Context: an optimization exercise on an open-source flow, tuned for small area and a short achievable clock period. The choices shown serve that exercise and are no tape-out recipe.
The RTL was checked by simulation tests, not by an equivalence proof against the original design.
Some runs may be left out. An edit can pass the tests and still lose a function that they never use.
Power is estimated from default activity; no workload was simulated.

--- flow/design.v: outline only ---
// module rat_round: 3925 lines
module rat_round #(parameter WIDTH=32) (
        input clk,
        input rst,
        input [WIDTH-1:0] in_num,
        input [WIDTH-1:0] in_den,
        output wire [WIDTH-1:0] out_num,
        output wire [WIDTH-1:0] out_den,
        output wire rdy
    );
  // ...
==> flow/flow/run.sh <==
#!/bin/bash
# Own layout flow: the standard synthesis and layout (standard.sh), except
# that the input and output ports are buffered with buf_2 cells rather than the
# clkdlybuf4s50 delay buffer that buffer_ports picks by itself.
set -euo pipefail
cd "$(dirname "$(readlink -f "$0")")/.."
bash standard.sh synth > flow_synth.log 2>&1
bash standard.sh "BUFFER_PORTS_ARGS=-buffer_cell sky130_fd_sc_hd__buf_2" finish > flow_layout.log 2>&1
==> flow/standard.sh <==
#!/bin/bash
# synth_recipe.tcl (not shown) runs the flow's synth.tcl, then flattens the netlist and writes it again
# the make line also repeats each setting of config.mk as NAME=value (left out here)
make -C /OpenROAD-flow-scripts/flow DESIGN_CONFIG=/design/flow/config.mk WORK_HOME=/design/flow/orfs CLKGATE_MAP_FILE= SYNTH_SCRIPT=/design/flow/synth_recipe.tcl "${@:-finish}"
==> flow/config.mk <==
export PLATFORM = sky130hd
export DESIGN_NAME = rat_round
export DESIGN_NICKNAME = rat_round
export VERILOG_FILES = /design/flow/design.v
export SDC_FILE = /design/flow/constraint.sdc
export NUM_CORES = 4
export LEC_CHECK = 0
export ABC_AREA = 1
export CAP_MARGIN = 20
export CORE_MARGIN = 2
export CORE_UTILIZATION = 60
export CTS_BUF_LIST = sky130_fd_sc_hd__clkbuf_16
export CTS_CLUSTER_DIAMETER = 100
export CTS_CLUSTER_SIZE = 22
export GPL_ROUTABILITY_DRIVEN = 0
export PLACE_DENSITY = 0.85
export SLEW_MARGIN = 80
==> flow/constraint.sdc <==
create_clock -name core_clock -period 72.0 [get_ports {clk}]
set_input_delay 14.4000 -clock core_clock [delete_from_list [all_inputs] [get_ports {clk}]]
set_output_delay 14.4000 -clock core_clock [all_outputs]
set_load 0.01 [all_outputs]
==> run_1/metal_stack.png <==
Scale bar: 100 um.
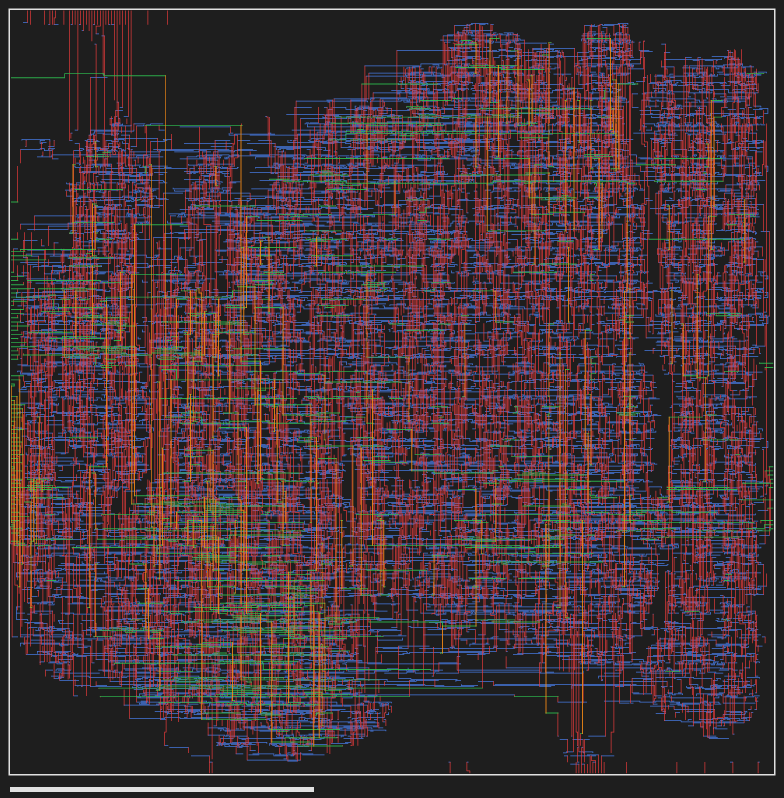
legend:
  green:
    layer: met3
    wire_length: 6,300 um
  orange:
    layer: met4
    wire_length: 4,880 um
  red:
    layer: met2
    wire_length: 48.4 mm
  blue:
    layer: met1
    wire_length: 39.3 mm
gr usage total: 31.1%
DR WL/cell: 15.3 um

==> run_1/final_ir_drop.png <==
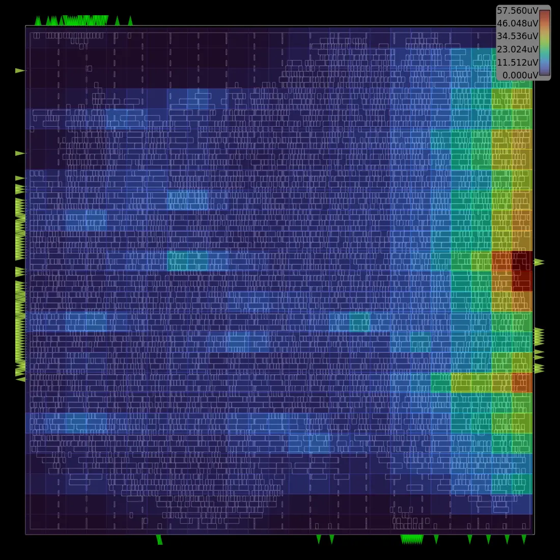
Final Total Pwr: 1.32 mW
P_sw: 0.707 mW

==> run_1/port_nets.png <==
Scale bar: 100 um.
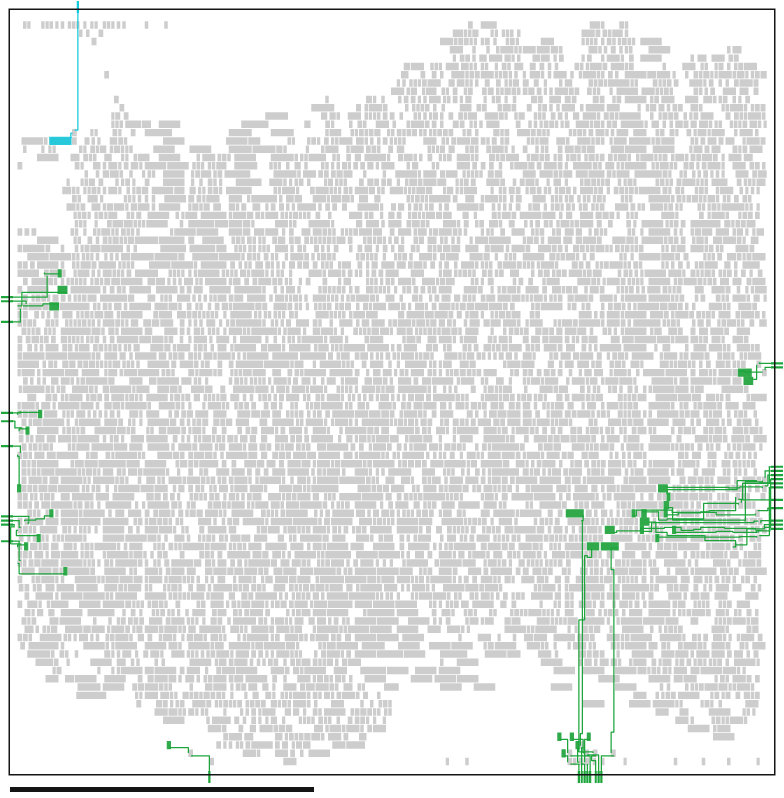
legend:
  green:
    port: `out_num`
    direction: output
    end_cells: 32
    wire: 1,090 um
  cyan:
    port: `rdy`
    direction: output
    end_cells: 1
    wire: 42.3 um
IO Port Bufs: 98
count of boundary I/O pins: 131

==> run notes, run 1 <==
post-synthesis sequential area ratio=between 10% and 20%; core box area=just over 60,000 um^2; Detail Placement HPWL=between 80,000 and 90,000 um; max_cap viols=0; CTS tree=built; Vias=approximately 37,000; largest family of logic cells by synthesized area=simple AND/OR/NAND/NOR gates; element type at the critical path start=input pin; Slew Viols, Final=0; clk latency of the worst-skew pair=about 530 ps; die area=63,100 um^2; DRT Wirelength=~100,000 um; post-route ant nets=0; Placed Cells=between 6,000 and 7,000; met1 Use GR=a little over a third; Worst EP required=72,420 ps; CTS hold repair buffers=0; Post-Synth Simple-Gate Area=between 30% and 40%; dominant cells by area after synthesis=ha_1, nand2_1, dfxtp_1, nand3_1, inv_1; Synth top area share=18.0%; synthesized flop and latch total=249; Compound-Gate Fraction of Synth Area=10.4%; Post-Synth XOR/XNOR Area=7.39%; flop-to-flop setup slack=47,520 ps; largest net degree at the start of global routing=51; P&R area growth vs syn=8.89%; WP depth=70; Sum Neg Setup Slack=0 ps; non-filler cells, final=6,473; cells on worst reg2reg path=162; multiplexer share of the synthesized area=less than 1%; CP top delay family=simple AND/OR/NAND/NOR gates; first-pass GRT wire length=164,000 um; Max FO, Critical Path=9; Crit path buffers/inverters=9; Post-synth top cells=nand2_1, inv_1, nand3_1; met3 usage=3.78%; post-CTS setup buffer count=0; most used flip-flop cell after synthesis=dfxtp_1; crit path DAT=between 20,000 and 30,000 ps; slowest CP cell=fa_1; WHS=333 ps; post-cts resize count=0; commonest non-fill, non-tap cell in the layout=nand2_1; Num CTS Buffers=16; met2 usage=57.4%; slowest stage delay, CP=460 ps; Worst Setup Slack, final=between 40,000 and 50,000 ps; drt via density=5.65; Layout Nets=6,399; Clock Skew=24.2 ps; TritonRoute pass-1 iters=6; worst hold stages=0; Fin. Hold Viols=0; Synth cell types=67; Clock Pin Slew Worst Setup and Hold Paths=90 ps; CP dominant cell by count=nand2_1; RSZ-0062 raised after global routing=no; worst-case clock buffer depth=3; row count=90; fmax=between 30 and 40 MHz; worst hold path class=reg -> reg; Post-synth EDFFs=0; largest area contributor in the netlist=ha_1; DRC violations left=0; Final min period=25,730 ps; Max H-tree Level=1; endpoint class of the critical path=flip-flop; most frequent cells in the layout=nand2_1, inv_1, nand3_1; antenna violations before repair=9; layout cells sized above 1=between 10% and 20%; P per Cell Area=33.1 nW/um^2; GR Overflow Total=0; vias in the first global route=35,800; CTS Sinks=249; Post-Syn Area=36,600 um^2; final worst-path cycle share=between 30% and 40%; Cells after Synth=between 5,000 and 6,000; Die Y=251 um; count leader, synth=nand2_1; Starting Density=60.7%; Place WS=45,800 ps; Post-Syn Area per Cell=roughly 6.6 um^2; Worst VDD drop=0.0267 mV; Root Buffer=clkbuf_16; critical path class=in -> reg; status=timing/DRC/antenna clean; leakage power=21.4 nW; grt peak-use layer=met2; Async SR Flop Fraction=0%; Yosys warning total=1; adder-cell share of the synthesized area=25.0%; Initial DRC Count=about 2,400; Final setup violation count=0; Die W=251 um
-- run 1: where the power goes --
part	total (mW)	leakage, nW	switching, mW	internal, mW
clock	0.0952	0.258	0.0511	0.0441
sequential	0.174	2.09	0.0188	0.155
combinational	1.05	19.1	0.637	0.413
total	1.32	21.4	0.707	0.612
-- run 1: per-stage QoR --
stage / utilization, % / instance area, um^2
floorplan: - / 36700
global placement: 62.5 / 37700
detailed placement: 64.6 / 39000
CTS: 65.4 / 39500
global route: 66.1 / 39900
finish: 66.1 / 39900
-- run 1: final cells by class --
| cell class | instances | area [um^2] |
|---|---|---|
| clock buffers | 17 | 425 |
| fillers | 5176 | 20500 |
| multi-input cells | 4429 | 29100 |
| diodes | 5 | 12.5 |
| repair buffers | 170 | 1110 |
| flip-flops and latches | 249 | 5090 |
| inverters | 812 | 3120 |
| clock inverters | 9 | 62.6 |
| well taps | 782 | 978 |
-- run 1: layer usage --
metal	vias up	part of all wire, %
met3	354	6.4
met1	16700	40
met5	-	0
met2	1163	49
li1	18300	-
met4	0	4.9
==> run_1/met1.png <==
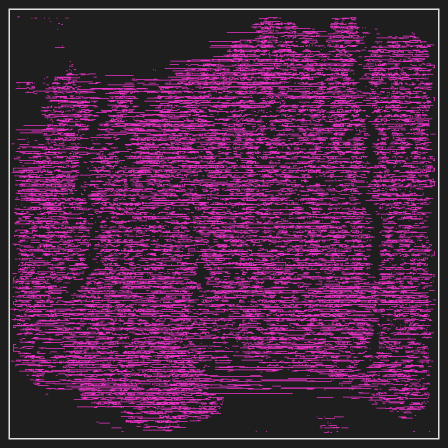

==> run 2: changes to the inputs <==
--- a/flow/config.mk
+++ b/flow/config.mk
@@ -15,3 +15,3 @@
 export GPL_ROUTABILITY_DRIVEN = 0
 export PLACE_DENSITY = 0.85
-export SLEW_MARGIN = 80
+export SLEW_MARGIN = 70
==> run_2/met1.png <==
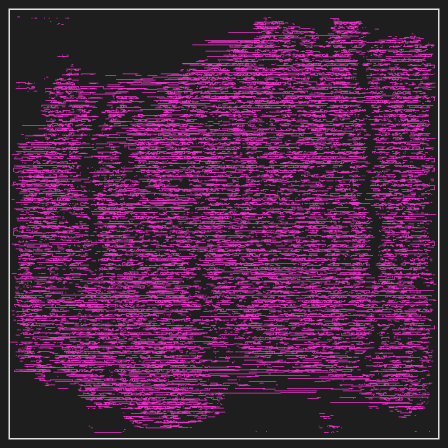
wire length on this layer: 39.2 mm
share of all routed wire: 40%
nets with wire on the layer: 6,031
DRT Wirelength: 97,500 um
Vias: 36,100

==> run_2/metal_stack.png <==
Scale bar: 100 um.
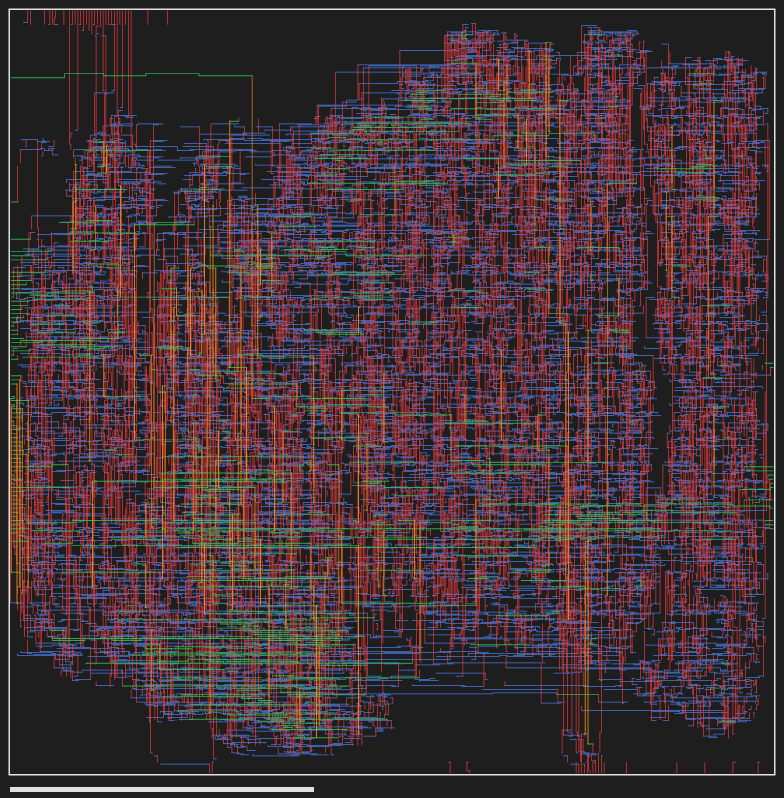
legend:
  green:
    layer: met3
    wire_length: 6,640 um
  orange:
    layer: met4
    wire_length: 4,210 um
  blue:
    layer: met1
    wire_length: 39.2 mm
  red:
    layer: met2
    wire_length: 47.5 mm
DR WL/cell: 15.2 um
gr usage total: 30.5%

==> run notes, run 2 <==
synthesized flop and latch total=249 (unchanged); CTS tree=built; largest family of logic cells by synthesized area=simple AND/OR/NAND/NOR gates; Final setup violation count=0 (unchanged); slowest CP cell=fa_1; non-filler cells, final=6,432 (-0.63%); element type at the critical path start=input pin; DRC violations left=0 (unchanged); post-route ant nets=0 (unchanged); Clock Power=0.0944 mW (-0.8%); adder-cell share of the synthesized area=25.0% (unchanged); Clock Pin Slew Worst Setup and Hold Paths=90 ps (about the same); flop-to-flop setup slack=46,060 ps (-1460 ps); Fin. Hold Viols=0 (unchanged); Post-Syn Area per Cell=6.56 um^2 (unchanged); IO Port Bufs=98 (unchanged); Yosys warning total=1 (unchanged); slowest stage delay, CP=460 ps (about the same); combinational share of power=79.0% (-0.6 points); Net Sw Frac=53.6% (about the same); Clock Skew=21.2 ps (-3.07 ps); status=timing/DRC/antenna clean; worst hold stages=0 (unchanged); P&R area growth vs syn=5.49%; layout cells sized above 1=7.28% (-2.8 points); Clock power frac=7.4% (+0.2 points); P per Cell Area=33.2 nW/um^2 (+0.45%); drt via density=5.61 (-0.59%); Cells after Synth=5,583 (unchanged); dominant cells by area after synthesis=ha_1, nand2_1, dfxtp_1, nand3_1, inv_1; leakage power=21.0 nW (-1.8%); Post-Syn Area=36,600 um^2 (unchanged); clk latency of the worst-skew pair=530 ps (about the same); RSZ-0062 raised after global routing=no; Initial DRC Count=2,357 (-1.9%); cells on worst reg2reg path=167 (+3.1%); Layout Nets=6,360 (-0.61%); Synth cell types=67 (unchanged); cell-internal power=0.596 mW (-2.7%); max_cap viols=0 (unchanged); critical path class=in -> reg; Root Buffer=clkbuf_16; crit path DAT=26,440 ps (+290 ps); worst hold path class=reg -> reg; final-layout fill cell count=5,386 (+4.1%); Post-synth EDFFs=0 (unchanged); Die Y=251 um (unchanged); first-pass GRT wire length=161,000 um (-1.8%); count leader, synth=nand2_1; CP dominant cell by count=nand2_1; TritonRoute pass-1 iters=6 (unchanged); Synth top area share=18.0% (unchanged); row count=90 (unchanged); Worst VDD drop=0.0429 mV (+61%); Max FO, Critical Path=9 (unchanged); Worst EP required=72,420 ps (about the same); Post-Synth XOR/XNOR Area=7.39% (unchanged); WHS=325 ps (-8.61 ps); Post-synth top cells=nand2_1, inv_1, nand3_1; GR Overflow Total=0 (unchanged); largest area contributor in the netlist=ha_1; Final min period=26,020 ps (+283 ps); vias in the first global route=34,900 (-2.6%); most frequent cells in the layout=nand2_1, inv_1, nand3_1; Slew Viols, Final=0 (unchanged); post-cts resize count=0 (unchanged); count of boundary I/O pins=131 (unchanged); antenna violations before repair=11 (+2); Die W=251 um (unchanged); Max H-tree Level=1 (unchanged); largest net degree at the start of global routing=54 (+5.9%); CTS hold repair buffers=0 (unchanged); commonest non-fill, non-tap cell in the layout=nand2_1; final worst-path cycle share=36.1% (+0.39 points); P_sw=0.688 mW (-2.7%); Post-Synth Simple-Gate Area=33.3% (unchanged); sequential share of power=13.6% (+0.4 points); most used flip-flop cell after synthesis=dfxtp_1; Num CTS Buffers=16 (unchanged); Async SR Flop Fraction=0% (unchanged); core box area=60,400 um^2 (unchanged); Combinational Power=1.02 mW (about the same); Final Total Pwr=1.28 mW (-2.7%); Placed Area=38,000 um^2 (-2.6%); die area=63,100 um^2 (unchanged); Final Cell Area=38,600 um^2 (-3.1%); Sum Neg Setup Slack=0 ps (unchanged); Starting Density=60.7% (unchanged); CTS Sinks=249 (unchanged)
## run 2: routing by layer
| metal | track usage, % | wire length [um] | up-vias |
|---|---|---|---|
| li1 | - | - | 18200 |
| met1 | 35.6 | 39200 | 16500 |
| met2 | 56.3 | 47500 | 1129 |
| met3 | 3.62 | 6640 | 280 |
| met4 | 13.0 | 4210 | 0 |
| met5 | 0 | 0 | - |
## run 2: area by class of cell
| class | instances | area (um^2) | area share, % |
|---|---|---|---|
| multi-input combinational | 4429 | 28300 | 73.3 |
| timing repair buffer | 131 | 758 | 1.96 |
| antenna | 5 | 12.5 | 0.0324 |
| clock inverter | 7 | 57.6 | 0.149 |
| tap | 782 | 978 | 2.53 |
| inverter | 812 | 3060 | 7.92 |
| clock buffer | 17 | 425 | 1.10 |
| sequential | 249 | 5030 | 13.0 |
## run 2: through the flow
stage / worst slack (ps) / util [%]
final: 45980 / 64.0
after global routing: 43270 / 64.0
after CTS: 46030 / 63.8
after detailed placement: 45560 / 63.0
after global placement: 44570 / 62.5
after floorplan: 47510 / -
## run 2: worst max-delay path: cells and delay by family
family          cells  cell delay (ps)
compound gates      9             1980
xor+xnor            1              170
fa+ha+maj           9             3080
buf+inv             9             1250
simple gates       42             5540
==> run_2/drive_strength.png <==
Scale bar: 100 um.
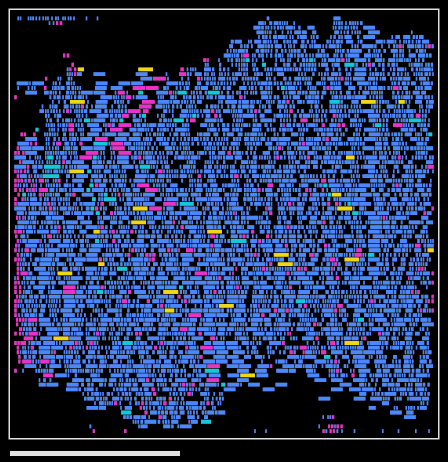

==> run 3: changes to the inputs <==
--- a/flow/config.mk
+++ b/flow/config.mk
@@ -14,4 +14,4 @@
 export CTS_CLUSTER_SIZE = 22
 export GPL_ROUTABILITY_DRIVEN = 0
-export PLACE_DENSITY = 0.85
+export PLACE_DENSITY = 0.75
 export SLEW_MARGIN = 70
==> run_3/drive_strength.png <==
Scale bar: 100 um.
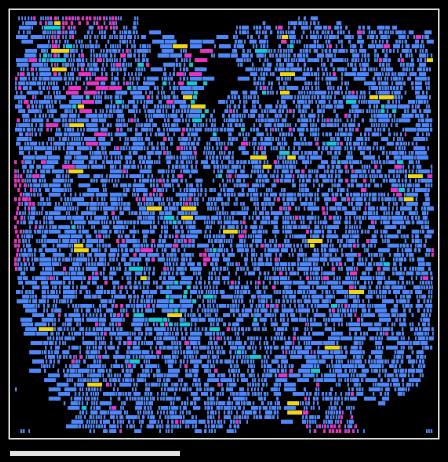
legend:
  cyan:
    size: drive 3 to 4
    cells: 65
    share: 1.1%
    most_used: buf_4
  magenta:
    size: drive 2
    cells: 321
    share: 5.7%
    most_used: or2_2
  blue:
    size: drive 1 or less
    cells: 5,246
    share: 93%
    most_used: nand2_1
  yellow:
    size: drive 6 and up
    cells: 36
    share: 0.64%
    most_used: clkbuf_16
Final Cell Area: 38,900 um^2
Signal buffers: 148
P&R area growth vs syn: 6.12%
Worst Setup Slack, final: 45,920 ps

==> run_3/metal_stack.png <==
Scale bar: 100 um.
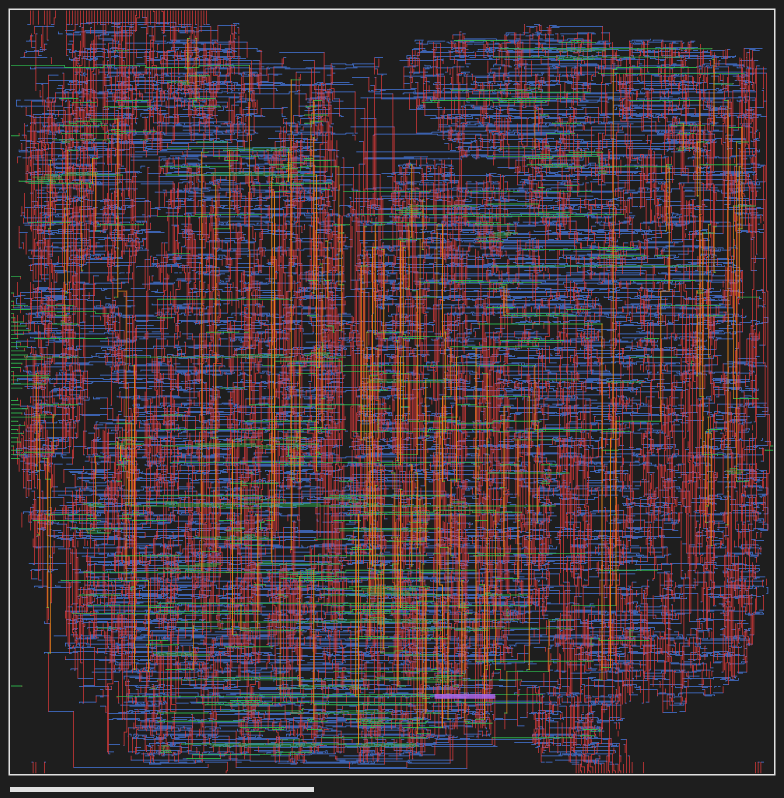
legend:
  blue:
    layer: met1
    wire_length: 44.4 mm
  green:
    layer: met3
    wire_length: 7,170 um
  red:
    layer: met2
    wire_length: 46.7 mm
  orange:
    layer: met4
    wire_length: 6,050 um
  purple:
    layer: met5
    wire_length: 18.4 um
DR WL/cell: 16.2 um
DRT Wirelength: 104,000 um
Vias: 36,000
gr usage total: 32.8%

==> run notes, run 3 <==
status=timing/DRC/antenna clean; leakage power=21.2 nW (+0.66%); P per Cell Area=34.7 nW/um^2 (+4.3%); P_sw=0.733 mW (+6.5%); Crit path buffers/inverters=8 (-1); first-pass GRT wire length=168,000 um (+4.2%); post-layout util=64.4% (+0.38 points); die area=63,100 um^2 (unchanged); WHS=331 ps (+6.45 ps); flop-to-flop setup slack=46,790 ps (+730 ps); Final min period=26,080 ps (+64.0 ps); vias in the first global route=33,500 (-3.9%); Worst EP required=57,600 ps (-14,820 ps); met2 usage=54.3% (-2.0 points); Post-synth EDFFs=0 (unchanged); Final setup violation count=0 (unchanged); max layer used=met5; Cells after Synth=5,583 (unchanged); Fin. Hold Viols=0 (unchanged); count leader, synth=nand2_1; cell-internal power=0.615 mW (+3.2%); worst-case clock buffer depth=3; combinational share of power=78.5% (-0.5 points); non-filler cells, final=6,451 (+0.30%); Num CTS Buffers=19 (+3); core box area=60,400 um^2 (unchanged); post-route ant nets=0 (unchanged); met3 usage=4.32% (+0.69 points); count of boundary I/O pins=131 (unchanged); Synth top area share=18.0% (unchanged); Max H-tree Level=1 (unchanged); DRC violations left=0 (unchanged); WP depth=68 (-2.9%); Layout Nets=6,380 (+0.31%); endpoint class of the critical path=primary output; GR Overflow Total=0 (unchanged); Clock Pin Slew Worst Setup and Hold Paths=90 ps (about the same); largest net degree at the start of global routing=54 (unchanged); slowest stage delay, CP=420 ps (-40 ps); Slew Viols, Final=0 (unchanged); Placed Area=38,100 um^2 (+0.26%); fmax=38.3 MHz; Post-Syn Area per Cell=6.56 um^2 (unchanged); Placed Cells=6,416; max_cap viols=0 (unchanged); TritonRoute pass-1 iters=8 (+2); largest area contributor in the netlist=ha_1; final worst-path cycle share=36.2% (+0.089 points); Net Sw Frac=54.4% (+0.78 points); most used flip-flop cell after synthesis=dfxtp_1; Clock power frac=8.6% (+1.2 points); Die Y=251 um (unchanged); row count=90 (unchanged); slowest CP cell=dfxtp_1; post-CTS setup buffer count=0; Root Buffer=clkbuf_16; most frequent cells in the layout=nand2_1, inv_1, nand3_1; final-layout fill cell count=5,688 (+5.6%); Clock Skew=26.3 ps (+5.16 ps); Place WS=45,770 ps (+210 ps); met1 Use GR=42.0% (+6.4 points); CTS hold repair buffers=0 (unchanged); dominant cells by area after synthesis=ha_1, nand2_1, dfxtp_1, nand3_1, inv_1; worst hold path class=reg -> reg; drt via density=5.59 (-0.46%); Post-synth top cells=nand2_1, inv_1, nand3_1; cells on worst reg2reg path=154 (-7.8%); post-synthesis sequential area ratio=13.6%; CTS Sinks=249 (unchanged); Final Total Pwr=1.35 mW (+5.0%); Yosys warning total=1 (unchanged); crit path DAT=11,680 ps (-14,760 ps); Sum Neg Setup Slack=0 ps (unchanged); Async SR Flop Fraction=0% (unchanged); antenna violations before repair=5 (-6); Starting Density=60.7% (unchanged); critical path class=reg -> out; RSZ-0062 raised after global routing=no; grt peak-use layer=met2; Detail Placement HPWL=just under 90,000 um; CTS tree=built; post-cts resize count=0 (unchanged); WL met1=44,400 um (+13%); Worst VDD drop=0.0396 mV (-7.8%); clk latency of the worst-skew pair=570 ps (+40 ps); Post-Syn Area=36,600 um^2 (unchanged); CP dominant cell by count=nand2_1; CP top delay family=simple AND/OR/NAND/NOR gates; Initial DRC Count=2,628 (+11%); synthesized flop and latch total=249 (unchanged); IO Port Bufs=98 (unchanged); Max FO, Critical Path=51 (+42); Die W=251 um (unchanged); met2 WL=46,700 um (-1.7%); sequential share of power=12.8% (-0.8 points); layout cells sized above 1=7.45% (+0.16 points); met3 wire len=7170 um (+7.9%); Synth cell types=67 (unchanged); worst hold stages=0 (unchanged); element type at the critical path start=flip-flop; commonest non-fill, non-tap cell in the layout=nand2_1
==> run 3: cell counts after synthesis <==
Identical to the previous run, type by type.
==> run 3: layout make-up <==
cell class	instances	area, um^2	share of cell area, %
well taps	782	978	2.52
multi-input cells	4429	28300	72.7
clock buffers	19	475	1.22
clock inverters	11	166	0.428
flip-flops and latches	249	5010	12.9
inverters	812	3060	7.87
diodes	1	2.50	0.00644
repair buffers	148	916	2.36
==> run 3: cell families after synthesis <==
logic type	count (synthesis)	share of synthesized area (%)
other	2	0.0205
multiplexers	4	0.109
adder cells (fa/ha/maj)	655	25.0
AO/OA/AOI/OAI	678	10.4
flip-flops	249	13.6
buffers and inverters	935	10.2
XOR/XNOR	309	7.39
AND/OR/NAND/NOR	2751	33.3
==> run 3: power by group through the flow <==
| stage | Clock (mW) | Combinational, mW | Sequential [mW] |
|---|---|---|---|
| floorplan | 0 | 0.792 | 0.171 |
| global placement | 0 | 1.01 | 0.175 |
| detailed placement | 0 | 1.05 | 0.176 |
| CTS | 0.118 | 1.05 | 0.173 |
| global route | 0.122 | 1.21 | 0.175 |
| finish | 0.116 | 1.06 | 0.173 |
==> run_3/final_ir_drop.png <==
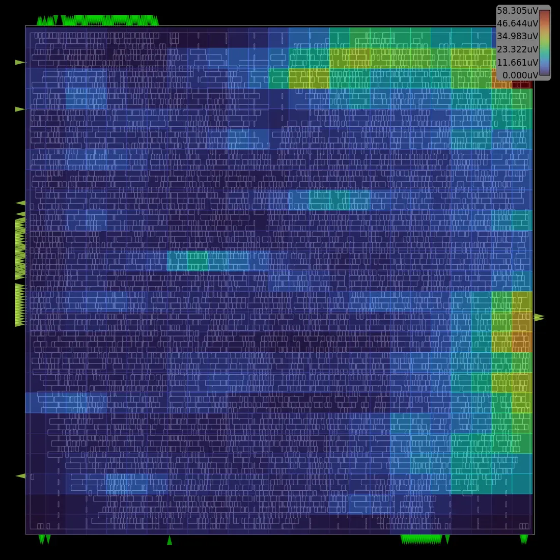

==> run 4: changes to the inputs <==
--- a/flow/config.mk
+++ b/flow/config.mk
@@ -10,8 +10,8 @@
 export CORE_MARGIN = 2
 export CORE_UTILIZATION = 60
-export CTS_BUF_LIST = sky130_fd_sc_hd__clkbuf_16
-export CTS_CLUSTER_DIAMETER = 100
-export CTS_CLUSTER_SIZE = 22
+export CTS_BUF_LIST = sky130_fd_sc_hd__clkbuf_8 sky130_fd_sc_hd__clkbuf_16
+export CTS_CLUSTER_DIAMETER = 60
+export CTS_CLUSTER_SIZE = 12
 export GPL_ROUTABILITY_DRIVEN = 0
-export PLACE_DENSITY = 0.75
-export SLEW_MARGIN = 70
+export PLACE_DENSITY = 0.85
+export SLEW_MARGIN = 80
==> run_4/final_ir_drop.png <==
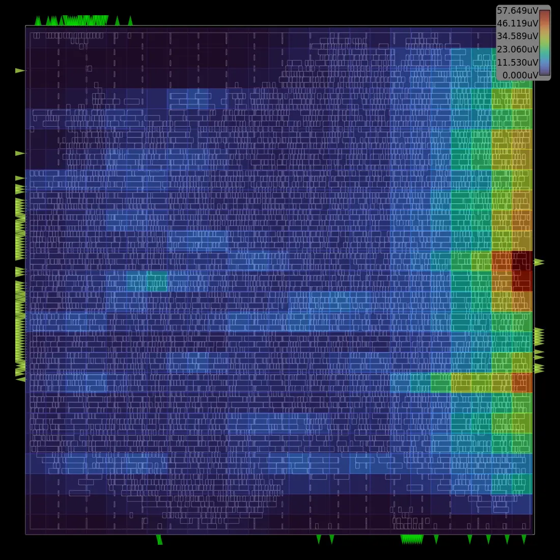
P_sw: 0.721 mW
Final Total Pwr: 1.37 mW
P per Cell Area: 34.0 nW/um^2
cell-internal power: 0.651 mW

==> run_4/metal_stack.png <==
Scale bar: 100 um.
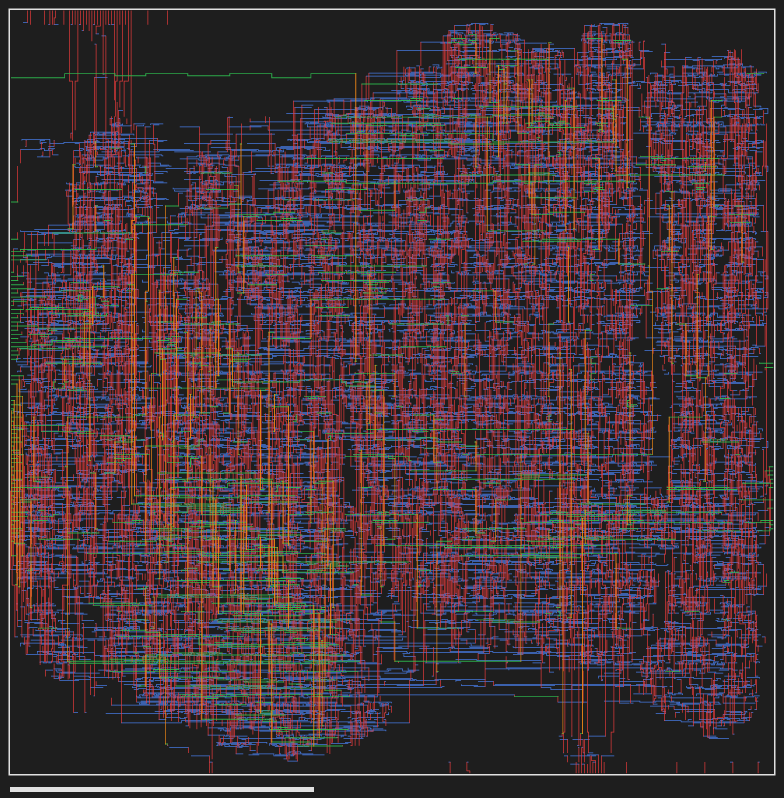
legend:
  green:
    layer: met3
    wire_length: 6,390 um
  blue:
    layer: met1
    wire_length: 39.7 mm
  orange:
    layer: met4
    wire_length: 4,960 um
  red:
    layer: met2
    wire_length: 49.1 mm
Vias: 36,700
DRT Wirelength: 100,000 um
gr usage total: 31.2%

==> run notes, run 4 <==
TritonRoute pass-1 iters=6 (-2); non-filler cells, final=6,500 (+0.76%); CP top delay family=simple AND/OR/NAND/NOR gates; Final min period=25,780 ps (-296 ps); Worst VDD drop=0.0267 mV (-33%); IO Port Bufs=98 (unchanged); worst hold path class=reg -> reg; Sum Neg Setup Slack=0 ps (unchanged); Clock Pin Slew Worst Setup and Hold Paths=60 ps (-30 ps); synthesized flop and latch total=249 (unchanged); leakage power=21.7 nW (+2.3%); Worst Setup Slack, final=46,220 ps (+296 ps); CTS tree=built; P&R area growth vs syn=10.2%; core box area=60,400 um^2 (unchanged); Num CTS Buffers=31 (+12); Starting Density=60.7% (unchanged); status=timing/DRC/antenna clean; Root Buffer=clkbuf_16; count of boundary I/O pins=131 (unchanged); Place WS=45,800 ps (+31.4 ps); drt via density=5.64 (+1.0%); largest net degree at the start of global routing=51 (-5.6%); flop-to-flop setup slack=47,640 ps (+850 ps); worst-case clock buffer depth=3 (unchanged); fmax=38.8 MHz (+1.1%); dominant cells by area after synthesis=ha_1, nand2_1, dfxtp_1, nand3_1, inv_1; slowest CP cell=fa_1; most frequent cells in the layout=nand2_1, inv_1, nand3_1; endpoint class of the critical path=flip-flop; DR WL/cell=15.4 um (-4.7%); max_cap viols=0 (unchanged); post-CTS setup buffer count=0 (unchanged); Worst EP required=72,520 ps (+14,920 ps); Synth cell types=67 (unchanged); antenna violations before repair=8 (+3); count leader, synth=nand2_1; slowest stage delay, CP=470 ps (+50 ps); met3 usage=4.22% (-0.093 points); Die W=251 um (unchanged); Detail Placement HPWL=83,700 um (-3.5%); cells on worst reg2reg path=167 (+8.4%); CTS hold repair buffers=0 (unchanged); DRC violations left=0 (unchanged); Synth top area share=18.0% (unchanged); critical path class=in -> reg; clk latency of the worst-skew pair=590 ps (+20 ps); Die Y=251 um (unchanged); Post-synth top cells=nand2_1, inv_1, nand3_1; Fin. Hold Viols=0 (unchanged); row count=90 (unchanged); WHS=325 ps (-5.70 ps); Max FO, Critical Path=9 (-82%); largest area contributor in the netlist=ha_1; met2 usage=57.6% (+3.3 points); Yosys warning total=1 (unchanged); met2 WL=49,100 um (+5.2%); Crit path buffers/inverters=9 (+1); Post-synth EDFFs=0 (unchanged); Cells after Synth=5,583 (unchanged); Max H-tree Level=1 (unchanged); post-layout util=66.9% (+2.5 points); GR Overflow Total=0 (unchanged); worst hold stages=0 (unchanged); met3 wire len=6390 um (-11%); post-route ant nets=0 (unchanged); crit path DAT=26,310 ps (+14,630 ps); post-synthesis sequential area ratio=13.6% (unchanged); Slew Viols, Final=0 (unchanged); post-cts resize count=0 (unchanged); CP dominant cell by count=nand2_1; first-pass GRT wire length=165,000 um (-1.8%); Final setup violation count=0 (unchanged); RSZ-0062 raised after global routing=no; met1 Use GR=35.2% (-6.8 points); CTS Sinks=249 (unchanged); commonest non-fill, non-tap cell in the layout=nand2_1; Initial DRC Count=2,505 (-4.7%); element type at the critical path start=input pin; Placed Area=39,000 um^2 (+2.4%); Post-Syn Area per Cell=6.56 um^2 (unchanged); layout cells sized above 1=10.5% (+3.0 points); vias in the first global route=36,100 (+7.6%); WP depth=71 (+4.4%); most used flip-flop cell after synthesis=dfxtp_1; grt peak-use layer=met2; Layout Nets=6,414 (+0.53%); final worst-path cycle share=35.8% (-0.41 points); Placed Cells=6,437 (+0.33%); max layer used=met4; WL met1=39,700 um (-11%); Post-Syn Area=36,600 um^2 (unchanged); Async SR Flop Fraction=0% (unchanged); die area=63,100 um^2 (unchanged); Clock Skew=22.7 ps (-3.59 ps); Final Cell Area=40,400 um^2 (+3.9%)
## run 4: cell counts after synthesis
No cell type changed its count.
## run 4: layout make-up
type | instances | area (um^2)
antenna | 5 | 12.5
clock buffer | 33 | 815
clock inverter | 20 | 131
fill | 5066 | 20000
inverter | 812 | 3120
multi-input combinational | 4429 | 29100
sequential | 249 | 5090
tap | 782 | 978
timing repair buffer | 170 | 1100
## run 4: power by group
part / switching (mW) / internal (mW)
Sequential: 0.0190 / 0.155
Clock: 0.0634 / 0.0820
Combinational: 0.638 / 0.413
Total: 0.721 / 0.651
## run 4: logic make-up (layout without fill, tap and decap cells)
| family | after synthesis | after routing | synth area share, % |
|---|---|---|---|
| adders and majority gates | 655 | 655 | 25.0 |
| DFF | 249 | 249 | 13.6 |
| other | 2 | 37 | 0.0205 |
| xor gates and xnor gates | 309 | 309 | 7.39 |
| muxes | 4 | 4 | 0.109 |
| AOI/OAI and AO/OA | 678 | 678 | 10.4 |
| and+or+nand+nor | 2751 | 2751 | 33.3 |
| buffers and inverters | 935 | 1035 | 10.2 |
==> run_4/port_nets.png <==
Scale bar: 100 um.
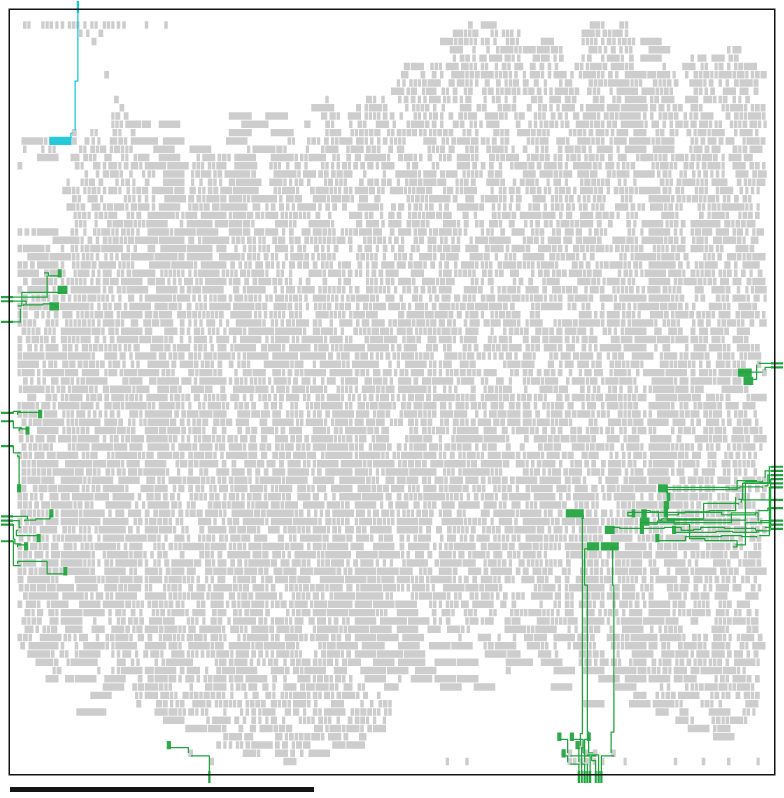

==> run 5: changes to the inputs <==
--- a/flow/config.mk
+++ b/flow/config.mk
@@ -10,7 +10,5 @@
 export CORE_MARGIN = 2
 export CORE_UTILIZATION = 60
-export CTS_BUF_LIST = sky130_fd_sc_hd__clkbuf_8 sky130_fd_sc_hd__clkbuf_16
-export CTS_CLUSTER_DIAMETER = 60
-export CTS_CLUSTER_SIZE = 12
+export CTS_BUF_LIST = sky130_fd_sc_hd__clkbuf_4 sky130_fd_sc_hd__clkbuf_8
 export GPL_ROUTABILITY_DRIVEN = 0
 export PLACE_DENSITY = 0.85
==> run_5/port_nets.png <==
Scale bar: 100 um.
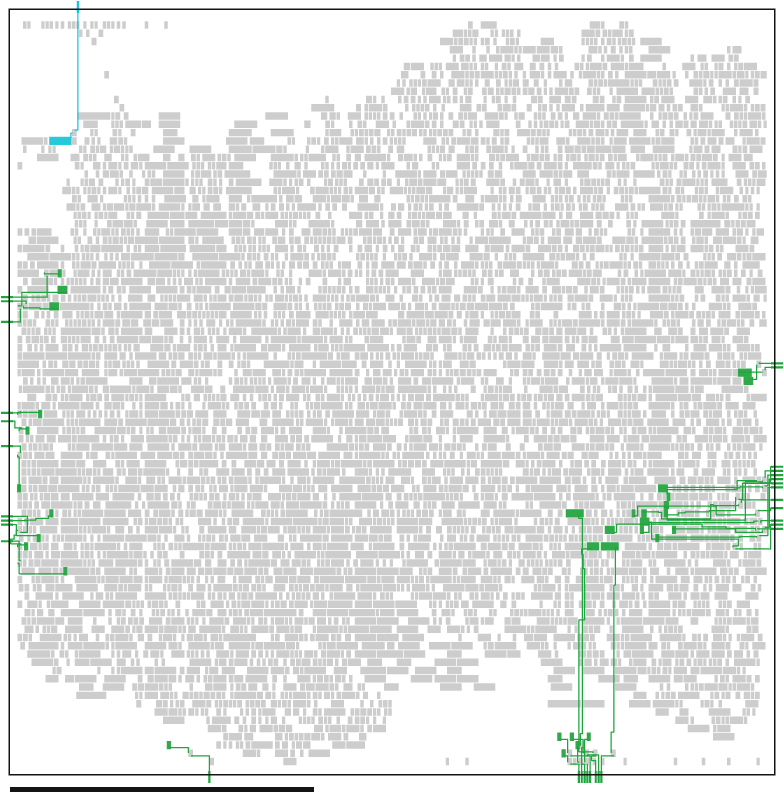
legend:
  cyan:
    port: `rdy`
    direction: output
    end_cells: 1
    wire: 42.3 um
  green:
    port: `out_num`
    direction: output
    end_cells: 32
    wire: 1,100 um

==> run_5/metal_stack.png <==
Scale bar: 100 um.
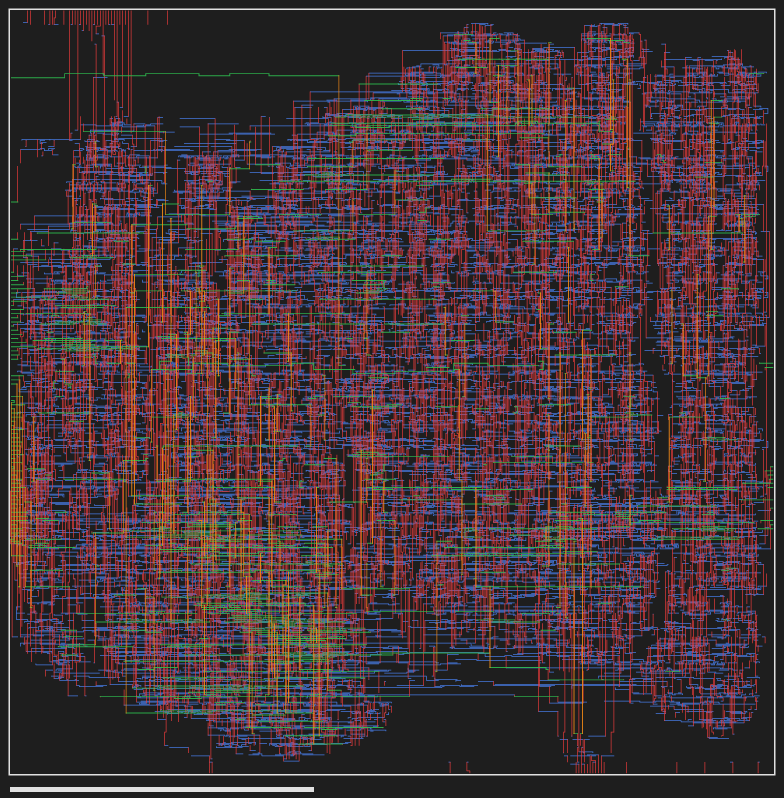
legend:
  orange:
    layer: met4
    wire_length: 5,240 um
  green:
    layer: met3
    wire_length: 6,920 um
  red:
    layer: met2
    wire_length: 48.9 mm
  blue:
    layer: met1
    wire_length: 39.5 mm
DRT Wirelength: 101,000 um
gr usage total: 31.5%

==> run notes, run 5 <==
met2 usage=57.5% (-0.095 points); Worst Setup Slack, final=46,310 ps (+91.3 ps); post-route ant nets=0 (unchanged); Place WS=45,800 ps (unchanged); Synth top area share=18.0% (unchanged); most frequent cells in the layout=nand2_1, inv_1, nand3_1; Final clock-cell share=2.47% (+0.12 points); status=timing/DRC/antenna clean; grt peak-use layer=met2; Detail Placement HPWL=83,700 um (unchanged); final worst-path cycle share=35.7% (-0.13 points); Placed Area=39,000 um^2 (unchanged); sequential share of power=12.7% (about the same); fraction of area in multi-input gates=72.0% (-0.15 points); sequential share of cell area=12.6% (about the same); antenna violations before repair=8 (unchanged); Synth cell types=67 (unchanged); worst hold stages=0 (unchanged); CTS tree=built; slowest stage delay, CP=460 ps (about the same); met3 usage=4.83% (+0.60 points); ANT cells=5 (unchanged); CTS hold repair buffers=0 (unchanged); Final Cell Area=40,400 um^2 (about the same); post-cts resize count=0 (unchanged); Clock Skew=59.2 ps (+36.5 ps); IO Port Bufs=98 (unchanged); post-layout util=66.9% (about the same); Post-synth top cells=nand2_1, inv_1, nand3_1; comb_multi_in=4,429 (unchanged); element type at the critical path start=input pin; Sum Neg Setup Slack=0 ps (unchanged); non-filler cells, final=6,524 (+0.37%); Final setup violation count=0 (unchanged); RSZ-0062 raised after global routing=no; worst hold path class=reg -> reg; die area=63,100 um^2 (unchanged); Final non-clock buffer share=2.75% (+0.022 points); combinational share of power=76.4% (-0.3 points); P per Cell Area=34.1 nW/um^2 (+0.39%); Post-Syn Area per Cell=6.56 um^2 (unchanged); Worst VDD drop=0.0266 mV (-0.22%); Starting Density=60.7% (unchanged); clk latency of the worst-skew pair=640 ps (+50 ps); worst-case clock buffer depth=3 (unchanged); WL met1=39,500 um (-0.51%); largest area contributor in the netlist=ha_1; final-layout fill cell count=5,092 (+0.51%); Final Total Pwr=1.38 mW (+0.37%); post-CTS setup buffer count=0 (unchanged); Worst EP required=72,560 ps (+40 ps); drt via density=5.65 (about the same); Signal buffers=170 (unchanged); crit path DAT=26,250 ps (-60 ps); Seq cells=249 (unchanged); endpoint class of the critical path=flip-flop; Async SR Flop Fraction=0% (unchanged); Die W=251 um (unchanged); Cells after Synth=5,583 (unchanged); Post-Syn Area=36,600 um^2 (unchanged); max_cap viols=0 (unchanged); met1 Use GR=35.1% (-0.058 points); P_sw=0.720 mW (about the same); CTS Sinks=249 (unchanged); Num CTS Buffers=43 (+39%); cell-internal power=0.656 mW (+0.87%); Initial DRC Count=2,380 (-5.0%); max layer used=met4; non-clock inverter count=812 (unchanged); clock buffers=61 (+85%); combined area of the multi-input logic cells=29,100 um^2 (-0.23%); Net Sw Frac=52.3% (-0.23 points); Post-synth EDFFs=0 (unchanged); post-synthesis sequential area ratio=13.6% (unchanged); Max FO, Critical Path=9 (unchanged); count of boundary I/O pins=131 (unchanged); layout cells sized above 1=10.9% (+0.44 points); flop-to-flop setup slack=47,510 ps (-130 ps); met2 WL=48,900 um (-0.33%); Slew Viols, Final=0 (unchanged); Final min period=25,690 ps (-91.3 ps); Clock Pin Slew Worst Setup and Hold Paths=60 ps (about the same); TritonRoute pass-1 iters=7 (+1); leakage power=21.7 nW (+0.18%); row count=90 (unchanged); DRC violations left=0 (unchanged); DR WL/cell=15.4 um (about the same); fmax=38.9 MHz (+0.36%); Yosys warning total=1 (unchanged); met3 wire len=6920 um (+8.4%); synthesized flop and latch total=249 (unchanged); tapcell count=782 (unchanged); cells on worst reg2reg path=162 (-3.0%); first-pass GRT wire length=166,000 um (+0.54%); P&R area growth vs syn=10.2% (about the same); Seq. cell area=5090 um^2 (unchanged); critical path class=in -> reg; most used flip-flop cell after synthesis=dfxtp_1; Fin. Hold Viols=0 (unchanged); Max H-tree Level=2 (+1); dominant cells by area after synthesis=ha_1, nand2_1, dfxtp_1, nand3_1, inv_1; Placed Cells=6,437 (unchanged); WHS=324 ps (-1.20 ps); commonest non-fill, non-tap cell in the layout=nand2_1; count leader, synth=nand2_1; vias in the first global route=36,300 (+0.74%); Layout Nets=6,426 (+0.19%); Root Buffer=clkbuf_8; Largest cell class=multi-input gates; core box area=60,400 um^2 (unchanged); Clock power frac=11.0% (+0.4 points); Die Y=251 um (unchanged); CP dominant cell by count=nand2_1; largest net degree at the start of global routing=51 (unchanged); GR Overflow Total=0 (unchanged); slowest CP cell=fa_1; Vias=36,800 (+0.41%)
run 5: cell counts after synthesis:
Identical to the previous run, type by type.
run 5: logic make-up (layout without fill, tap and decap cells):
logic type,after synthesis,count (layout),synth area share [%]
buffers and inverters,935,1059,10.2
AOI/OAI and AO/OA,678,678,10.4
adders and majority gates,655,655,25.0
other,2,37,0.0205
and+or+nand+nor,2751,2751,33.3
DFF,249,249,13.6
xor gates and xnor gates,309,309,7.39
muxes,4,4,0.109
run 5: power groups by stage:
stage	clock (mW)	combinational (mW)	sequential [mW]
6_report	0.151	1.05	0.174
3_3_place_gp	0	0.961	0.177
2_1_floorplan	0	0.792	0.171
3_5_place_dp	0	1.03	0.177
4_1_cts	0.153	1.03	0.174
5_1_grt	0.158	1.20	0.176
run 5: critical path: cells and delay by family:
| kind | cells | cell delay (ps) |
|---|---|---|
| AND/OR/NAND/NOR | 44 | 5660 |
| adder cells (fa/ha/maj) | 9 | 3110 |
| AO/OA/AOI/OAI | 8 | 1680 |
| buffers and inverters | 9 | 1270 |
| XOR/XNOR | 1 | 160 |
==> run_5/drive_strength.png <==
Scale bar: 100 um.
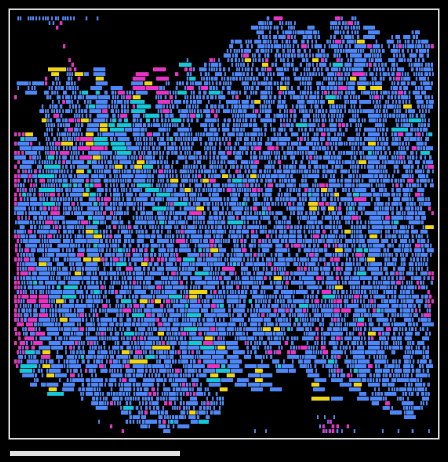

==> run 6: changes to the inputs <==
--- a/flow/design.v
+++ b/flow/design.v
@@ -150,19 +150,30 @@
     assign p26[5] = q26 ? (r26_e5 ~^ r26g_35) : x26[5];
     wire [31:26] qq26 = {qq27, q26};
-    wire [6:0] x25 = {p26, n0[25]};
-    wire r25_g0 = ~x25[0] & d0[0];
-    wire r25_e0 = ~(x25[0] ^ d0[0]);
-    wire r25_g1 = ~x25[1] & d0[1];
-    wire r25_e1 = ~(x25[1] ^ d0[1]);
-    wire r25_g2 = ~x25[2] & d0[2];
-    wire r25_e2 = ~(x25[2] ^ d0[2]);
-    wire r25_g3 = ~x25[3] & d0[3];
-    wire r25_e3 = ~(x25[3] ^ d0[3]);
-    wire r25_g4 = ~x25[4] & d0[4];
-    wire r25_e4 = ~(x25[4] ^ d0[4]);
-    wire r25_g5 = ~x25[5] & d0[5];
-    wire r25_e5 = ~(x25[5] ^ d0[5]);
-    wire r25_g6 = ~x25[6] & d0[6];
-    wire r25_e6 = ~(x25[6] ^ d0[6]);
+    reg [5:0] a_p;
+    reg [31:26] a_q;
+    reg [25:0] a_n;
+    reg [31:0] a_d;
+    always @(posedge clk) begin
+        a_p <= p26;
+        a_q <= qq26;
+        a_n <= n0[25:0];
+        a_d <= d0;
+    end
+    wire [31:0] a_nx = {6'b0, a_n};
+    wire [6:0] x25 = {a_p, a_nx[25]};
+    wire r25_g0 = ~x25[0] & a_d[0];
+    wire r25_e0 = ~(x25[0] ^ a_d[0]);
+    wire r25_g1 = ~x25[1] & a_d[1];
+    wire r25_e1 = ~(x25[1] ^ a_d[1]);
+    wire r25_g2 = ~x25[2] & a_d[2];
+    wire r25_e2 = ~(x25[2] ^ a_d[2]);
+    wire r25_g3 = ~x25[3] & a_d[3];
+    wire r25_e3 = ~(x25[3] ^ a_d[3]);
+    wire r25_g4 = ~x25[4] & a_d[4];
+    wire r25_e4 = ~(x25[4] ^ a_d[4]);
+    wire r25_g5 = ~x25[5] & a_d[5];
+    wire r25_e5 = ~(x25[5] ^ a_d[5]);
+    wire r25_g6 = ~x25[6] & a_d[6];
+    wire r25_e6 = ~(x25[6] ^ a_d[6]);
     wire r25g_39 = r25_g1 | (r25_e1 & r25_g0);
     wire r25p_40 = r25_e1 & r25_e0;
@@ -183,5 +194,5 @@
     wire r25g_55 = r25g_49 | (r25p_50 & r25g_47);
     wire r25p_56 = r25p_50 & r25p_48;
-    wire q25 = ~r25g_55 & ~|d0[31:7];
+    wire q25 = ~r25g_55 & ~|a_d[31:7];
     wire [6:0] p25;
     assign p25[0] = q25 ? (r25_e0 ~^ 1'b0) : x25[0];
@@ -192,17 +203,6 @@
     assign p25[5] = q25 ? (r25_e5 ~^ r25g_51) : x25[5];
     assign p25[6] = q25 ? (r25_e6 ~^ r25g_53) : x25[6];
-    wire [31:25] qq25 = {qq26, q25};
-    reg [6:0] a_p;
-    reg [31:25] a_q;
-    reg [24:0] a_n;
-    reg [31:0] a_d;
-    always @(posedge clk) begin
-        a_p <= p25;
-        a_q <= qq25;
-        a_n <= n0[24:0];
-        a_d <= d0;
-    end
-    wire [31:0] a_nx = {7'b0, a_n};
-    wire [7:0] x24 = {a_p, a_nx[24]};
+    wire [31:25] qq25 = {a_q, q25};
+    wire [7:0] x24 = {p25, a_nx[24]};
     wire r24_g0 = ~x24[0] & a_d[0];
     wire r24_e0 = ~(x24[0] ^ a_d[0]);
@@ -255,5 +255,5 @@
     assign p24[6] = q24 ? (r24_e6 ~^ r24g_75) : x24[6];
     assign p24[7] = q24 ? (r24_e7 ~^ r24g_77) : x24[7];
-    wire [31:24] qq24 = {a_q, q24};
+    wire [31:24] qq24 = {qq25, q24};
     wire [8:0] x23 = {p24, a_nx[23]};
     wire r23_g0 = ~x23[0] & a_d[0];
==> run_6/drive_strength.png <==
Scale bar: 100 um.
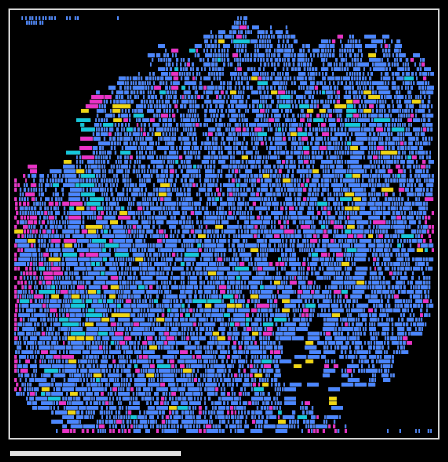
legend:
  cyan:
    size: drive 3 to 4
    cells: 125
    share: 2.2%
    most_used: dfxtp_4
  magenta:
    size: drive 2
    cells: 431
    share: 7.5%
    most_used: buf_2
  yellow:
    size: drive 6 and up
    cells: 94
    share: 1.6%
    most_used: clkbuf_8
  blue:
    size: drive 1 or less
    cells: 5,090
    share: 89%
    most_used: nand2_1
Final Cell Area: 40,500 um^2
Signal buffers: 185
Worst Setup Slack, final: 45,430 ps

==> run_6/met1.png <==
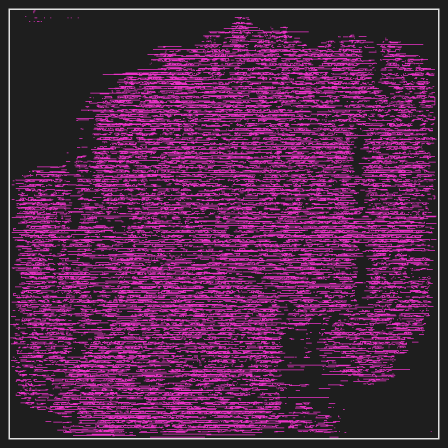
longest straight run: 67.6 um
nets with wire on the layer: 6,122
main direction: horizontal
Vias: 37,200
met1 Use GR: 39.5%
DRT Wirelength: 105,000 um

==> run notes, run 6 <==
post-route ant nets=0 (unchanged); slowest CP cell=clkdlybuf4s50_1; P&R area growth vs syn=10.8%; drt via density=5.70 (+1.0%); Synth cell types=68 (+1.5%); worst hold stages=0 (unchanged); slowest stage delay, CP=550 ps (+90 ps); Clock Pin Slew Worst Setup and Hold Paths=60 ps (about the same); Post-synth top cells=nand2_1, inv_1, nand3_1; Compound-Gate Fraction of Synth Area=10.1% (-0.30 points); WHS=324 ps (-0.432 ps); Post-Syn Area=36,600 um^2 (-0.14%); post-CTS setup buffer count=0 (unchanged); Largest cell class=multi-input gates; most frequent cells in the layout=nand2_1, inv_1, nand3_1; Placed Cells=6,436 (-0.016%); ANT cells=2 (-3); Clock Skew=38.7 ps (-20.5 ps); IO Port Bufs=98 (unchanged); core box area=60,400 um^2 (unchanged); CTS tree=built; largest net degree at the start of global routing=46 (-9.8%); Post-Synth XOR/XNOR Area=7.66% (+0.27 points); non-clock inverter count=814 (+0.25%); multiplexer share of the synthesized area=0.109% (+0.00015 points); Net Sw Frac=52.2% (-0.15 points); GR Overflow Total=0 (unchanged); clock buffers=65 (+6.6%); Worst VDD drop=0.0309 mV (+16%); sequential share of power=12.7% (about the same); cell-internal power=0.658 mW (+0.31%); Detail Placement HPWL=84,700 um (+1.2%); Final setup violation count=0 (unchanged); CP dominant cell by count=nand2_1; Num CTS Buffers=45 (+4.7%); max_cap viols=0 (unchanged); Sum Neg Setup Slack=0 ps (unchanged); adder-cell share of the synthesized area=25.0% (+0.035 points); RSZ-0062 raised after global routing=no; leading power group=combinational logic; Fin. Hold Viols=0 (unchanged); Die W=251 um (about the same); largest area contributor in the netlist=ha_1; Final clock-cell share=2.44% (-0.029 points); TritonRoute pass-1 iters=8 (+1); Combinational Power=1.05 mW (about the same); gr usage total=32.5% (+0.97 points); final worst-path cycle share=36.9% (+1.2 points); post-synthesis sequential area ratio=13.6% (-0.036 points); Clock power frac=10.9% (about the same); leakage power=21.6 nW (-0.38%); dominant cells by area after synthesis=ha_1, nand2_1, dfxtp_1, nand3_1, inv_1; Die Y=251 um (about the same); CTS Sinks=248 (-0.40%); antenna violations before repair=3 (-5); count leader, synth=nand2_1; Max FO, Critical Path=36 (+27); comb_multi_in=4,414 (-0.34%); Seq. cell area=5050 um^2 (-0.76%); Initial DRC Count=2,855 (+20%); DR WL/cell=16.1 um (+4.1%); layout cells sized above 1=11.3% (+0.41 points); flop-to-flop setup slack=47,290 ps (-220 ps); combinational share of power=76.4% (about the same); Slew Viols, Final=0 (unchanged); fmax=37.6 MHz (-3.3%); Worst EP required=57,600 ps (-14,960 ps); P per Cell Area=33.9 nW/um^2 (-0.42%); cells on worst reg2reg path=158 (-2.5%); Clock Power=0.150 mW (about the same); Async SR Flop Fraction=0% (unchanged); synthesized flop and latch total=248 (-0.40%); first-pass GRT wire length=170,000 um (+2.1%); row count=90 (unchanged); Root Buffer=clkbuf_8; Max H-tree Level=2 (unchanged); element type at the critical path start=flip-flop; endpoint class of the critical path=primary output; DRC violations left=0 (unchanged); Post-synth EDFFs=0 (unchanged); critical path class=reg -> out; Yosys warning total=1 (unchanged); Starting Density=60.6% (-0.085 points); fraction of area in multi-input gates=71.8% (-0.21 points); Post-Synth Simple-Gate Area=33.3% (+0.043 points); Final Total Pwr=1.38 mW (about the same); crit path DAT=12,170 ps (-14,080 ps); count of boundary I/O pins=131 (unchanged); worst-case clock buffer depth=3 (unchanged); Cells after Synth=5,568 (-0.27%); Final non-clock buffer share=3.20% (+0.44 points); status=timing/DRC/antenna clean; most used flip-flop cell after synthesis=dfxtp_1; Synth top area share=18.0% (+0.025 points); Final min period=26,570 ps (+878 ps); Layout Nets=6,429 (+0.047%); clk latency of the worst-skew pair=650 ps (about the same); Seq. pwr=0.174 mW (about the same); Placed Area=39,100 um^2 (+0.29%); tapcell count=782 (unchanged); P_sw=0.718 mW (-0.30%); vias in the first global route=35,800 (-1.6%)
==> run 6: changes by cell type after synthesis, moves of 6 or more <==
cell / before / now
o21bai_1: 24 / 33
o211ai_1: 14 / 3
a31oi_1: 13 / 22
o21a_1: 9 / 3
and2_1: 84 / 74
o21ai_1: 21 / 35
o21ai_0: 199 / 179
xor2_1: 200 / 208
==> run 6: per-layer routing <==
| layer | part of all wire (%) | global-route usage [%] | up-vias |
|---|---|---|---|
| li1 | - | - | 18300 |
| met1 | 40 | 39.5 | 17000 |
| met2 | 46 | 55.6 | 1467 |
| met3 | 9.1 | 6.34 | 373 |
| met4 | 4.9 | 14.5 | 0 |
| met5 | 0 | 0 | - |
==> run 6: through the flow <==
step | util, % | setup WS (ps)
after floorplan | - | 49390
after global placement | 62.4 | 43090
after detailed placement | 64.8 | 46750
after CTS | 66.4 | 46040
after global routing | 67.2 | 44520
final | 67.2 | 45430
==> run 6: critical path, delay by kind of cell (launching register included) <==
family | cells | cell delay, ps
fa+ha+maj | 4 | 1560
xor+xnor | 1 | 160
flops | 1 | 430
compound gates | 12 | 1950
simple gates | 35 | 3590
buf+inv | 12 | 3750
==> run_6/final_ir_drop.png <==
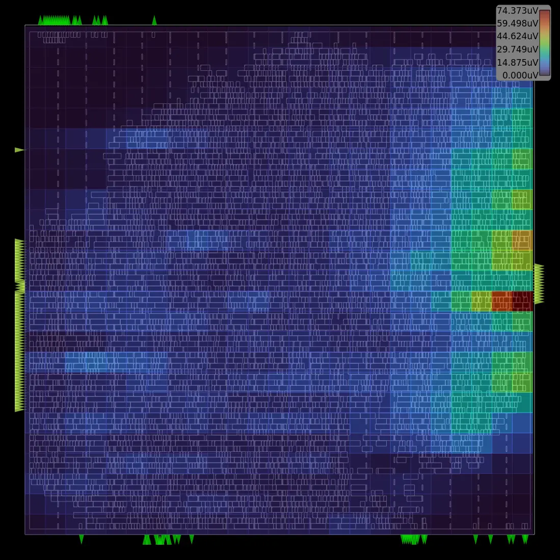

==> run 7: changes to the inputs <==
--- a/flow/config.mk
+++ b/flow/config.mk
@@ -10,5 +10,7 @@
 export CORE_MARGIN = 2
 export CORE_UTILIZATION = 60
-export CTS_BUF_LIST = sky130_fd_sc_hd__clkbuf_4 sky130_fd_sc_hd__clkbuf_8
+export CTS_BUF_LIST = sky130_fd_sc_hd__clkbuf_16
+export CTS_CLUSTER_DIAMETER = 100
+export CTS_CLUSTER_SIZE = 22
 export GPL_ROUTABILITY_DRIVEN = 0
 export PLACE_DENSITY = 0.85
==> run_7/final_ir_drop.png <==
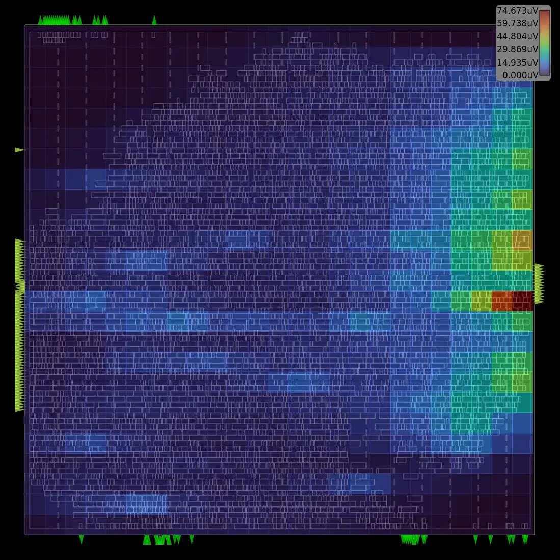
Final Total Pwr: 1.33 mW
P_sw: 0.705 mW
P per Cell Area: 33.1 nW/um^2
cell-internal power: 0.621 mW

==> run_7/metal_stack.png <==
Scale bar: 100 um.
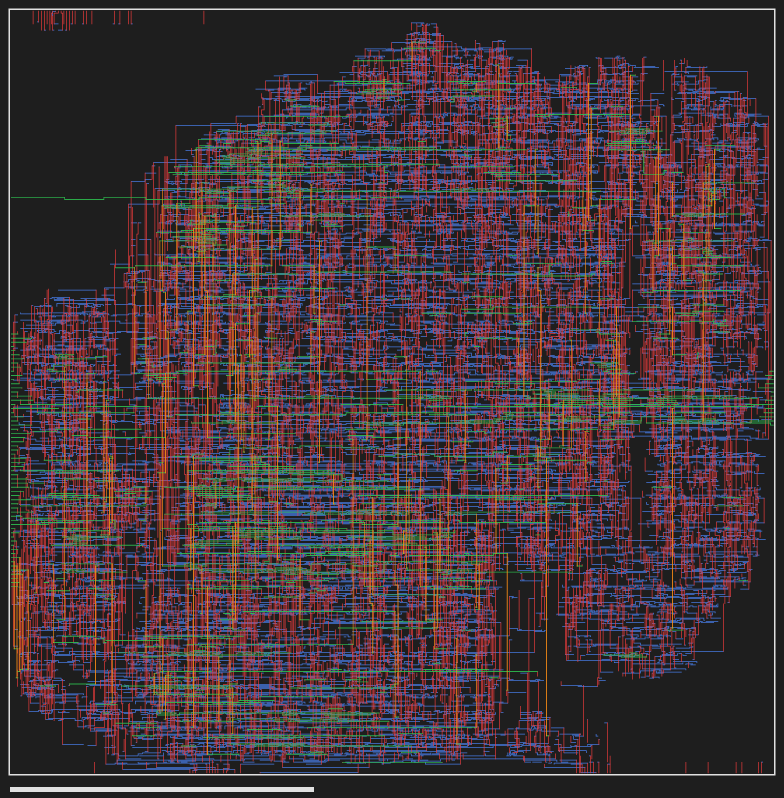
legend:
  green:
    layer: met3
    wire_length: 8,870 um
  red:
    layer: met2
    wire_length: 47.2 mm
  orange:
    layer: met4
    wire_length: 4,640 um
  blue:
    layer: met1
    wire_length: 41.7 mm
gr usage total: 31.9%
DRT Wirelength: 102,000 um
Vias: 36,900

==> run notes, run 7 <==
Clock Pin Slew Worst Setup and Hold Paths=90 ps (+30 ps); largest net degree at the start of global routing=46 (unchanged); max layer used=met4; DRC violations left=0 (unchanged); Post-Syn Area=36,600 um^2 (unchanged); CTS tree=built; post-CTS setup buffer count=0 (unchanged); post-layout util=66.4% (-0.75 points); commonest non-fill, non-tap cell in the layout=nand2_1; final-layout fill cell count=5,044; Starting Density=60.6% (unchanged); vias in the first global route=35,300 (-1.4%); layout cells sized above 1=10.5% (-0.87 points); flop-to-flop setup slack=47,510 ps (+220 ps); met3 wire len=8870 um (-6.4%); Layout Nets=6,402 (-0.42%); leakage power=21.4 nW (-1.1%); cells on worst reg2reg path=162 (+2.5%); met2 WL=47,200 um (-1.9%); Post-Syn Area per Cell=6.57 um^2; Post-synth top cells=nand2_1, inv_1, nand3_1; Crit path buffers/inverters=11 (-1); CTS Sinks=248 (unchanged); Slew Viols, Final=0 (unchanged); combined area of the multi-input logic cells=a little under 30,000 um^2; largest area contributor in the netlist=ha_1; TritonRoute pass-1 iters=6 (-2); DR WL/cell=15.8 um (-1.6%); count leader, synth=nand2_1; status=timing/DRC/antenna clean; met3 usage=5.23% (-1.1 points); synthesized flop and latch total=248 (unchanged); post-route ant nets=0 (unchanged); Worst Setup Slack, final=45,510 ps (+79.8 ps); row count=90 (unchanged); CTS hold repair buffers=0; met2 usage=55.0% (-0.55 points); first-pass GRT wire length=167,000 um (-1.5%); dominant cells by area after synthesis=ha_1, nand2_1, dfxtp_1, nand3_1, inv_1; Worst VDD drop=0.0310 mV (+0.11%); WHS=321 ps (-2.66 ps); crit path DAT=12,090 ps (-80 ps); core box area=60,400 um^2 (unchanged); CP dominant cell by count=nand2_1; Final min period=26,490 ps (-79.8 ps); Place WS=46,750 ps (unchanged); most used flip-flop cell after synthesis=dfxtp_1; final worst-path cycle share=36.8% (-0.11 points); Root Buffer=clkbuf_16; grt peak-use layer=met2; CP top delay family=buffers and inverters; Final Cell Area=40,100 um^2 (-1.1%); Async SR Flop Fraction=0% (unchanged); P&R area growth vs syn=9.59%; Initial DRC Count=2,652 (-7.1%); Die Y=251 um (unchanged); Final setup violation count=0 (unchanged); worst-case clock buffer depth=3 (unchanged); slowest CP cell=clkdlybuf4s50_1; Post-synth EDFFs=0 (unchanged); GR Overflow Total=0 (unchanged); non-filler cells, final=6,478; count of boundary I/O pins=131 (unchanged); IO Port Bufs=98 (unchanged); WP depth=61 (-4.7%); Fin. Hold Viols=0 (unchanged); Die W=251 um (unchanged); element type at the critical path start=flip-flop; drt via density=5.69 (-0.17%); Num CTS Buffers=17 (-62%); worst hold stages=0 (unchanged); die area=63,000 um^2; clk latency of the worst-skew pair=540 ps (-110 ps); most frequent cells in the layout=nand2_1, inv_1, nand3_1; Synth top area share=18.0% (unchanged); fmax=37.7 MHz (+0.30%); met1 Use GR=39.5% (-0.063 points); Clock Skew=28.0 ps (-10.7 ps); WL met1=41,700 um (-0.89%); antenna violations before repair=5 (+2); Max FO, Critical Path=36 (unchanged); Synth cell types=68 (unchanged); slowest stage delay, CP=550 ps (about the same); critical path class=reg -> out; Placed Area=39,100 um^2 (unchanged); Cells after Synth=5,568 (unchanged); Yosys warning total=1 (unchanged); post-synthesis sequential area ratio=13.6% (unchanged); Worst EP required=57,600 ps (about the same); worst hold path class=reg -> reg; post-cts resize count=0; Seq. cell area=5050 um^2 (unchanged); Detail Placement HPWL=84,700 um (unchanged); Sum Neg Setup Slack=0 ps (unchanged); RSZ-0062 raised after global routing=no; endpoint class of the critical path=primary output; Placed Cells=6,436 (unchanged); Max H-tree Level=1 (-1); max_cap viols=0 (unchanged)
==> run 7: changes by cell type in the layout (fill, tap and decap cells not counted), moves of 2 or more <==
cell        previous run  this run
bufinv_16              2         0
clkbuf_16              0        17
clkbuf_4              11         1
clkbuf_8              57         2
clkinv_2               7         1
clkinvlp_4             3         1
diode_2                2         4
inv_1                769       774
inv_6                  1         5
==> run 7: cell type report <==
cell class	instances	share of cell area, %
tap	782	2.44
sequential	248	12.6
inverter	814	7.77
timing repair buffer	186	3.26
multi-input combinational	4414	72.6
clock buffer	17	1.06
antenna	4	0.0250
clock inverter	13	0.240
==> run 7: logic make-up (layout without fill, tap and decap cells) <==
family                     count (synthesis)  count (layout)  synth area share (%)
AOI/OAI and AO/OA                        662             662                  10.1
adders and majority gates                655             655                  25.0
xor gates and xnor gates                 320             320                  7.66
other                                      2              36                0.0205
DFF                                      248             248                  13.6
muxes                                      4               4                 0.109
buffers and inverters                    936            1030                  10.2
and+or+nand+nor                         2741            2741                  33.3
==> run 7: report_power, final <==
| group | internal [mW] | switching (mW) |
|---|---|---|
| Sequential | 0.154 | 0.0195 |
| Combinational | 0.421 | 0.630 |
| Clock | 0.0453 | 0.0559 |
| Total | 0.621 | 0.705 |
==> run_7/met1.png <==
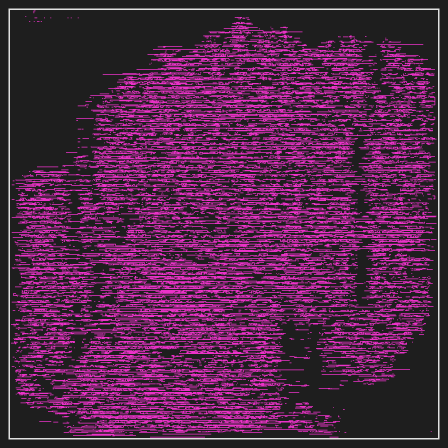

==> run 8: changes to the inputs <==
--- a/flow/config.mk
+++ b/flow/config.mk
@@ -15,3 +15,3 @@
 export GPL_ROUTABILITY_DRIVEN = 0
 export PLACE_DENSITY = 0.85
-export SLEW_MARGIN = 80
+export SLEW_MARGIN = 60
==> run_8/met1.png <==
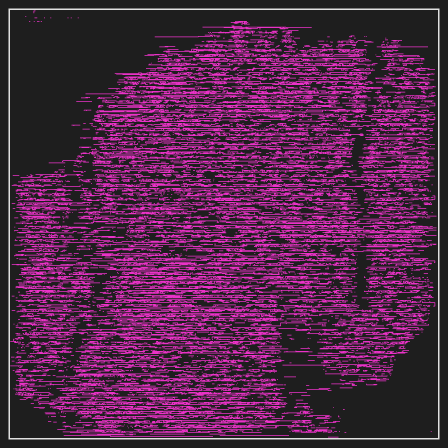
longest straight run: 60.3 um
share of all routed wire: 42%
main direction: horizontal
DRT Wirelength: 99,500 um
met1 Use GR: 38.6%
Vias: 36,000

==> run_8/final_ir_drop.png <==
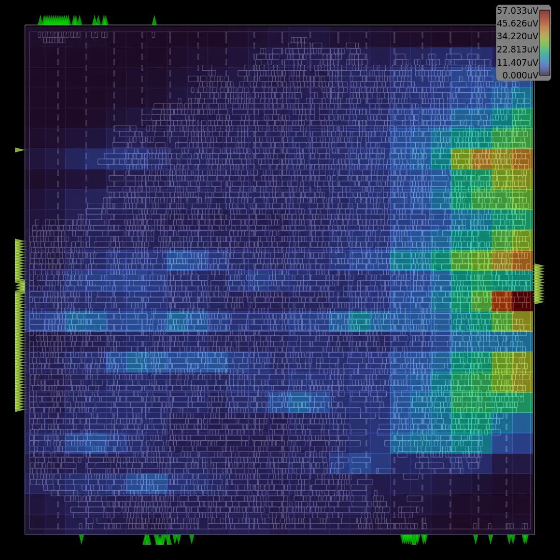
P_sw: 0.676 mW
cell-internal power: 0.588 mW
P per Cell Area: 32.9 nW/um^2

==> run notes, run 8 <==
CP dominant cell by count=nand2_1; Final setup violation count=0 (unchanged); antenna violations before repair=4 (-1); Async SR Flop Fraction=0% (unchanged); Final min period=27,120 ps (+625 ps); status=timing/DRC/antenna clean; Initial DRC Count=2,457 (-7.4%); Worst EP required=72,470 ps (+14,870 ps); DRC violations left=0 (unchanged); Final Cell Area=38,400 um^2 (-4.3%); post-route ant nets=0 (unchanged); CP top delay family=simple AND/OR/NAND/NOR gates; CTS tree=built; GR Overflow Total=0 (unchanged); commonest non-fill, non-tap cell in the layout=nand2_1; slowest CP cell=inv_1; Sum Neg Setup Slack=0 ps (unchanged); Worst Tran Pin Value=roughly 600 ps; Post-Synth XOR/XNOR Area=7.66% (unchanged); most frequent cells in the layout=nand2_1, inv_1, nand3_1; Post-Syn Area per Cell=6.57 um^2 (unchanged); Placed Cells=6,383 (-0.82%); combined area of the multi-input logic cells=28,100 um^2 (-3.3%); Post-Synth Simple-Gate Area=33.3% (unchanged); flop-to-flop setup slack=44,880 ps (-2630 ps); Synth cell types=68 (unchanged); Cells after Synth=5,568 (unchanged); Clock Skew=25.1 ps (-2.98 ps); critical path class=reg -> reg; post-layout util=63.6% (-2.8 points); max_cap viols=0 (unchanged); Max H-tree Level=1 (unchanged); Placed Area=37,800 um^2 (-3.3%); layout cells sized above 1=6.88% (-3.6 points); worst hold path class=reg -> reg; gr usage total=31.2% (-0.67 points); final worst-path cycle share=37.7% (+0.87 points); Clock Pin Slew Worst Setup and Hold Paths=90 ps (about the same); clk latency of the worst-skew pair=530 ps (about the same); core box area=60,400 um^2 (unchanged); dominant cells by area after synthesis=ha_1, nand2_1, dfxtp_1, nand3_1, inv_1; slowest stage delay, CP=500 ps (-50 ps); Num CTS Buffers=17 (unchanged); Root Buffer=clkbuf_16; WHS=321 ps (-0.412 ps); Yosys warning total=1 (unchanged); IO Port Bufs=98 (unchanged); endpoint class of the critical path=flip-flop; crit path DAT=27,590 ps (+15,500 ps); count leader, synth=nand2_1; Post-Syn Area=36,600 um^2 (unchanged); Layout Nets=6,341 (-0.95%); largest family of logic cells by synthesized area=simple AND/OR/NAND/NOR gates; leakage power=20.9 nW (-2.4%); post-cts resize count=0 (unchanged); CTS hold repair buffers=0 (unchanged); Post-synth EDFFs=0 (unchanged); multiplexer share of the synthesized area=0.109% (unchanged); CTS Sinks=248 (unchanged); WP depth=165 (+170%); vias in the first global route=34,200 (-2.9%); P&R area growth vs syn=4.92%; post-CTS setup buffer count=0 (unchanged); Place WS=44,970 ps (-1790 ps); worst hold stages=0 (unchanged); cells on worst reg2reg path=165 (+1.9%); Max FO, Critical Path=26 (-28%); Fin. Hold Viols=0 (unchanged); first-pass GRT wire length=163,000 um (-2.3%); Seq. cell area=4980 um^2 (-1.4%); count of boundary I/O pins=131 (unchanged); Worst Setup Slack, final=44,880 ps (-625 ps); non-filler cells, final=6,410 (-1.0%); synthesized flop and latch total=248 (unchanged); row count=90 (unchanged); Post-synth top cells=nand2_1, inv_1, nand3_1; TritonRoute pass-1 iters=6 (unchanged); Crit path buffers/inverters=17 (+6); Worst VDD drop=0.0454 mV (+47%); die area=63,000 um^2 (unchanged); RSZ-0062 raised after global routing=no; element type at the critical path start=flip-flop; Die Y=251 um (unchanged); most used flip-flop cell after synthesis=dfxtp_1; largest net degree at the start of global routing=50 (+8.7%); fmax=36.9 MHz (-2.3%); DR WL/cell=15.5 um (-1.7%); post-synthesis sequential area ratio=13.6% (unchanged); Starting Density=60.6% (unchanged); Synth top area share=18.0% (unchanged); worst-case clock buffer depth=3 (unchanged); Compound-Gate Fraction of Synth Area=10.1% (unchanged); drt via density=5.62 (-1.3%); Final Total Pwr=1.26 mW (-4.7%); adder-cell share of the synthesized area=25.0% (unchanged); Detail Placement HPWL=82,800 um (-2.1%); Die W=251 um (unchanged); final-layout fill cell count=5,360 (+6.3%); largest area contributor in the netlist=ha_1; Slew Viols, Final=0 (unchanged); Slew HR=59.4%
## run 8: cell counts after synthesis
Identical to the previous run, type by type.
## run 8: power breakdown
group / internal [mW] / total (mW) / switching (mW)
combinational: 0.385 / 0.986 / 0.601
sequential: 0.154 / 0.173 / 0.0191
clock: 0.0487 / 0.104 / 0.0551
total: 0.588 / 1.26 / 0.676
## run 8: metal layers
layer	vias to the layer above	share of wire (%)	track usage, %
met1	16300	42	38.6
met4	2	4.3	12.6
li1	18100	-	-
met3	304	8.3	5.33
met5	-	0.013	0
met2	1278	46	53.7
## run 8: cells by family after synthesis
group / after synthesis
simple gates: 2741
buf+inv: 936
compound gates: 662
fa+ha+maj: 655
xor+xnor: 320
flops: 248
mux: 4
other cells: 2
## run 8: layout make-up
cell class	count	area share (%)
Timing Repair Buffer	125	1.80
Multi-Input combinational cell	4414	73.3
Clock inverter	8	0.271
Inverter	814	7.97
Tap cell	782	2.55
Antenna cell	2	0.0130
Clock buffer	17	1.11
Sequential cell	248	13.0
==> run_8/drive_strength.png <==
Scale bar: 100 um.
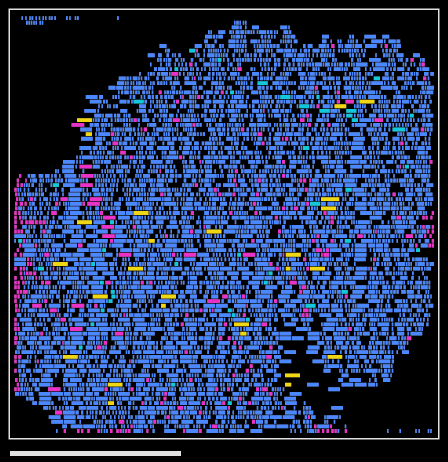

==> run 9: changes to the inputs <==
--- a/flow/config.mk
+++ b/flow/config.mk
@@ -15,3 +15,3 @@
 export GPL_ROUTABILITY_DRIVEN = 0
 export PLACE_DENSITY = 0.85
-export SLEW_MARGIN = 60
+export SLEW_MARGIN = 75
==> run_9/drive_strength.png <==
Scale bar: 100 um.
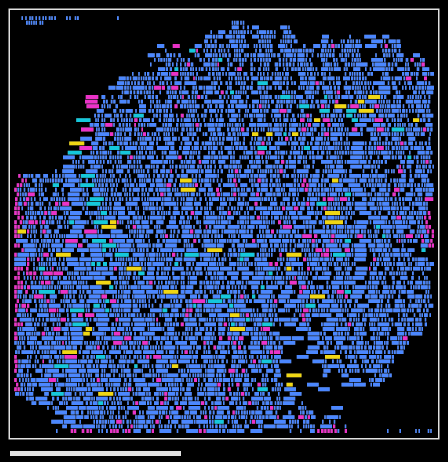
legend:
  magenta:
    size: drive 2
    cells: 347
    share: 6.1%
    most_used: buf_2
  cyan:
    size: drive 3 to 4
    cells: 78
    share: 1.4%
    most_used: buf_4
  yellow:
    size: drive 6 and up
    cells: 36
    share: 0.64%
    most_used: clkbuf_16
  blue:
    size: drive 1 or less
    cells: 5,192
    share: 92%
    most_used: nand2_1
Final Cell Area: 39,000 um^2
Worst Setup Slack, final: 46,390 ps

==> run notes, run 9 <==
Post-synth top cells=nand2_1, inv_1, nand3_1; Post-Syn Area=36,600 um^2 (unchanged); met2 usage=54.6% (+0.84 points); WP depth=165 (unchanged); Die Y=251 um (unchanged); post-CTS setup buffer count=0 (unchanged); Clock Pin Slew Worst Setup and Hold Paths=100 ps (about the same); DRC violations left=0 (unchanged); IO Port Bufs=98 (unchanged); Placed Cells=6,404 (+0.33%); element type at the critical path start=flip-flop; layout cells sized above 1=8.15% (+1.3 points); Post-Synth XOR/XNOR Area=7.66% (unchanged); met3 usage=4.73% (-0.60 points); CP dominant cell by count=nand2_1; multiplexer share of the synthesized area=0.109% (unchanged); largest area contributor in the netlist=ha_1; Post-Syn Area per Cell=6.57 um^2 (unchanged); max layer used=met4; Final setup violation count=0 (unchanged); WL met1=41,500 um (-0.14%); post-cts resize count=0 (unchanged); worst hold stages=0 (unchanged); Detail Placement HPWL=83,500 um (+0.81%); CP top delay family=simple AND/OR/NAND/NOR gates; fmax=39.0 MHz (+5.9%); Die W=251 um (unchanged); leakage power=21.1 nW (+0.99%); core box area=60,400 um^2 (unchanged); dominant cells by area after synthesis=ha_1, nand2_1, dfxtp_1, nand3_1, inv_1; cells on worst reg2reg path=165 (unchanged); adder-cell share of the synthesized area=25.0% (unchanged); post-route ant nets=0 (unchanged); status=timing/DRC/antenna clean; Final min period=25,610 ps (-1510 ps); CTS Sinks=248 (unchanged); row count=90 (unchanged); Sum Neg Setup Slack=0 ps (unchanged); Crit path buffers/inverters=16 (-1); Layout Nets=6,364 (+0.36%); vias in the first global route=34,900 (+2.0%); met2 WL=46,700 um (+3.0%); count leader, synth=nand2_1; Yosys warning total=1 (unchanged); endpoint class of the critical path=flip-flop; gr usage total=31.7% (+0.49 points); CTS hold repair buffers=0 (unchanged); Worst EP required=72,430 ps (-40 ps); final-layout fill cell count=5,262 (-1.8%); crit path DAT=26,040 ps (-1550 ps); most used flip-flop cell after synthesis=dfxtp_1; worst hold path class=reg -> reg; DR WL/cell=15.8 um (+1.5%); Compound-Gate Fraction of Synth Area=10.1% (unchanged); final worst-path cycle share=35.6% (-2.1 points); Max FO, Critical Path=26 (unchanged); non-filler cells, final=6,437 (+0.42%); P per Cell Area=33.0 nW/um^2 (+0.36%); Clock Skew=26.2 ps (+1.10 ps); slowest CP cell=clkdlybuf4s50_1; antenna violations before repair=3 (-1); GR Overflow Total=0 (unchanged); post-layout util=64.7% (+1.1 points); synthesized flop and latch total=248 (unchanged); first-pass GRT wire length=166,000 um (+1.7%); RSZ-0062 raised after global routing=no; count of boundary I/O pins=131 (unchanged); Async SR Flop Fraction=0% (unchanged); slowest stage delay, CP=590 ps (+90 ps); Synth cell types=68 (unchanged); Post-synth EDFFs=0 (unchanged); Synth top area share=18.0% (unchanged); post-synthesis sequential area ratio=13.6% (unchanged); Worst VDD drop=0.0320 mV (-30%); Starting Density=60.6% (unchanged); Fin. Hold Viols=0 (unchanged); Max H-tree Level=1 (unchanged); largest family of logic cells by synthesized area=simple AND/OR/NAND/NOR gates; worst-case clock buffer depth=3 (unchanged); P&R area growth vs syn=6.72%; die area=63,000 um^2 (unchanged); Final Total Pwr=1.29 mW (+2.1%); CTS tree=built; clk latency of the worst-skew pair=540 ps (about the same); most frequent cells in the layout=nand2_1, inv_1, nand3_1; Initial DRC Count=2,869 (+17%); flop-to-flop setup slack=46,390 ps (+1510 ps); met3 wire len=8860 um (+6.9%); critical path class=reg -> reg; Post-Synth Simple-Gate Area=33.3% (unchanged); drt via density=5.69 (+1.2%); Slew Viols, Final=0 (unchanged); Root Buffer=clkbuf_16; Num CTS Buffers=17 (unchanged); commonest non-fill, non-tap cell in the layout=nand2_1; Cells after Synth=5,568 (unchanged); grt peak-use layer=met2; largest net degree at the start of global routing=50 (unchanged); TritonRoute pass-1 iters=7 (+1); max_cap viols=0 (unchanged)
==> run_9/met1.png <==
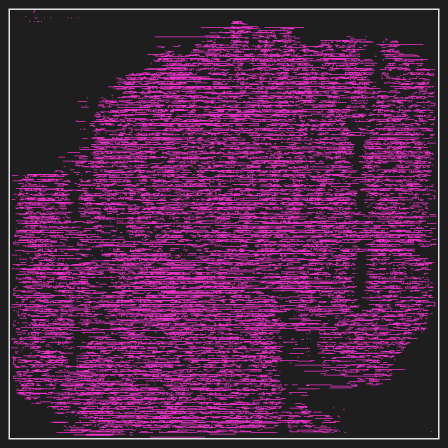
nets with wire on the layer: 6,043
wire length on this layer: 41.5 mm
longest straight run: 72.2 um
Vias: 36,600
met1 Use GR: 39.6%
DRT Wirelength: 101,000 um

-- run 9: area by class of cell --
type	count	area (um^2)	share of cell area, %
Clock buffer	17	425	1.09
Multi-Input combinational cell	4414	28500	73.0
Antenna cell	2	5.00	0.0128
Timing Repair Buffer	148	900	2.30
Inverter	814	3080	7.90
Sequential cell	248	5040	12.9
Tap cell	782	978	2.51
Clock inverter	12	123	0.314
-- run 9: kinds of logic after synthesis --
| logic type | count (synthesis) |
|---|---|
| XOR/XNOR | 320 |
| buffers and inverters | 936 |
| AND/OR/NAND/NOR | 2741 |
| flip-flops | 248 |
| adder cells (fa/ha/maj) | 655 |
| AO/OA/AOI/OAI | 662 |
| multiplexers | 4 |
| other | 2 |
-- run 9: where the power goes --
group	internal, mW	leakage (nW)	switching [mW]
combinational	0.400	18.7	0.612
sequential	0.154	2.08	0.0193
clock	0.0488	0.278	0.0559
-- run 9: metrics by stage --
stage               setup WS [ps]  hold WS [ps]  area (um^2)
floorplan                   49390           310        36700
global placement            43090           310        37700
detailed placement          46760           312        38300
CTS                         46420           321        38900
global route                44030           331        39000
finish                      46390           319        39000
==> run_9/metal_stack.png <==
Scale bar: 100 um.
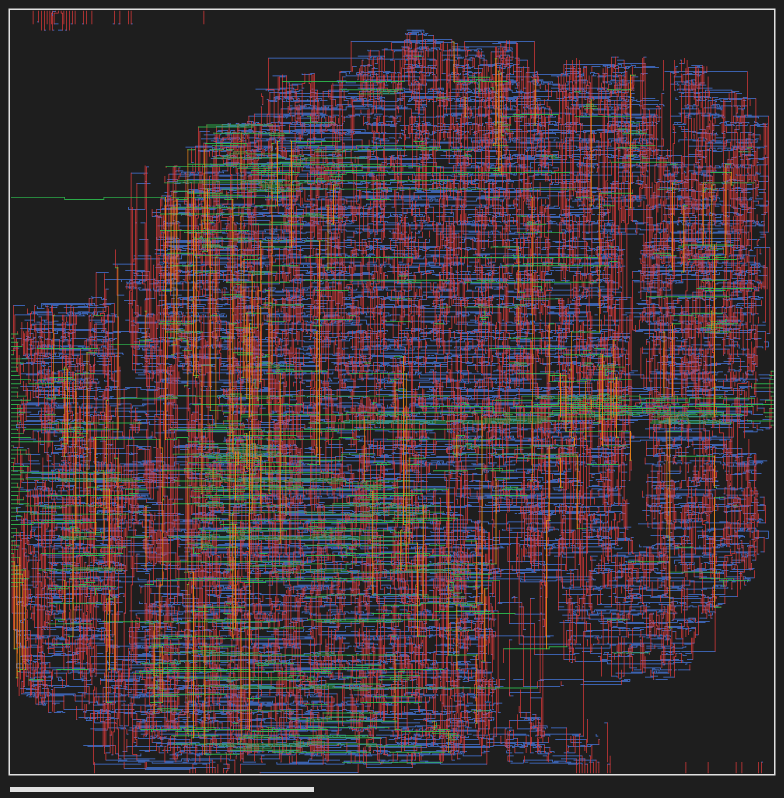

==> run 10: changes to the inputs <==
--- a/flow/config.mk
+++ b/flow/config.mk
@@ -7,5 +7,5 @@
 export LEC_CHECK = 0
 export ABC_AREA = 1
-export CAP_MARGIN = 20
+export CAP_MARGIN = 0
 export CORE_MARGIN = 2
 export CORE_UTILIZATION = 60
@@ -15,3 +15,3 @@
 export GPL_ROUTABILITY_DRIVEN = 0
 export PLACE_DENSITY = 0.85
-export SLEW_MARGIN = 75
+export SLEW_MARGIN = 70
==> run_10/metal_stack.png <==
Scale bar: 100 um.
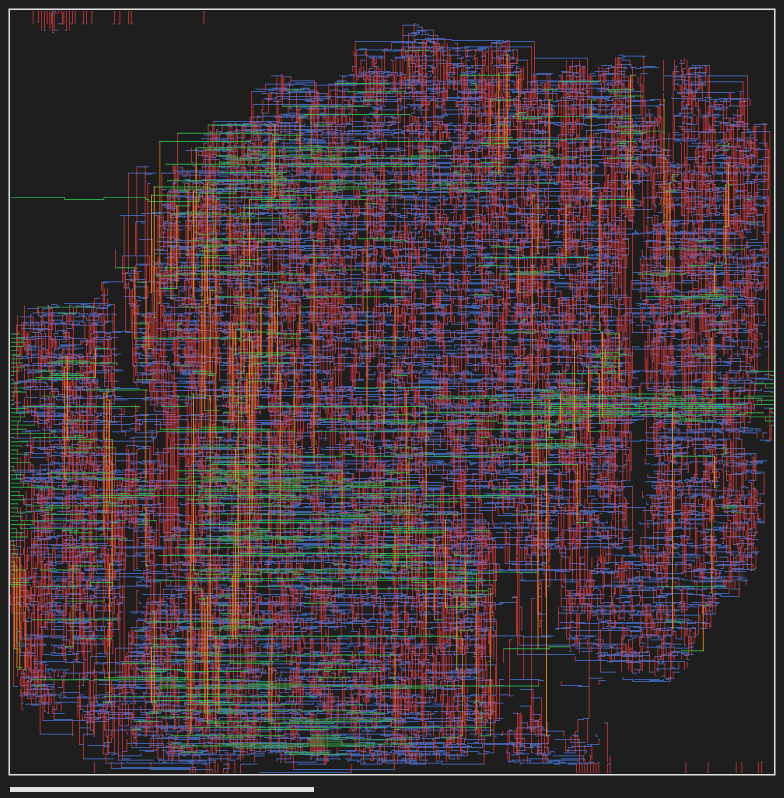
legend:
  green:
    layer: met3
    wire_length: 8,660 um
  red:
    layer: met2
    wire_length: 45.8 mm
  orange:
    layer: met4
    wire_length: 4,120 um
  blue:
    layer: met1
    wire_length: 41.3 mm
DRT Wirelength: 100,000 um
gr usage total: 31.2%

==> run notes, run 10 <==
status=timing/DRC/antenna clean; multiplexer share of the synthesized area=0.109% (unchanged); WHS=316 ps (-2.97 ps); Sum Neg Setup Slack=0 ps (unchanged); post-route ant nets=0 (unchanged); Max H-tree Level=1 (unchanged); Async SR Flop Fraction=0% (unchanged); Worst EP required=72,440 ps (about the same); grt peak-use layer=met2; P per Cell Area=33.0 nW/um^2 (-0.16%); met3 usage=5.48% (+0.75 points); worst hold path class=reg -> reg; Root Buffer=clkbuf_16; fmax=38.9 MHz (-0.32%); slowest stage delay, CP=440 ps (-150 ps); met2 usage=53.9% (-0.68 points); largest area contributor in the netlist=ha_1; Post-Syn Area=36,600 um^2 (unchanged); most frequent cells in the layout=nand2_1, inv_1, nand3_1; flop-to-flop setup slack=46,310 ps (-80 ps); adder-cell share of the synthesized area=25.0% (unchanged); synthesized flop and latch total=248 (unchanged); Worst VDD drop=0.0352 mV (+10%); met2 WL=45,800 um (-1.9%); commonest non-fill, non-tap cell in the layout=nand2_1; post-CTS setup buffer count=0 (unchanged); post-synthesis sequential area ratio=13.6% (unchanged); GR Overflow Total=0 (unchanged); RSZ-0062 raised after global routing=no; P&R area growth vs syn=5.67%; CTS Sinks=248 (unchanged); dominant cells by area after synthesis=ha_1, nand2_1, dfxtp_1, nand3_1, inv_1; largest net degree at the start of global routing=50 (unchanged); Final setup violation count=0 (unchanged); Cells after Synth=5,568 (unchanged); layout cells sized above 1=7.61% (-0.54 points); worst-case clock buffer depth=3 (unchanged); DR WL/cell=15.6 um (-1.3%); critical path class=reg -> reg; Max FO, Critical Path=26 (unchanged); final-layout fill cell count=5,322 (+1.1%); Layout Nets=6,350 (-0.22%); leakage power=20.9 nW (-0.62%); final worst-path cycle share=35.7% (+0.11 points); slowest CP cell=dfxtp_2; met3 wire len=8660 um (-2.3%); Post-Synth XOR/XNOR Area=7.66% (unchanged); Detail Placement HPWL=83,000 um (-0.64%); core box area=60,400 um^2 (unchanged); Compound-Gate Fraction of Synth Area=10.1% (unchanged); Post-Syn Area per Cell=6.57 um^2 (unchanged); max layer used=met4; CP dominant cell by count=nand2_1; Die Y=251 um (unchanged); most used flip-flop cell after synthesis=dfxtp_1; Starting Density=60.6% (unchanged); Fin. Hold Viols=0 (unchanged); Initial DRC Count=2,547 (-11%); element type at the critical path start=flip-flop; TritonRoute pass-1 iters=6 (-1); IO Port Bufs=98 (unchanged); cells on worst reg2reg path=170 (+3.0%); Post-synth EDFFs=0 (unchanged); DRC violations left=0 (unchanged); clk latency of the worst-skew pair=550 ps (about the same); Num CTS Buffers=17 (unchanged); count leader, synth=nand2_1; row count=90 (unchanged); CP top delay family=simple AND/OR/NAND/NOR gates; Crit path buffers/inverters=16 (unchanged); Clock Pin Slew Worst Setup and Hold Paths=100 ps (about the same); Clock Skew=41.5 ps (+15.3 ps); max_cap viols=0 (unchanged); Yosys warning total=1 (unchanged); Synth top area share=18.0% (unchanged); count of boundary I/O pins=131 (unchanged); endpoint class of the critical path=flip-flop; Synth cell types=68 (unchanged); worst hold stages=0 (unchanged); Post-synth top cells=nand2_1, inv_1, nand3_1; Final min period=25,690 ps (+81.7 ps); post-cts resize count=0 (unchanged); WP depth=170 (+3.0%); crit path DAT=26,130 ps (+90 ps); Slew Viols, Final=0 (unchanged); Post-Synth Simple-Gate Area=33.3% (unchanged); largest family of logic cells by synthesized area=simple AND/OR/NAND/NOR gates; CTS tree=built; CTS hold repair buffers=0 (unchanged); WL met1=41,300 um (-0.27%); Die W=251 um (unchanged); die area=63,000 um^2 (unchanged); vias in the first global route=34,200 (-2.0%)
==> run_10/met1.png <==
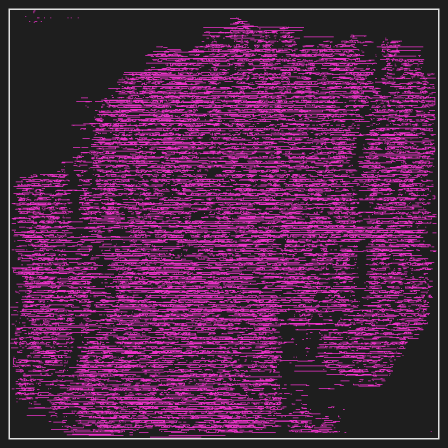
nets with wire on the layer: 6,036
longest straight run: 56.1 um
met1 Use GR: 38.6%
Vias: 36,100

run 10: cell count changes in the layout (fill, tap and decap cells not counted), sizes merged:
cell,previous run,this run
clkdlybuf4s50,3,0
clkbuf,17,19
bufinv,1,0
buf,141,132
clkinv,15,8
inv,810,815
clkinvlp,0,1
clkdlybuf4s15,4,0
diode,2,5
run 10: through the flow:
step           worst slack (ps)  std cells  power, mW  utilization [%]  area, um^2
3_5_place_dp              46360       6388       1.15             62.9       38000
4_1_cts                   46210       6415       1.26             63.8       38500
5_1_grt                   43830       6421       1.43             64.0       38700
2_1_floorplan             49390       5598      0.940                -       36700
3_3_place_gp              43090       6380       1.10             62.4       37700
6_report                  46310       6424       1.28             64.1       38700
run 10: power breakdown:
part	switching (mW)	internal, mW	total [mW]	leakage, nW
logic	0.607	0.394	1.00	18.6
clock network	0.0556	0.0452	0.101	0.261
registers	0.0192	0.154	0.174	2.07
run 10: final cells by class:
class                   count  area (um^2)  share of cell area (%)
repair buffers            134          763                    1.97
multi-input cells        4414        28300                    73.2
clock inverters            10         87.6                   0.227
inverters                 814         3070                    7.93
flip-flops and latches    248         5010                    13.0
well taps                 782          978                    2.53
diodes                      5         12.5                  0.0324
clock buffers              17          425                    1.10
==> run_10/port_nets.png <==
Scale bar: 100 um.
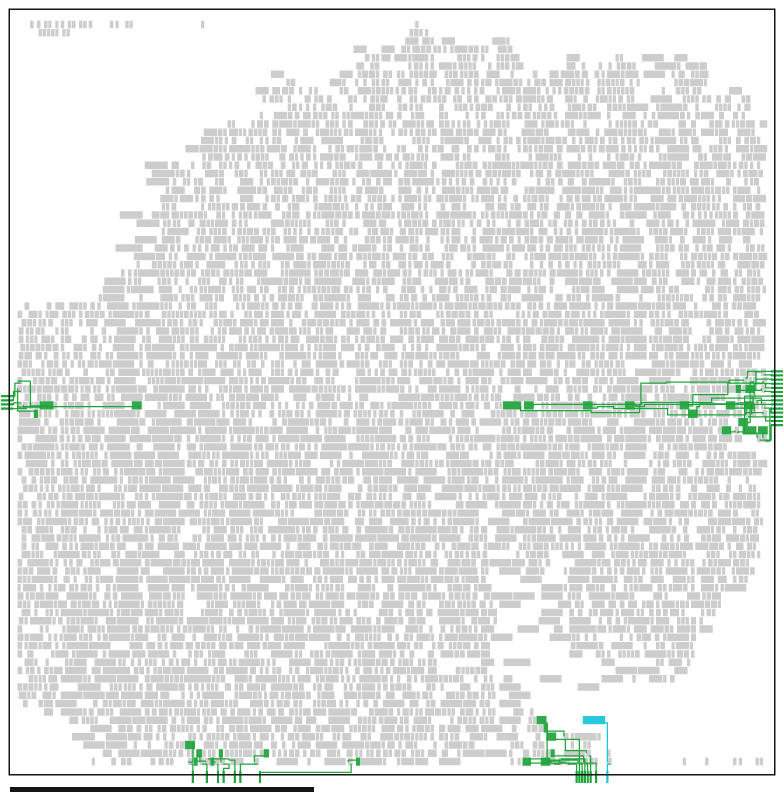

==> run 11: changes to the inputs <==
--- a/flow/config.mk
+++ b/flow/config.mk
@@ -7,5 +7,5 @@
 export LEC_CHECK = 0
 export ABC_AREA = 1
-export CAP_MARGIN = 0
+export CAP_MARGIN = 20
 export CORE_MARGIN = 2
 export CORE_UTILIZATION = 60
@@ -14,4 +14,4 @@
 export CTS_CLUSTER_SIZE = 22
 export GPL_ROUTABILITY_DRIVEN = 0
-export PLACE_DENSITY = 0.85
+export PLACE_DENSITY = 0.65
 export SLEW_MARGIN = 70
==> run_11/port_nets.png <==
Scale bar: 100 um.
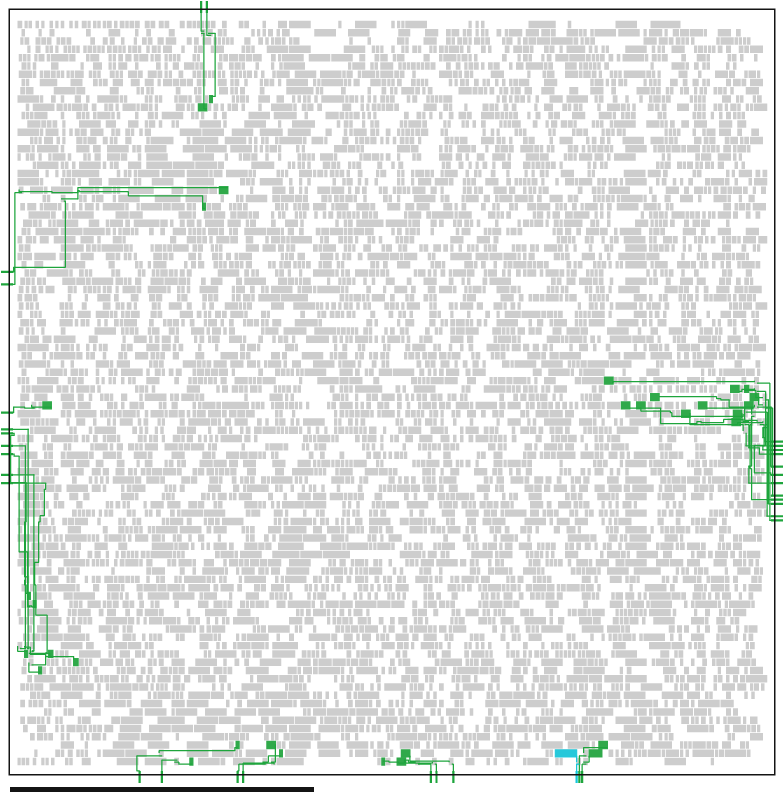
legend:
  green:
    port: `out_num`
    direction: output
    end_cells: 32
    wire: 1,520 um
  cyan:
    port: `rdy`
    direction: output
    end_cells: 1
    wire: 5.80 um

==> run_11/metal_stack.png <==
Scale bar: 100 um.
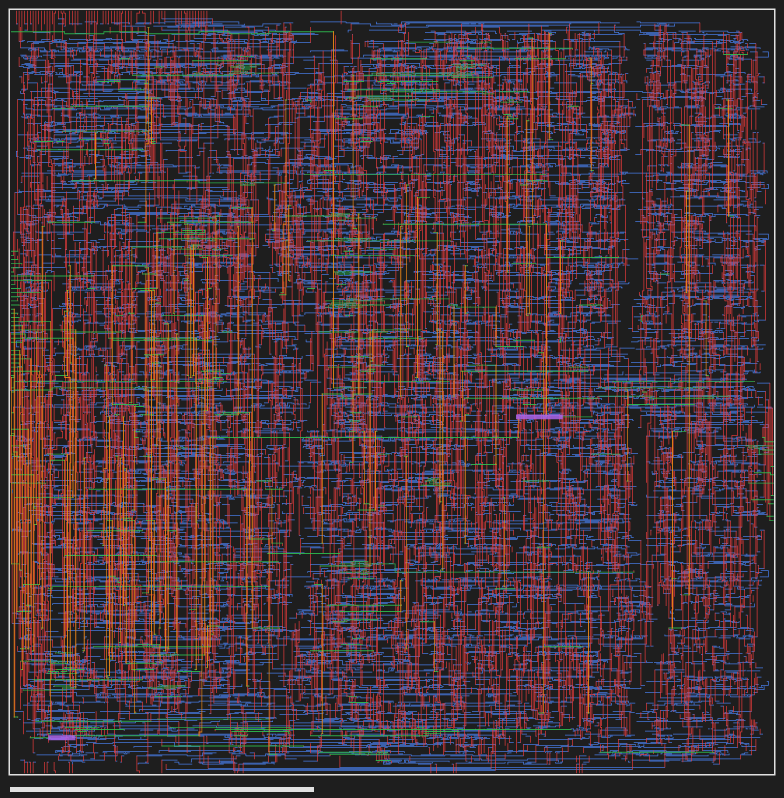
legend:
  purple:
    layer: met5
    wire_length: 21.2 um
  orange:
    layer: met4
    wire_length: 6,470 um
  red:
    layer: met2
    wire_length: 50.0 mm
  blue:
    layer: met1
    wire_length: 41.3 mm
  green:
    layer: met3
    wire_length: 4,190 um
DRT Wirelength: 102,000 um
Vias: 35,100

==> run notes, run 11 <==
worst-case clock buffer depth=3 (unchanged); slowest CP cell=dfxtp_1; clk latency of the worst-skew pair=550 ps (about the same); final worst-path cycle share=36.4% (+0.71 points); count of boundary I/O pins=131 (unchanged); first-pass GRT wire length=roughly 170,000 um; CTS Sinks=248 (unchanged); sequential share of power=13.9% (+0.3 points); leading power group=combinational logic; worst hold stages=0 (unchanged); Worst EP required=57,600 ps (-14,840 ps); post-route ant nets=0 (unchanged); Die W=251 um (unchanged); Placed Area=38,000 um^2 (about the same); Synth top area share=18.0% (unchanged); Place WS=45,550 ps (-808 ps); Starting Density=60.6% (unchanged); Slew Viols, Final=0 (unchanged); Clock power frac=8.0% (about the same); count leader, synth=nand2_1; cells on worst reg2reg path=156 (-8.2%); cell-internal power=0.585 mW (-1.4%); Fin. Hold Viols=0 (unchanged); Synth cell types=68 (unchanged); CP dominant cell by count=nand2_1; crit path DAT=11,800 ps (-14,330 ps); Final min period=26,200 ps (+508 ps); non-filler cells, final=6,435 (+0.17%); fmax=38.2 MHz (-1.9%); Seq. pwr=0.175 mW (about the same); Crit path buffers/inverters=9 (-7); Post-Syn Area per Cell=6.57 um^2 (unchanged); Root Buffer=clkbuf_16; post-layout util=64.0% (about the same); Die Y=251 um (unchanged); critical path class=reg -> out; synthesized flop and latch total=248 (unchanged); P_sw=0.670 mW (-1.8%); Final Cell Area=38,600 um^2 (about the same); final-layout fill cell count=5,802 (+9.0%); Post-synth EDFFs=0 (unchanged); post-CTS setup buffer count=0 (unchanged); TritonRoute pass-1 iters=6 (unchanged); combinational share of power=78.1% (-0.4 points); Combinational Power=0.979 mW (about the same); DRC violations left=0 (unchanged); dominant cells by area after synthesis=ha_1, nand2_1, dfxtp_1, nand3_1, inv_1; Detail Placement HPWL=86,800 um (+4.6%); multiplexer share of the synthesized area=0.109% (unchanged); flop-to-flop setup slack=45,890 ps (-420 ps); GR Overflow Total=0 (unchanged); slowest stage delay, CP=510 ps (+70 ps); Worst VDD drop=0.0366 mV (+4.0%); Max FO, Critical Path=49 (+88%); drt via density=5.45; Post-synth top cells=nand2_1, inv_1, nand3_1; Cells after Synth=5,568 (unchanged); commonest non-fill, non-tap cell in the layout=nand2_1; Compound-Gate Fraction of Synth Area=10.1% (unchanged); post-synthesis sequential area ratio=13.6% (unchanged); CTS tree=built; row count=90 (unchanged); Post-Synth XOR/XNOR Area=7.66% (unchanged); adder-cell share of the synthesized area=25.0% (unchanged); vias in the first global route=34,100 (-0.38%); Worst Setup Slack, final=45,800 ps (-508 ps); Clock Pin Slew Worst Setup and Hold Paths=80 ps (-20 ps); core box area=60,400 um^2 (unchanged); most frequent cells in the layout=nand2_1, inv_1, nand3_1; Layout Nets=6,355 (+0.079%); CP top delay family=simple AND/OR/NAND/NOR gates; worst hold path class=reg -> reg; gr usage total=32.5% (+1.3 points); Yosys warning total=1 (unchanged); Final Total Pwr=1.25 mW (-1.6%); leakage power=21.0 nW (+0.14%); endpoint class of the critical path=primary output; antenna violations before repair=15; layout cells sized above 1=7.43% (-0.18 points); Max H-tree Level=1 (unchanged); Sum Neg Setup Slack=0 ps (unchanged); Post-Syn Area=36,600 um^2 (unchanged); status=timing/DRC/antenna clean; Clock Skew=24.0 ps (-17.4 ps); IO Port Bufs=98 (unchanged); Final setup violation count=0 (unchanged); max_cap viols=0 (unchanged); post-cts resize count=0 (unchanged); Async SR Flop Fraction=0% (unchanged); largest net degree at the start of global routing=50 (unchanged); Net Sw Frac=53.4% (-0.088 points); Post-Synth Simple-Gate Area=33.3% (unchanged); CTS hold repair buffers=0 (unchanged); P per Cell Area=32.5 nW/um^2 (-1.6%); WHS=328 ps (+11.9 ps); die area=63,000 um^2 (unchanged); Initial DRC Count=1,791 (-30%); RSZ-0062 raised after global routing=no; DR WL/cell=15.8 um (+1.8%); largest area contributor in the netlist=ha_1; element type at the critical path start=flip-flop; Clock Power=0.100 mW (about the same); P&R area growth vs syn=5.62% (about the same); WP depth=68 (-60%); largest family of logic cells by synthesized area=simple AND/OR/NAND/NOR gates; Num CTS Buffers=17 (unchanged); Placed Cells=6,391 (+0.047%); most used flip-flop cell after synthesis=dfxtp_1
## run 11: cell types whose count changed in the layout (fill, tap and decap cells not counted), moves of 3 or more
cell	before	now
o21ai_1	46	49
a2111oi_2	3	0
inv_2	32	26
diode_2	5	12
dfxtp_1	224	217
buf_2	103	100
nand3_4	13	8
nand3_2	7	11
buf_4	21	26
dfxtp_2	17	24
inv_1	776	784
## run 11: per-layer routing
metal	part of all wire, %	GRT usage [%]
met1	40	36.4
met2	49	59.7
met3	4.1	3.29
met4	6.3	19.1
met5	0.021	0
## run 11: kinds of logic after synthesis
| logic type | count (synthesis) |
|---|---|
| and+or+nand+nor | 2741 |
| adders and majority gates | 655 |
| buffers and inverters | 936 |
| DFF | 248 |
| xor gates and xnor gates | 320 |
| other | 2 |
| muxes | 4 |
| AOI/OAI and AO/OA | 662 |
## run 11: cell type report
type,count,area [um^2],share of cell area (%)
inverter,814,3060,7.93
timing repair buffer,139,822,2.13
multi-input combinational,4414,28200,73.0
tap,782,978,2.53
sequential,248,5020,13.0
clock inverter,9,83.8,0.217
clock buffer,17,425,1.10
antenna,12,30.0,0.0777
==> run_11/drive_strength.png <==
Scale bar: 100 um.
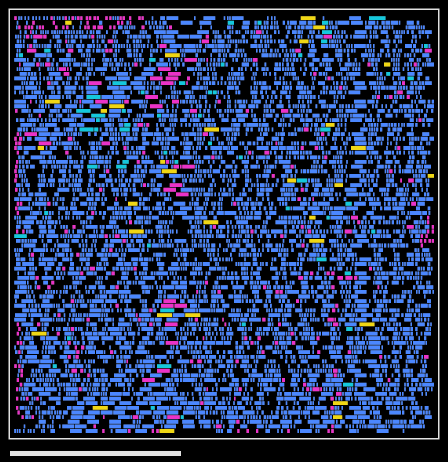

==> run 12: changes to the inputs <==
--- a/flow/config.mk
+++ b/flow/config.mk
@@ -14,4 +14,4 @@
 export CTS_CLUSTER_SIZE = 22
 export GPL_ROUTABILITY_DRIVEN = 0
-export PLACE_DENSITY = 0.65
+export PLACE_DENSITY = 0.8
 export SLEW_MARGIN = 70
==> run_12/drive_strength.png <==
Scale bar: 100 um.
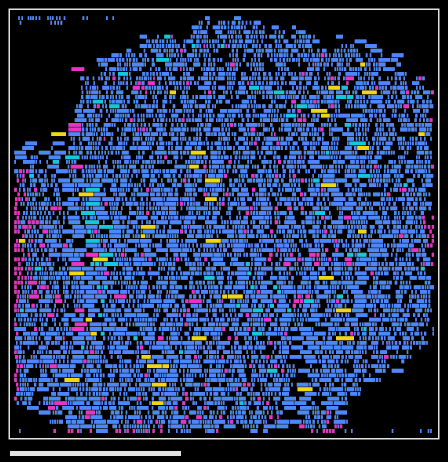
legend:
  magenta:
    size: drive 2
    cells: 322
    share: 5.7%
    most_used: buf_2
  cyan:
    size: drive 3 to 4
    cells: 64
    share: 1.1%
    most_used: buf_4
  yellow:
    size: drive 6 and up
    cells: 37
    share: 0.66%
    most_used: clkbuf_16
  blue:
    size: drive 1 or less
    cells: 5,219
    share: 93%
    most_used: nand2_1
Final Cell Area: 38,800 um^2
Worst Setup Slack, final: 46,090 ps
Signal buffers: 137

==> run_12/metal_stack.png <==
Scale bar: 100 um.
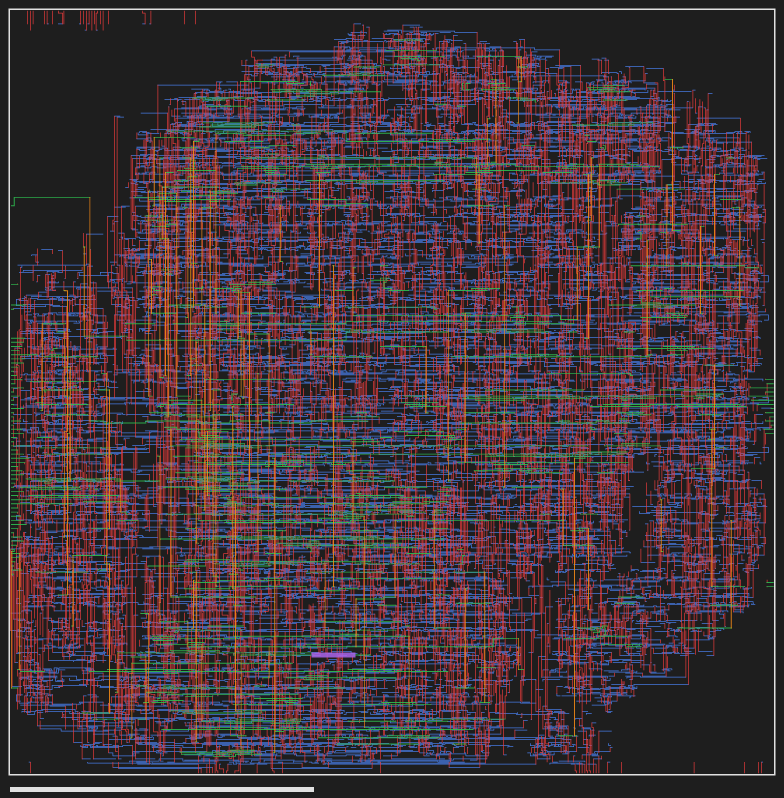
legend:
  green:
    layer: met3
    wire_length: 7,740 um
  orange:
    layer: met4
    wire_length: 3,820 um
  red:
    layer: met2
    wire_length: 46.0 mm
  purple:
    layer: met5
    wire_length: 12.9 um
  blue:
    layer: met1
    wire_length: 43.1 mm
DRT Wirelength: 101,000 um
gr usage total: 31.5%
Vias: 35,900

==> run notes, run 12 <==
status=timing/DRC/antenna clean; endpoint class of the critical path=flip-flop; non-filler cells, final=6,427 (-0.12%); Synth top area share=18.0% (unchanged); Die W=251 um (unchanged); Final setup violation count=0 (unchanged); P per Cell Area=33.0 nW/um^2 (+1.8%); antenna violations before repair=6 (-9); WHS=322 ps (-6.52 ps); Starting Density=60.6% (unchanged); count of boundary I/O pins=131 (unchanged); P&R area growth vs syn=6.03%; CP top delay family=simple AND/OR/NAND/NOR gates; dominant cells by area after synthesis=ha_1, nand2_1, dfxtp_1, nand3_1, inv_1; post-synthesis sequential area ratio=13.6% (unchanged); Post-synth top cells=nand2_1, inv_1, nand3_1; die area=63,000 um^2 (unchanged); first-pass GRT wire length=165,000 um (-1.3%); Layout Nets=6,354 (-0.016%); post-layout util=64.3% (+0.25 points); Synth cell types=68 (unchanged); Die Y=251 um (unchanged); Clock Skew=44.9 ps (+20.8 ps); max_cap viols=0 (unchanged); Slew Viols, Final=0 (unchanged); element type at the critical path start=flip-flop; met3 usage=4.07% (+0.78 points); post-CTS setup buffer count=0 (unchanged); leakage power=21.0 nW (+0.18%); Net Sw Frac=53.2% (-0.14 points); RSZ-0062 raised after global routing=no; flop-to-flop setup slack=46,090 ps (+200 ps); Final Total Pwr=1.28 mW (+2.2%); slowest CP cell=dfxtp_2; largest area contributor in the netlist=ha_1; Num CTS Buffers=18 (+1); Max FO, Critical Path=26 (-47%); DRC violations left=0 (unchanged); grt peak-use layer=met2; Worst VDD drop=0.0333 mV (-8.9%); Final min period=25,910 ps (-291 ps); Place WS=46,470 ps (+920 ps); post-route ant nets=0 (unchanged); Detail Placement HPWL=83,900 um (-3.2%); worst hold path class=reg -> reg; WP depth=165 (+140%); WL met1=43,100 um (+4.5%); Post-synth EDFFs=0 (unchanged); met1 Use GR=40.6% (+4.2 points); most frequent cells in the layout=nand2_1, inv_1, nand3_1; layout cells sized above 1=7.50% (+0.070 points); sequential share of power=13.5% (-0.4 points); worst hold stages=0 (unchanged); Post-Syn Area per Cell=6.57 um^2 (unchanged); fmax=38.6 MHz (+1.1%); row count=90 (unchanged); Cells after Synth=5,568 (unchanged); met2 usage=54.0% (-5.6 points); count leader, synth=nand2_1; clk latency of the worst-skew pair=560 ps (about the same); max layer used=met5; Initial DRC Count=2,570 (+43%); met3 wire len=7740 um (+85%); vias in the first global route=33,900 (-0.55%); synthesized flop and latch total=248 (unchanged); slowest stage delay, CP=450 ps (-60 ps); P_sw=0.682 mW (+1.9%); Yosys warning total=1 (unchanged); DR WL/cell=15.7 um (-1.2%); post-cts resize count=0 (unchanged); Async SR Flop Fraction=0% (unchanged); Placed Cells=6,389 (-0.031%); Placed Area=38,000 um^2 (about the same); drt via density=5.59 (+2.6%); cells on worst reg2reg path=165 (+5.8%); critical path class=reg -> reg; most used flip-flop cell after synthesis=dfxtp_1; Max H-tree Level=1 (unchanged); TritonRoute pass-1 iters=6 (unchanged); CTS Sinks=248 (unchanged); IO Port Bufs=98 (unchanged); CTS tree=built; crit path DAT=26,370 ps (+14,570 ps); cell-internal power=0.599 mW (+2.5%); Crit path buffers/inverters=17 (+8); Post-Syn Area=36,600 um^2 (unchanged); final worst-path cycle share=36.0% (-0.40 points); core box area=60,400 um^2 (unchanged); Worst EP required=72,460 ps (+14,860 ps); worst-case clock buffer depth=3 (unchanged); Clock power frac=8.6% (+0.6 points); Fin. Hold Viols=0 (unchanged); commonest non-fill, non-tap cell in the layout=nand2_1; combinational share of power=77.9% (-0.2 points); GR Overflow Total=0 (unchanged); Clock Pin Slew Worst Setup and Hold Paths=90 ps (about the same); CTS hold repair buffers=0 (unchanged); Root Buffer=clkbuf_16; met2 WL=46,000 um (-8.1%); largest net degree at the start of global routing=50 (unchanged); Sum Neg Setup Slack=0 ps (unchanged); CP dominant cell by count=nand2_1
[run 12: changes by cell type in the layout (fill, tap and decap cells not counted), sizes merged]
cell	before	now
buf	136	135
bufinv	0	1
inv	816	815
diode	12	3
clkinv	7	9
[run 12: cells by family (layout without fill, tap and decap cells)]
kind of cell,after synthesis,after routing,share of synthesized area (%)
mux,4,4,0.109
xor+xnor,320,320,7.66
buf+inv,936,980,10.2
flops,248,248,13.6
compound gates,662,662,10.1
other cells,2,35,0.0205
simple gates,2741,2741,33.3
fa+ha+maj,655,655,25.0
[run 12: layout make-up]
| type | instances | area (um^2) |
|---|---|---|
| fill | 5502 | 21600 |
| antenna | 3 | 7.51 |
| tap | 782 | 978 |
| clock buffer | 18 | 450 |
| sequential | 248 | 5010 |
| inverter | 814 | 3070 |
| multi-input combinational | 4414 | 28300 |
| timing repair buffer | 137 | 830 |
| clock inverter | 11 | 141 |
[run 12: power by group through the flow]
stage / clock network (mW) / registers (mW) / logic [mW]
detailed placement: 0 / 0.176 / 0.976
floorplan: 0 / 0.170 / 0.770
global route: 0.116 / 0.174 / 1.15
CTS: 0.112 / 0.172 / 0.981
finish: 0.111 / 0.173 / 0.998
global placement: 0 / 0.175 / 0.937
==> run_12/final_ir_drop.png <==
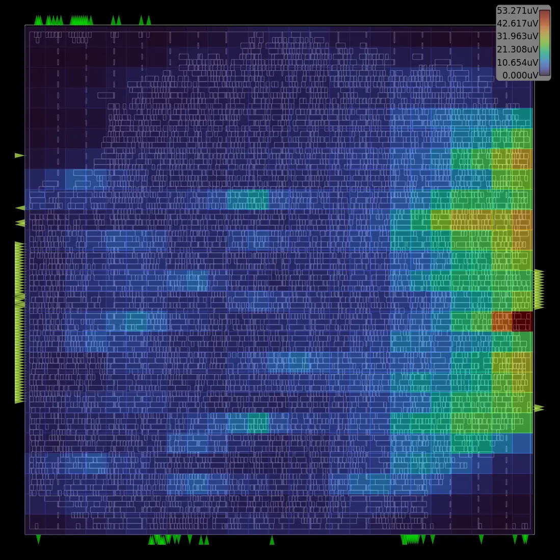

==> run 13: changes to the inputs <==
--- a/flow/config.mk
+++ b/flow/config.mk
@@ -14,4 +14,4 @@
 export CTS_CLUSTER_SIZE = 22
 export GPL_ROUTABILITY_DRIVEN = 0
-export PLACE_DENSITY = 0.8
+export PLACE_DENSITY = 0.85
 export SLEW_MARGIN = 70
==> run_13/final_ir_drop.png <==
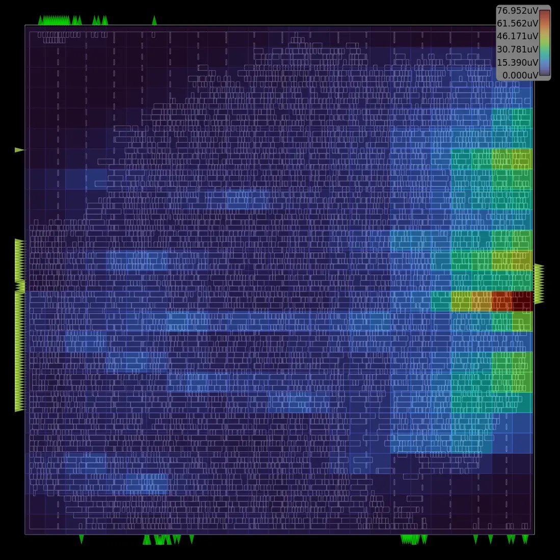
P per Cell Area: 33.0 nW/um^2
Final Total Pwr: 1.28 mW
cell-internal power: 0.593 mW
P_sw: 0.682 mW

==> run_13/drive_strength.png <==
Scale bar: 100 um.
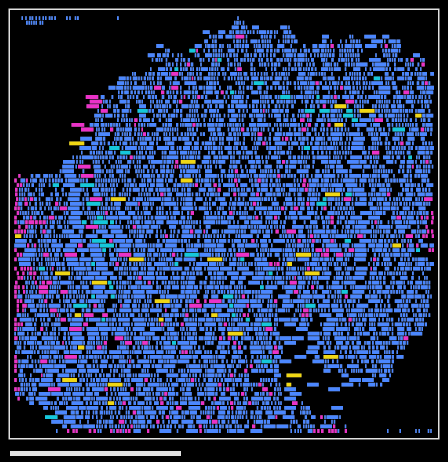
legend:
  yellow:
    size: drive 6 and up
    cells: 30
    share: 0.53%
    most_used: clkbuf_16
  cyan:
    size: drive 3 to 4
    cells: 57
    share: 1.0%
    most_used: buf_4
  blue:
    size: drive 1 or less
    cells: 5,208
    share: 92%
    most_used: nand2_1
  magenta:
    size: drive 2
    cells: 342
    share: 6.1%
    most_used: buf_2
P&R area growth vs syn: 5.67%
Signal buffers: 134

==> run notes, run 13 <==
status=timing/DRC/antenna clean; post-CTS setup buffer count=0 (unchanged); Placed Area=38,000 um^2 (about the same); Post-synth top cells=nand2_1, inv_1, nand3_1; Synth top area share=18.0% (unchanged); slowest stage delay, CP=440 ps (about the same); CTS tree=built; post-route ant nets=0 (unchanged); cells on worst reg2reg path=170 (+3.0%); Post-Synth XOR/XNOR Area=7.66% (unchanged); clk latency of the worst-skew pair=550 ps (about the same); adder-cell share of the synthesized area=25.0% (unchanged); largest net degree at the start of global routing=50 (unchanged); Root Buffer=clkbuf_16; Net Sw Frac=53.5% (+0.22 points); Num CTS Buffers=17 (-1); Place WS=46,360 ps (-113 ps); Worst VDD drop=0.0352 mV (+5.5%); worst hold path class=reg -> reg; drt via density=5.62 (+0.56%); Initial DRC Count=2,547 (-0.89%); Detail Placement HPWL=83,000 um (-1.1%); DRT Wirelength=100,000 um (-0.70%); endpoint class of the critical path=flip-flop; final-layout fill cell count=5,322 (-3.3%); layout cells sized above 1=7.61% (+0.11 points); largest family of logic cells by synthesized area=simple AND/OR/NAND/NOR gates; Fin. Hold Viols=0 (unchanged); element type at the critical path start=flip-flop; Clock Pin Slew Worst Setup and Hold Paths=100 ps (about the same); DR WL/cell=15.6 um (-0.65%); count leader, synth=nand2_1; WHS=316 ps (-5.36 ps); Starting Density=60.6% (unchanged); Vias=36,100 (+0.51%); Seq. pwr=0.174 mW (about the same); die area=63,000 um^2 (unchanged); vias in the first global route=34,200 (+0.94%); count of boundary I/O pins=131 (unchanged); Max FO, Critical Path=26 (unchanged); CTS hold repair buffers=0 (unchanged); post-cts resize count=0 (unchanged); Post-synth EDFFs=0 (unchanged); combined area of the multi-input logic cells=28,300 um^2 (about the same); most used flip-flop cell after synthesis=dfxtp_1; Synth cell types=68 (unchanged); leading power group=combinational logic; CP dominant cell by count=nand2_1; first-pass GRT wire length=163,000 um (-1.0%); Clock power frac=7.9% (-0.7 points); Combinational Power=1.00 mW (about the same); Yosys warning total=1 (unchanged); Slew Viols, Final=0 (unchanged); dominant cells by area after synthesis=ha_1, nand2_1, dfxtp_1, nand3_1, inv_1; Worst EP required=72,440 ps (-20 ps); Seq. cell area=5010 um^2 (unchanged); gr usage total=31.2% (-0.33 points); RSZ-0062 raised after global routing=no; DRC violations left=0 (unchanged); post-layout util=64.1% (-0.22 points)
[run 13: cell counts after synthesis]
No cell type changed its count.
[run 13: per-layer routing]
| metal | track usage (%) | up-vias | part of all wire (%) |
|---|---|---|---|
| li1 | - | 18100 | - |
| met1 | 38.6 | 16400 | 41 |
| met2 | 53.9 | 1320 | 46 |
| met3 | 5.48 | 296 | 8.7 |
| met4 | 12.4 | 0 | 4.1 |
| met5 | 0 | - | 0 |
[run 13: layout make-up]
| cell class | count | area share (%) |
|---|---|---|
| Tap cell | 782 | 2.53 |
| Sequential cell | 248 | 13.0 |
| Multi-Input combinational cell | 4414 | 73.2 |
| Timing Repair Buffer | 134 | 1.97 |
| Antenna cell | 5 | 0.0324 |
| Clock buffer | 17 | 1.10 |
| Clock inverter | 10 | 0.227 |
| Inverter | 814 | 7.93 |
[run 13: worst max-delay path, delay by kind of cell (launching register included)]
| family | cells | cell delay (ps) |
|---|---|---|
| fa+ha+maj | 15 | 4850 |
| flops | 1 | 440 |
| compound gates | 28 | 4930 |
| xor+xnor | 1 | 160 |
| buf+inv | 16 | 2730 |
| simple gates | 110 | 12370 |

==> separate check: timing with driven ports <==
How much do the figures lean on ideal ports? The routed layouts below were timed once more, with nothing changed but the port constraints.
Step 1, drivers: a clkbuf_16 drives clk and a buf_2 each remaining input, both assumed.
Step 2 moves the port delays by t, midway between the first and last clock arrival at a register: inputs arrive t later, outputs are due t later. That takes back most of the time a late clock gives input paths.
Three values: ideal ports, drivers, drivers and shift; two values: the first two.
run	t (ns)	slack for setup (ns)	worst setup path at the end
run 1	0.577	46.267 / 46.309 / 45.732	input to register
run 2	0.575	45.983 / 46.022 / 45.447	input to register
run 3	0.622	45.919 / 45.852 / 45.819	input to register
run 4	0.633	46.215 / 46.252 / 45.619	input to register
run 5	0.665	46.307 / 46.338 / 45.672	input to register
run 6	0.685	45.429 / 45.378 / 46.064	register to output
run 7	0.588	45.508 / 45.449 / 46.037	register to output
run 8	0.578	44.883 / 44.883 / 44.883	register to register
run 9	0.585	46.390 / 46.390 / 46.390	register to register
run 10	0.585	46.308 / 46.308 / 46.308	register to register
run 11	0.603	45.801 / 45.737 / 45.885	register to register
run 12	0.595	46.091 / 46.091 / 46.091	register to register
run 13	0.585	46.308 / 46.308 / 46.308	register to register
After both steps setup and hold are still met in every run listed. For run 5, which loses most, drivers alone change the setup slack by +0.031 ns; drivers and shift together by -0.635 ns.
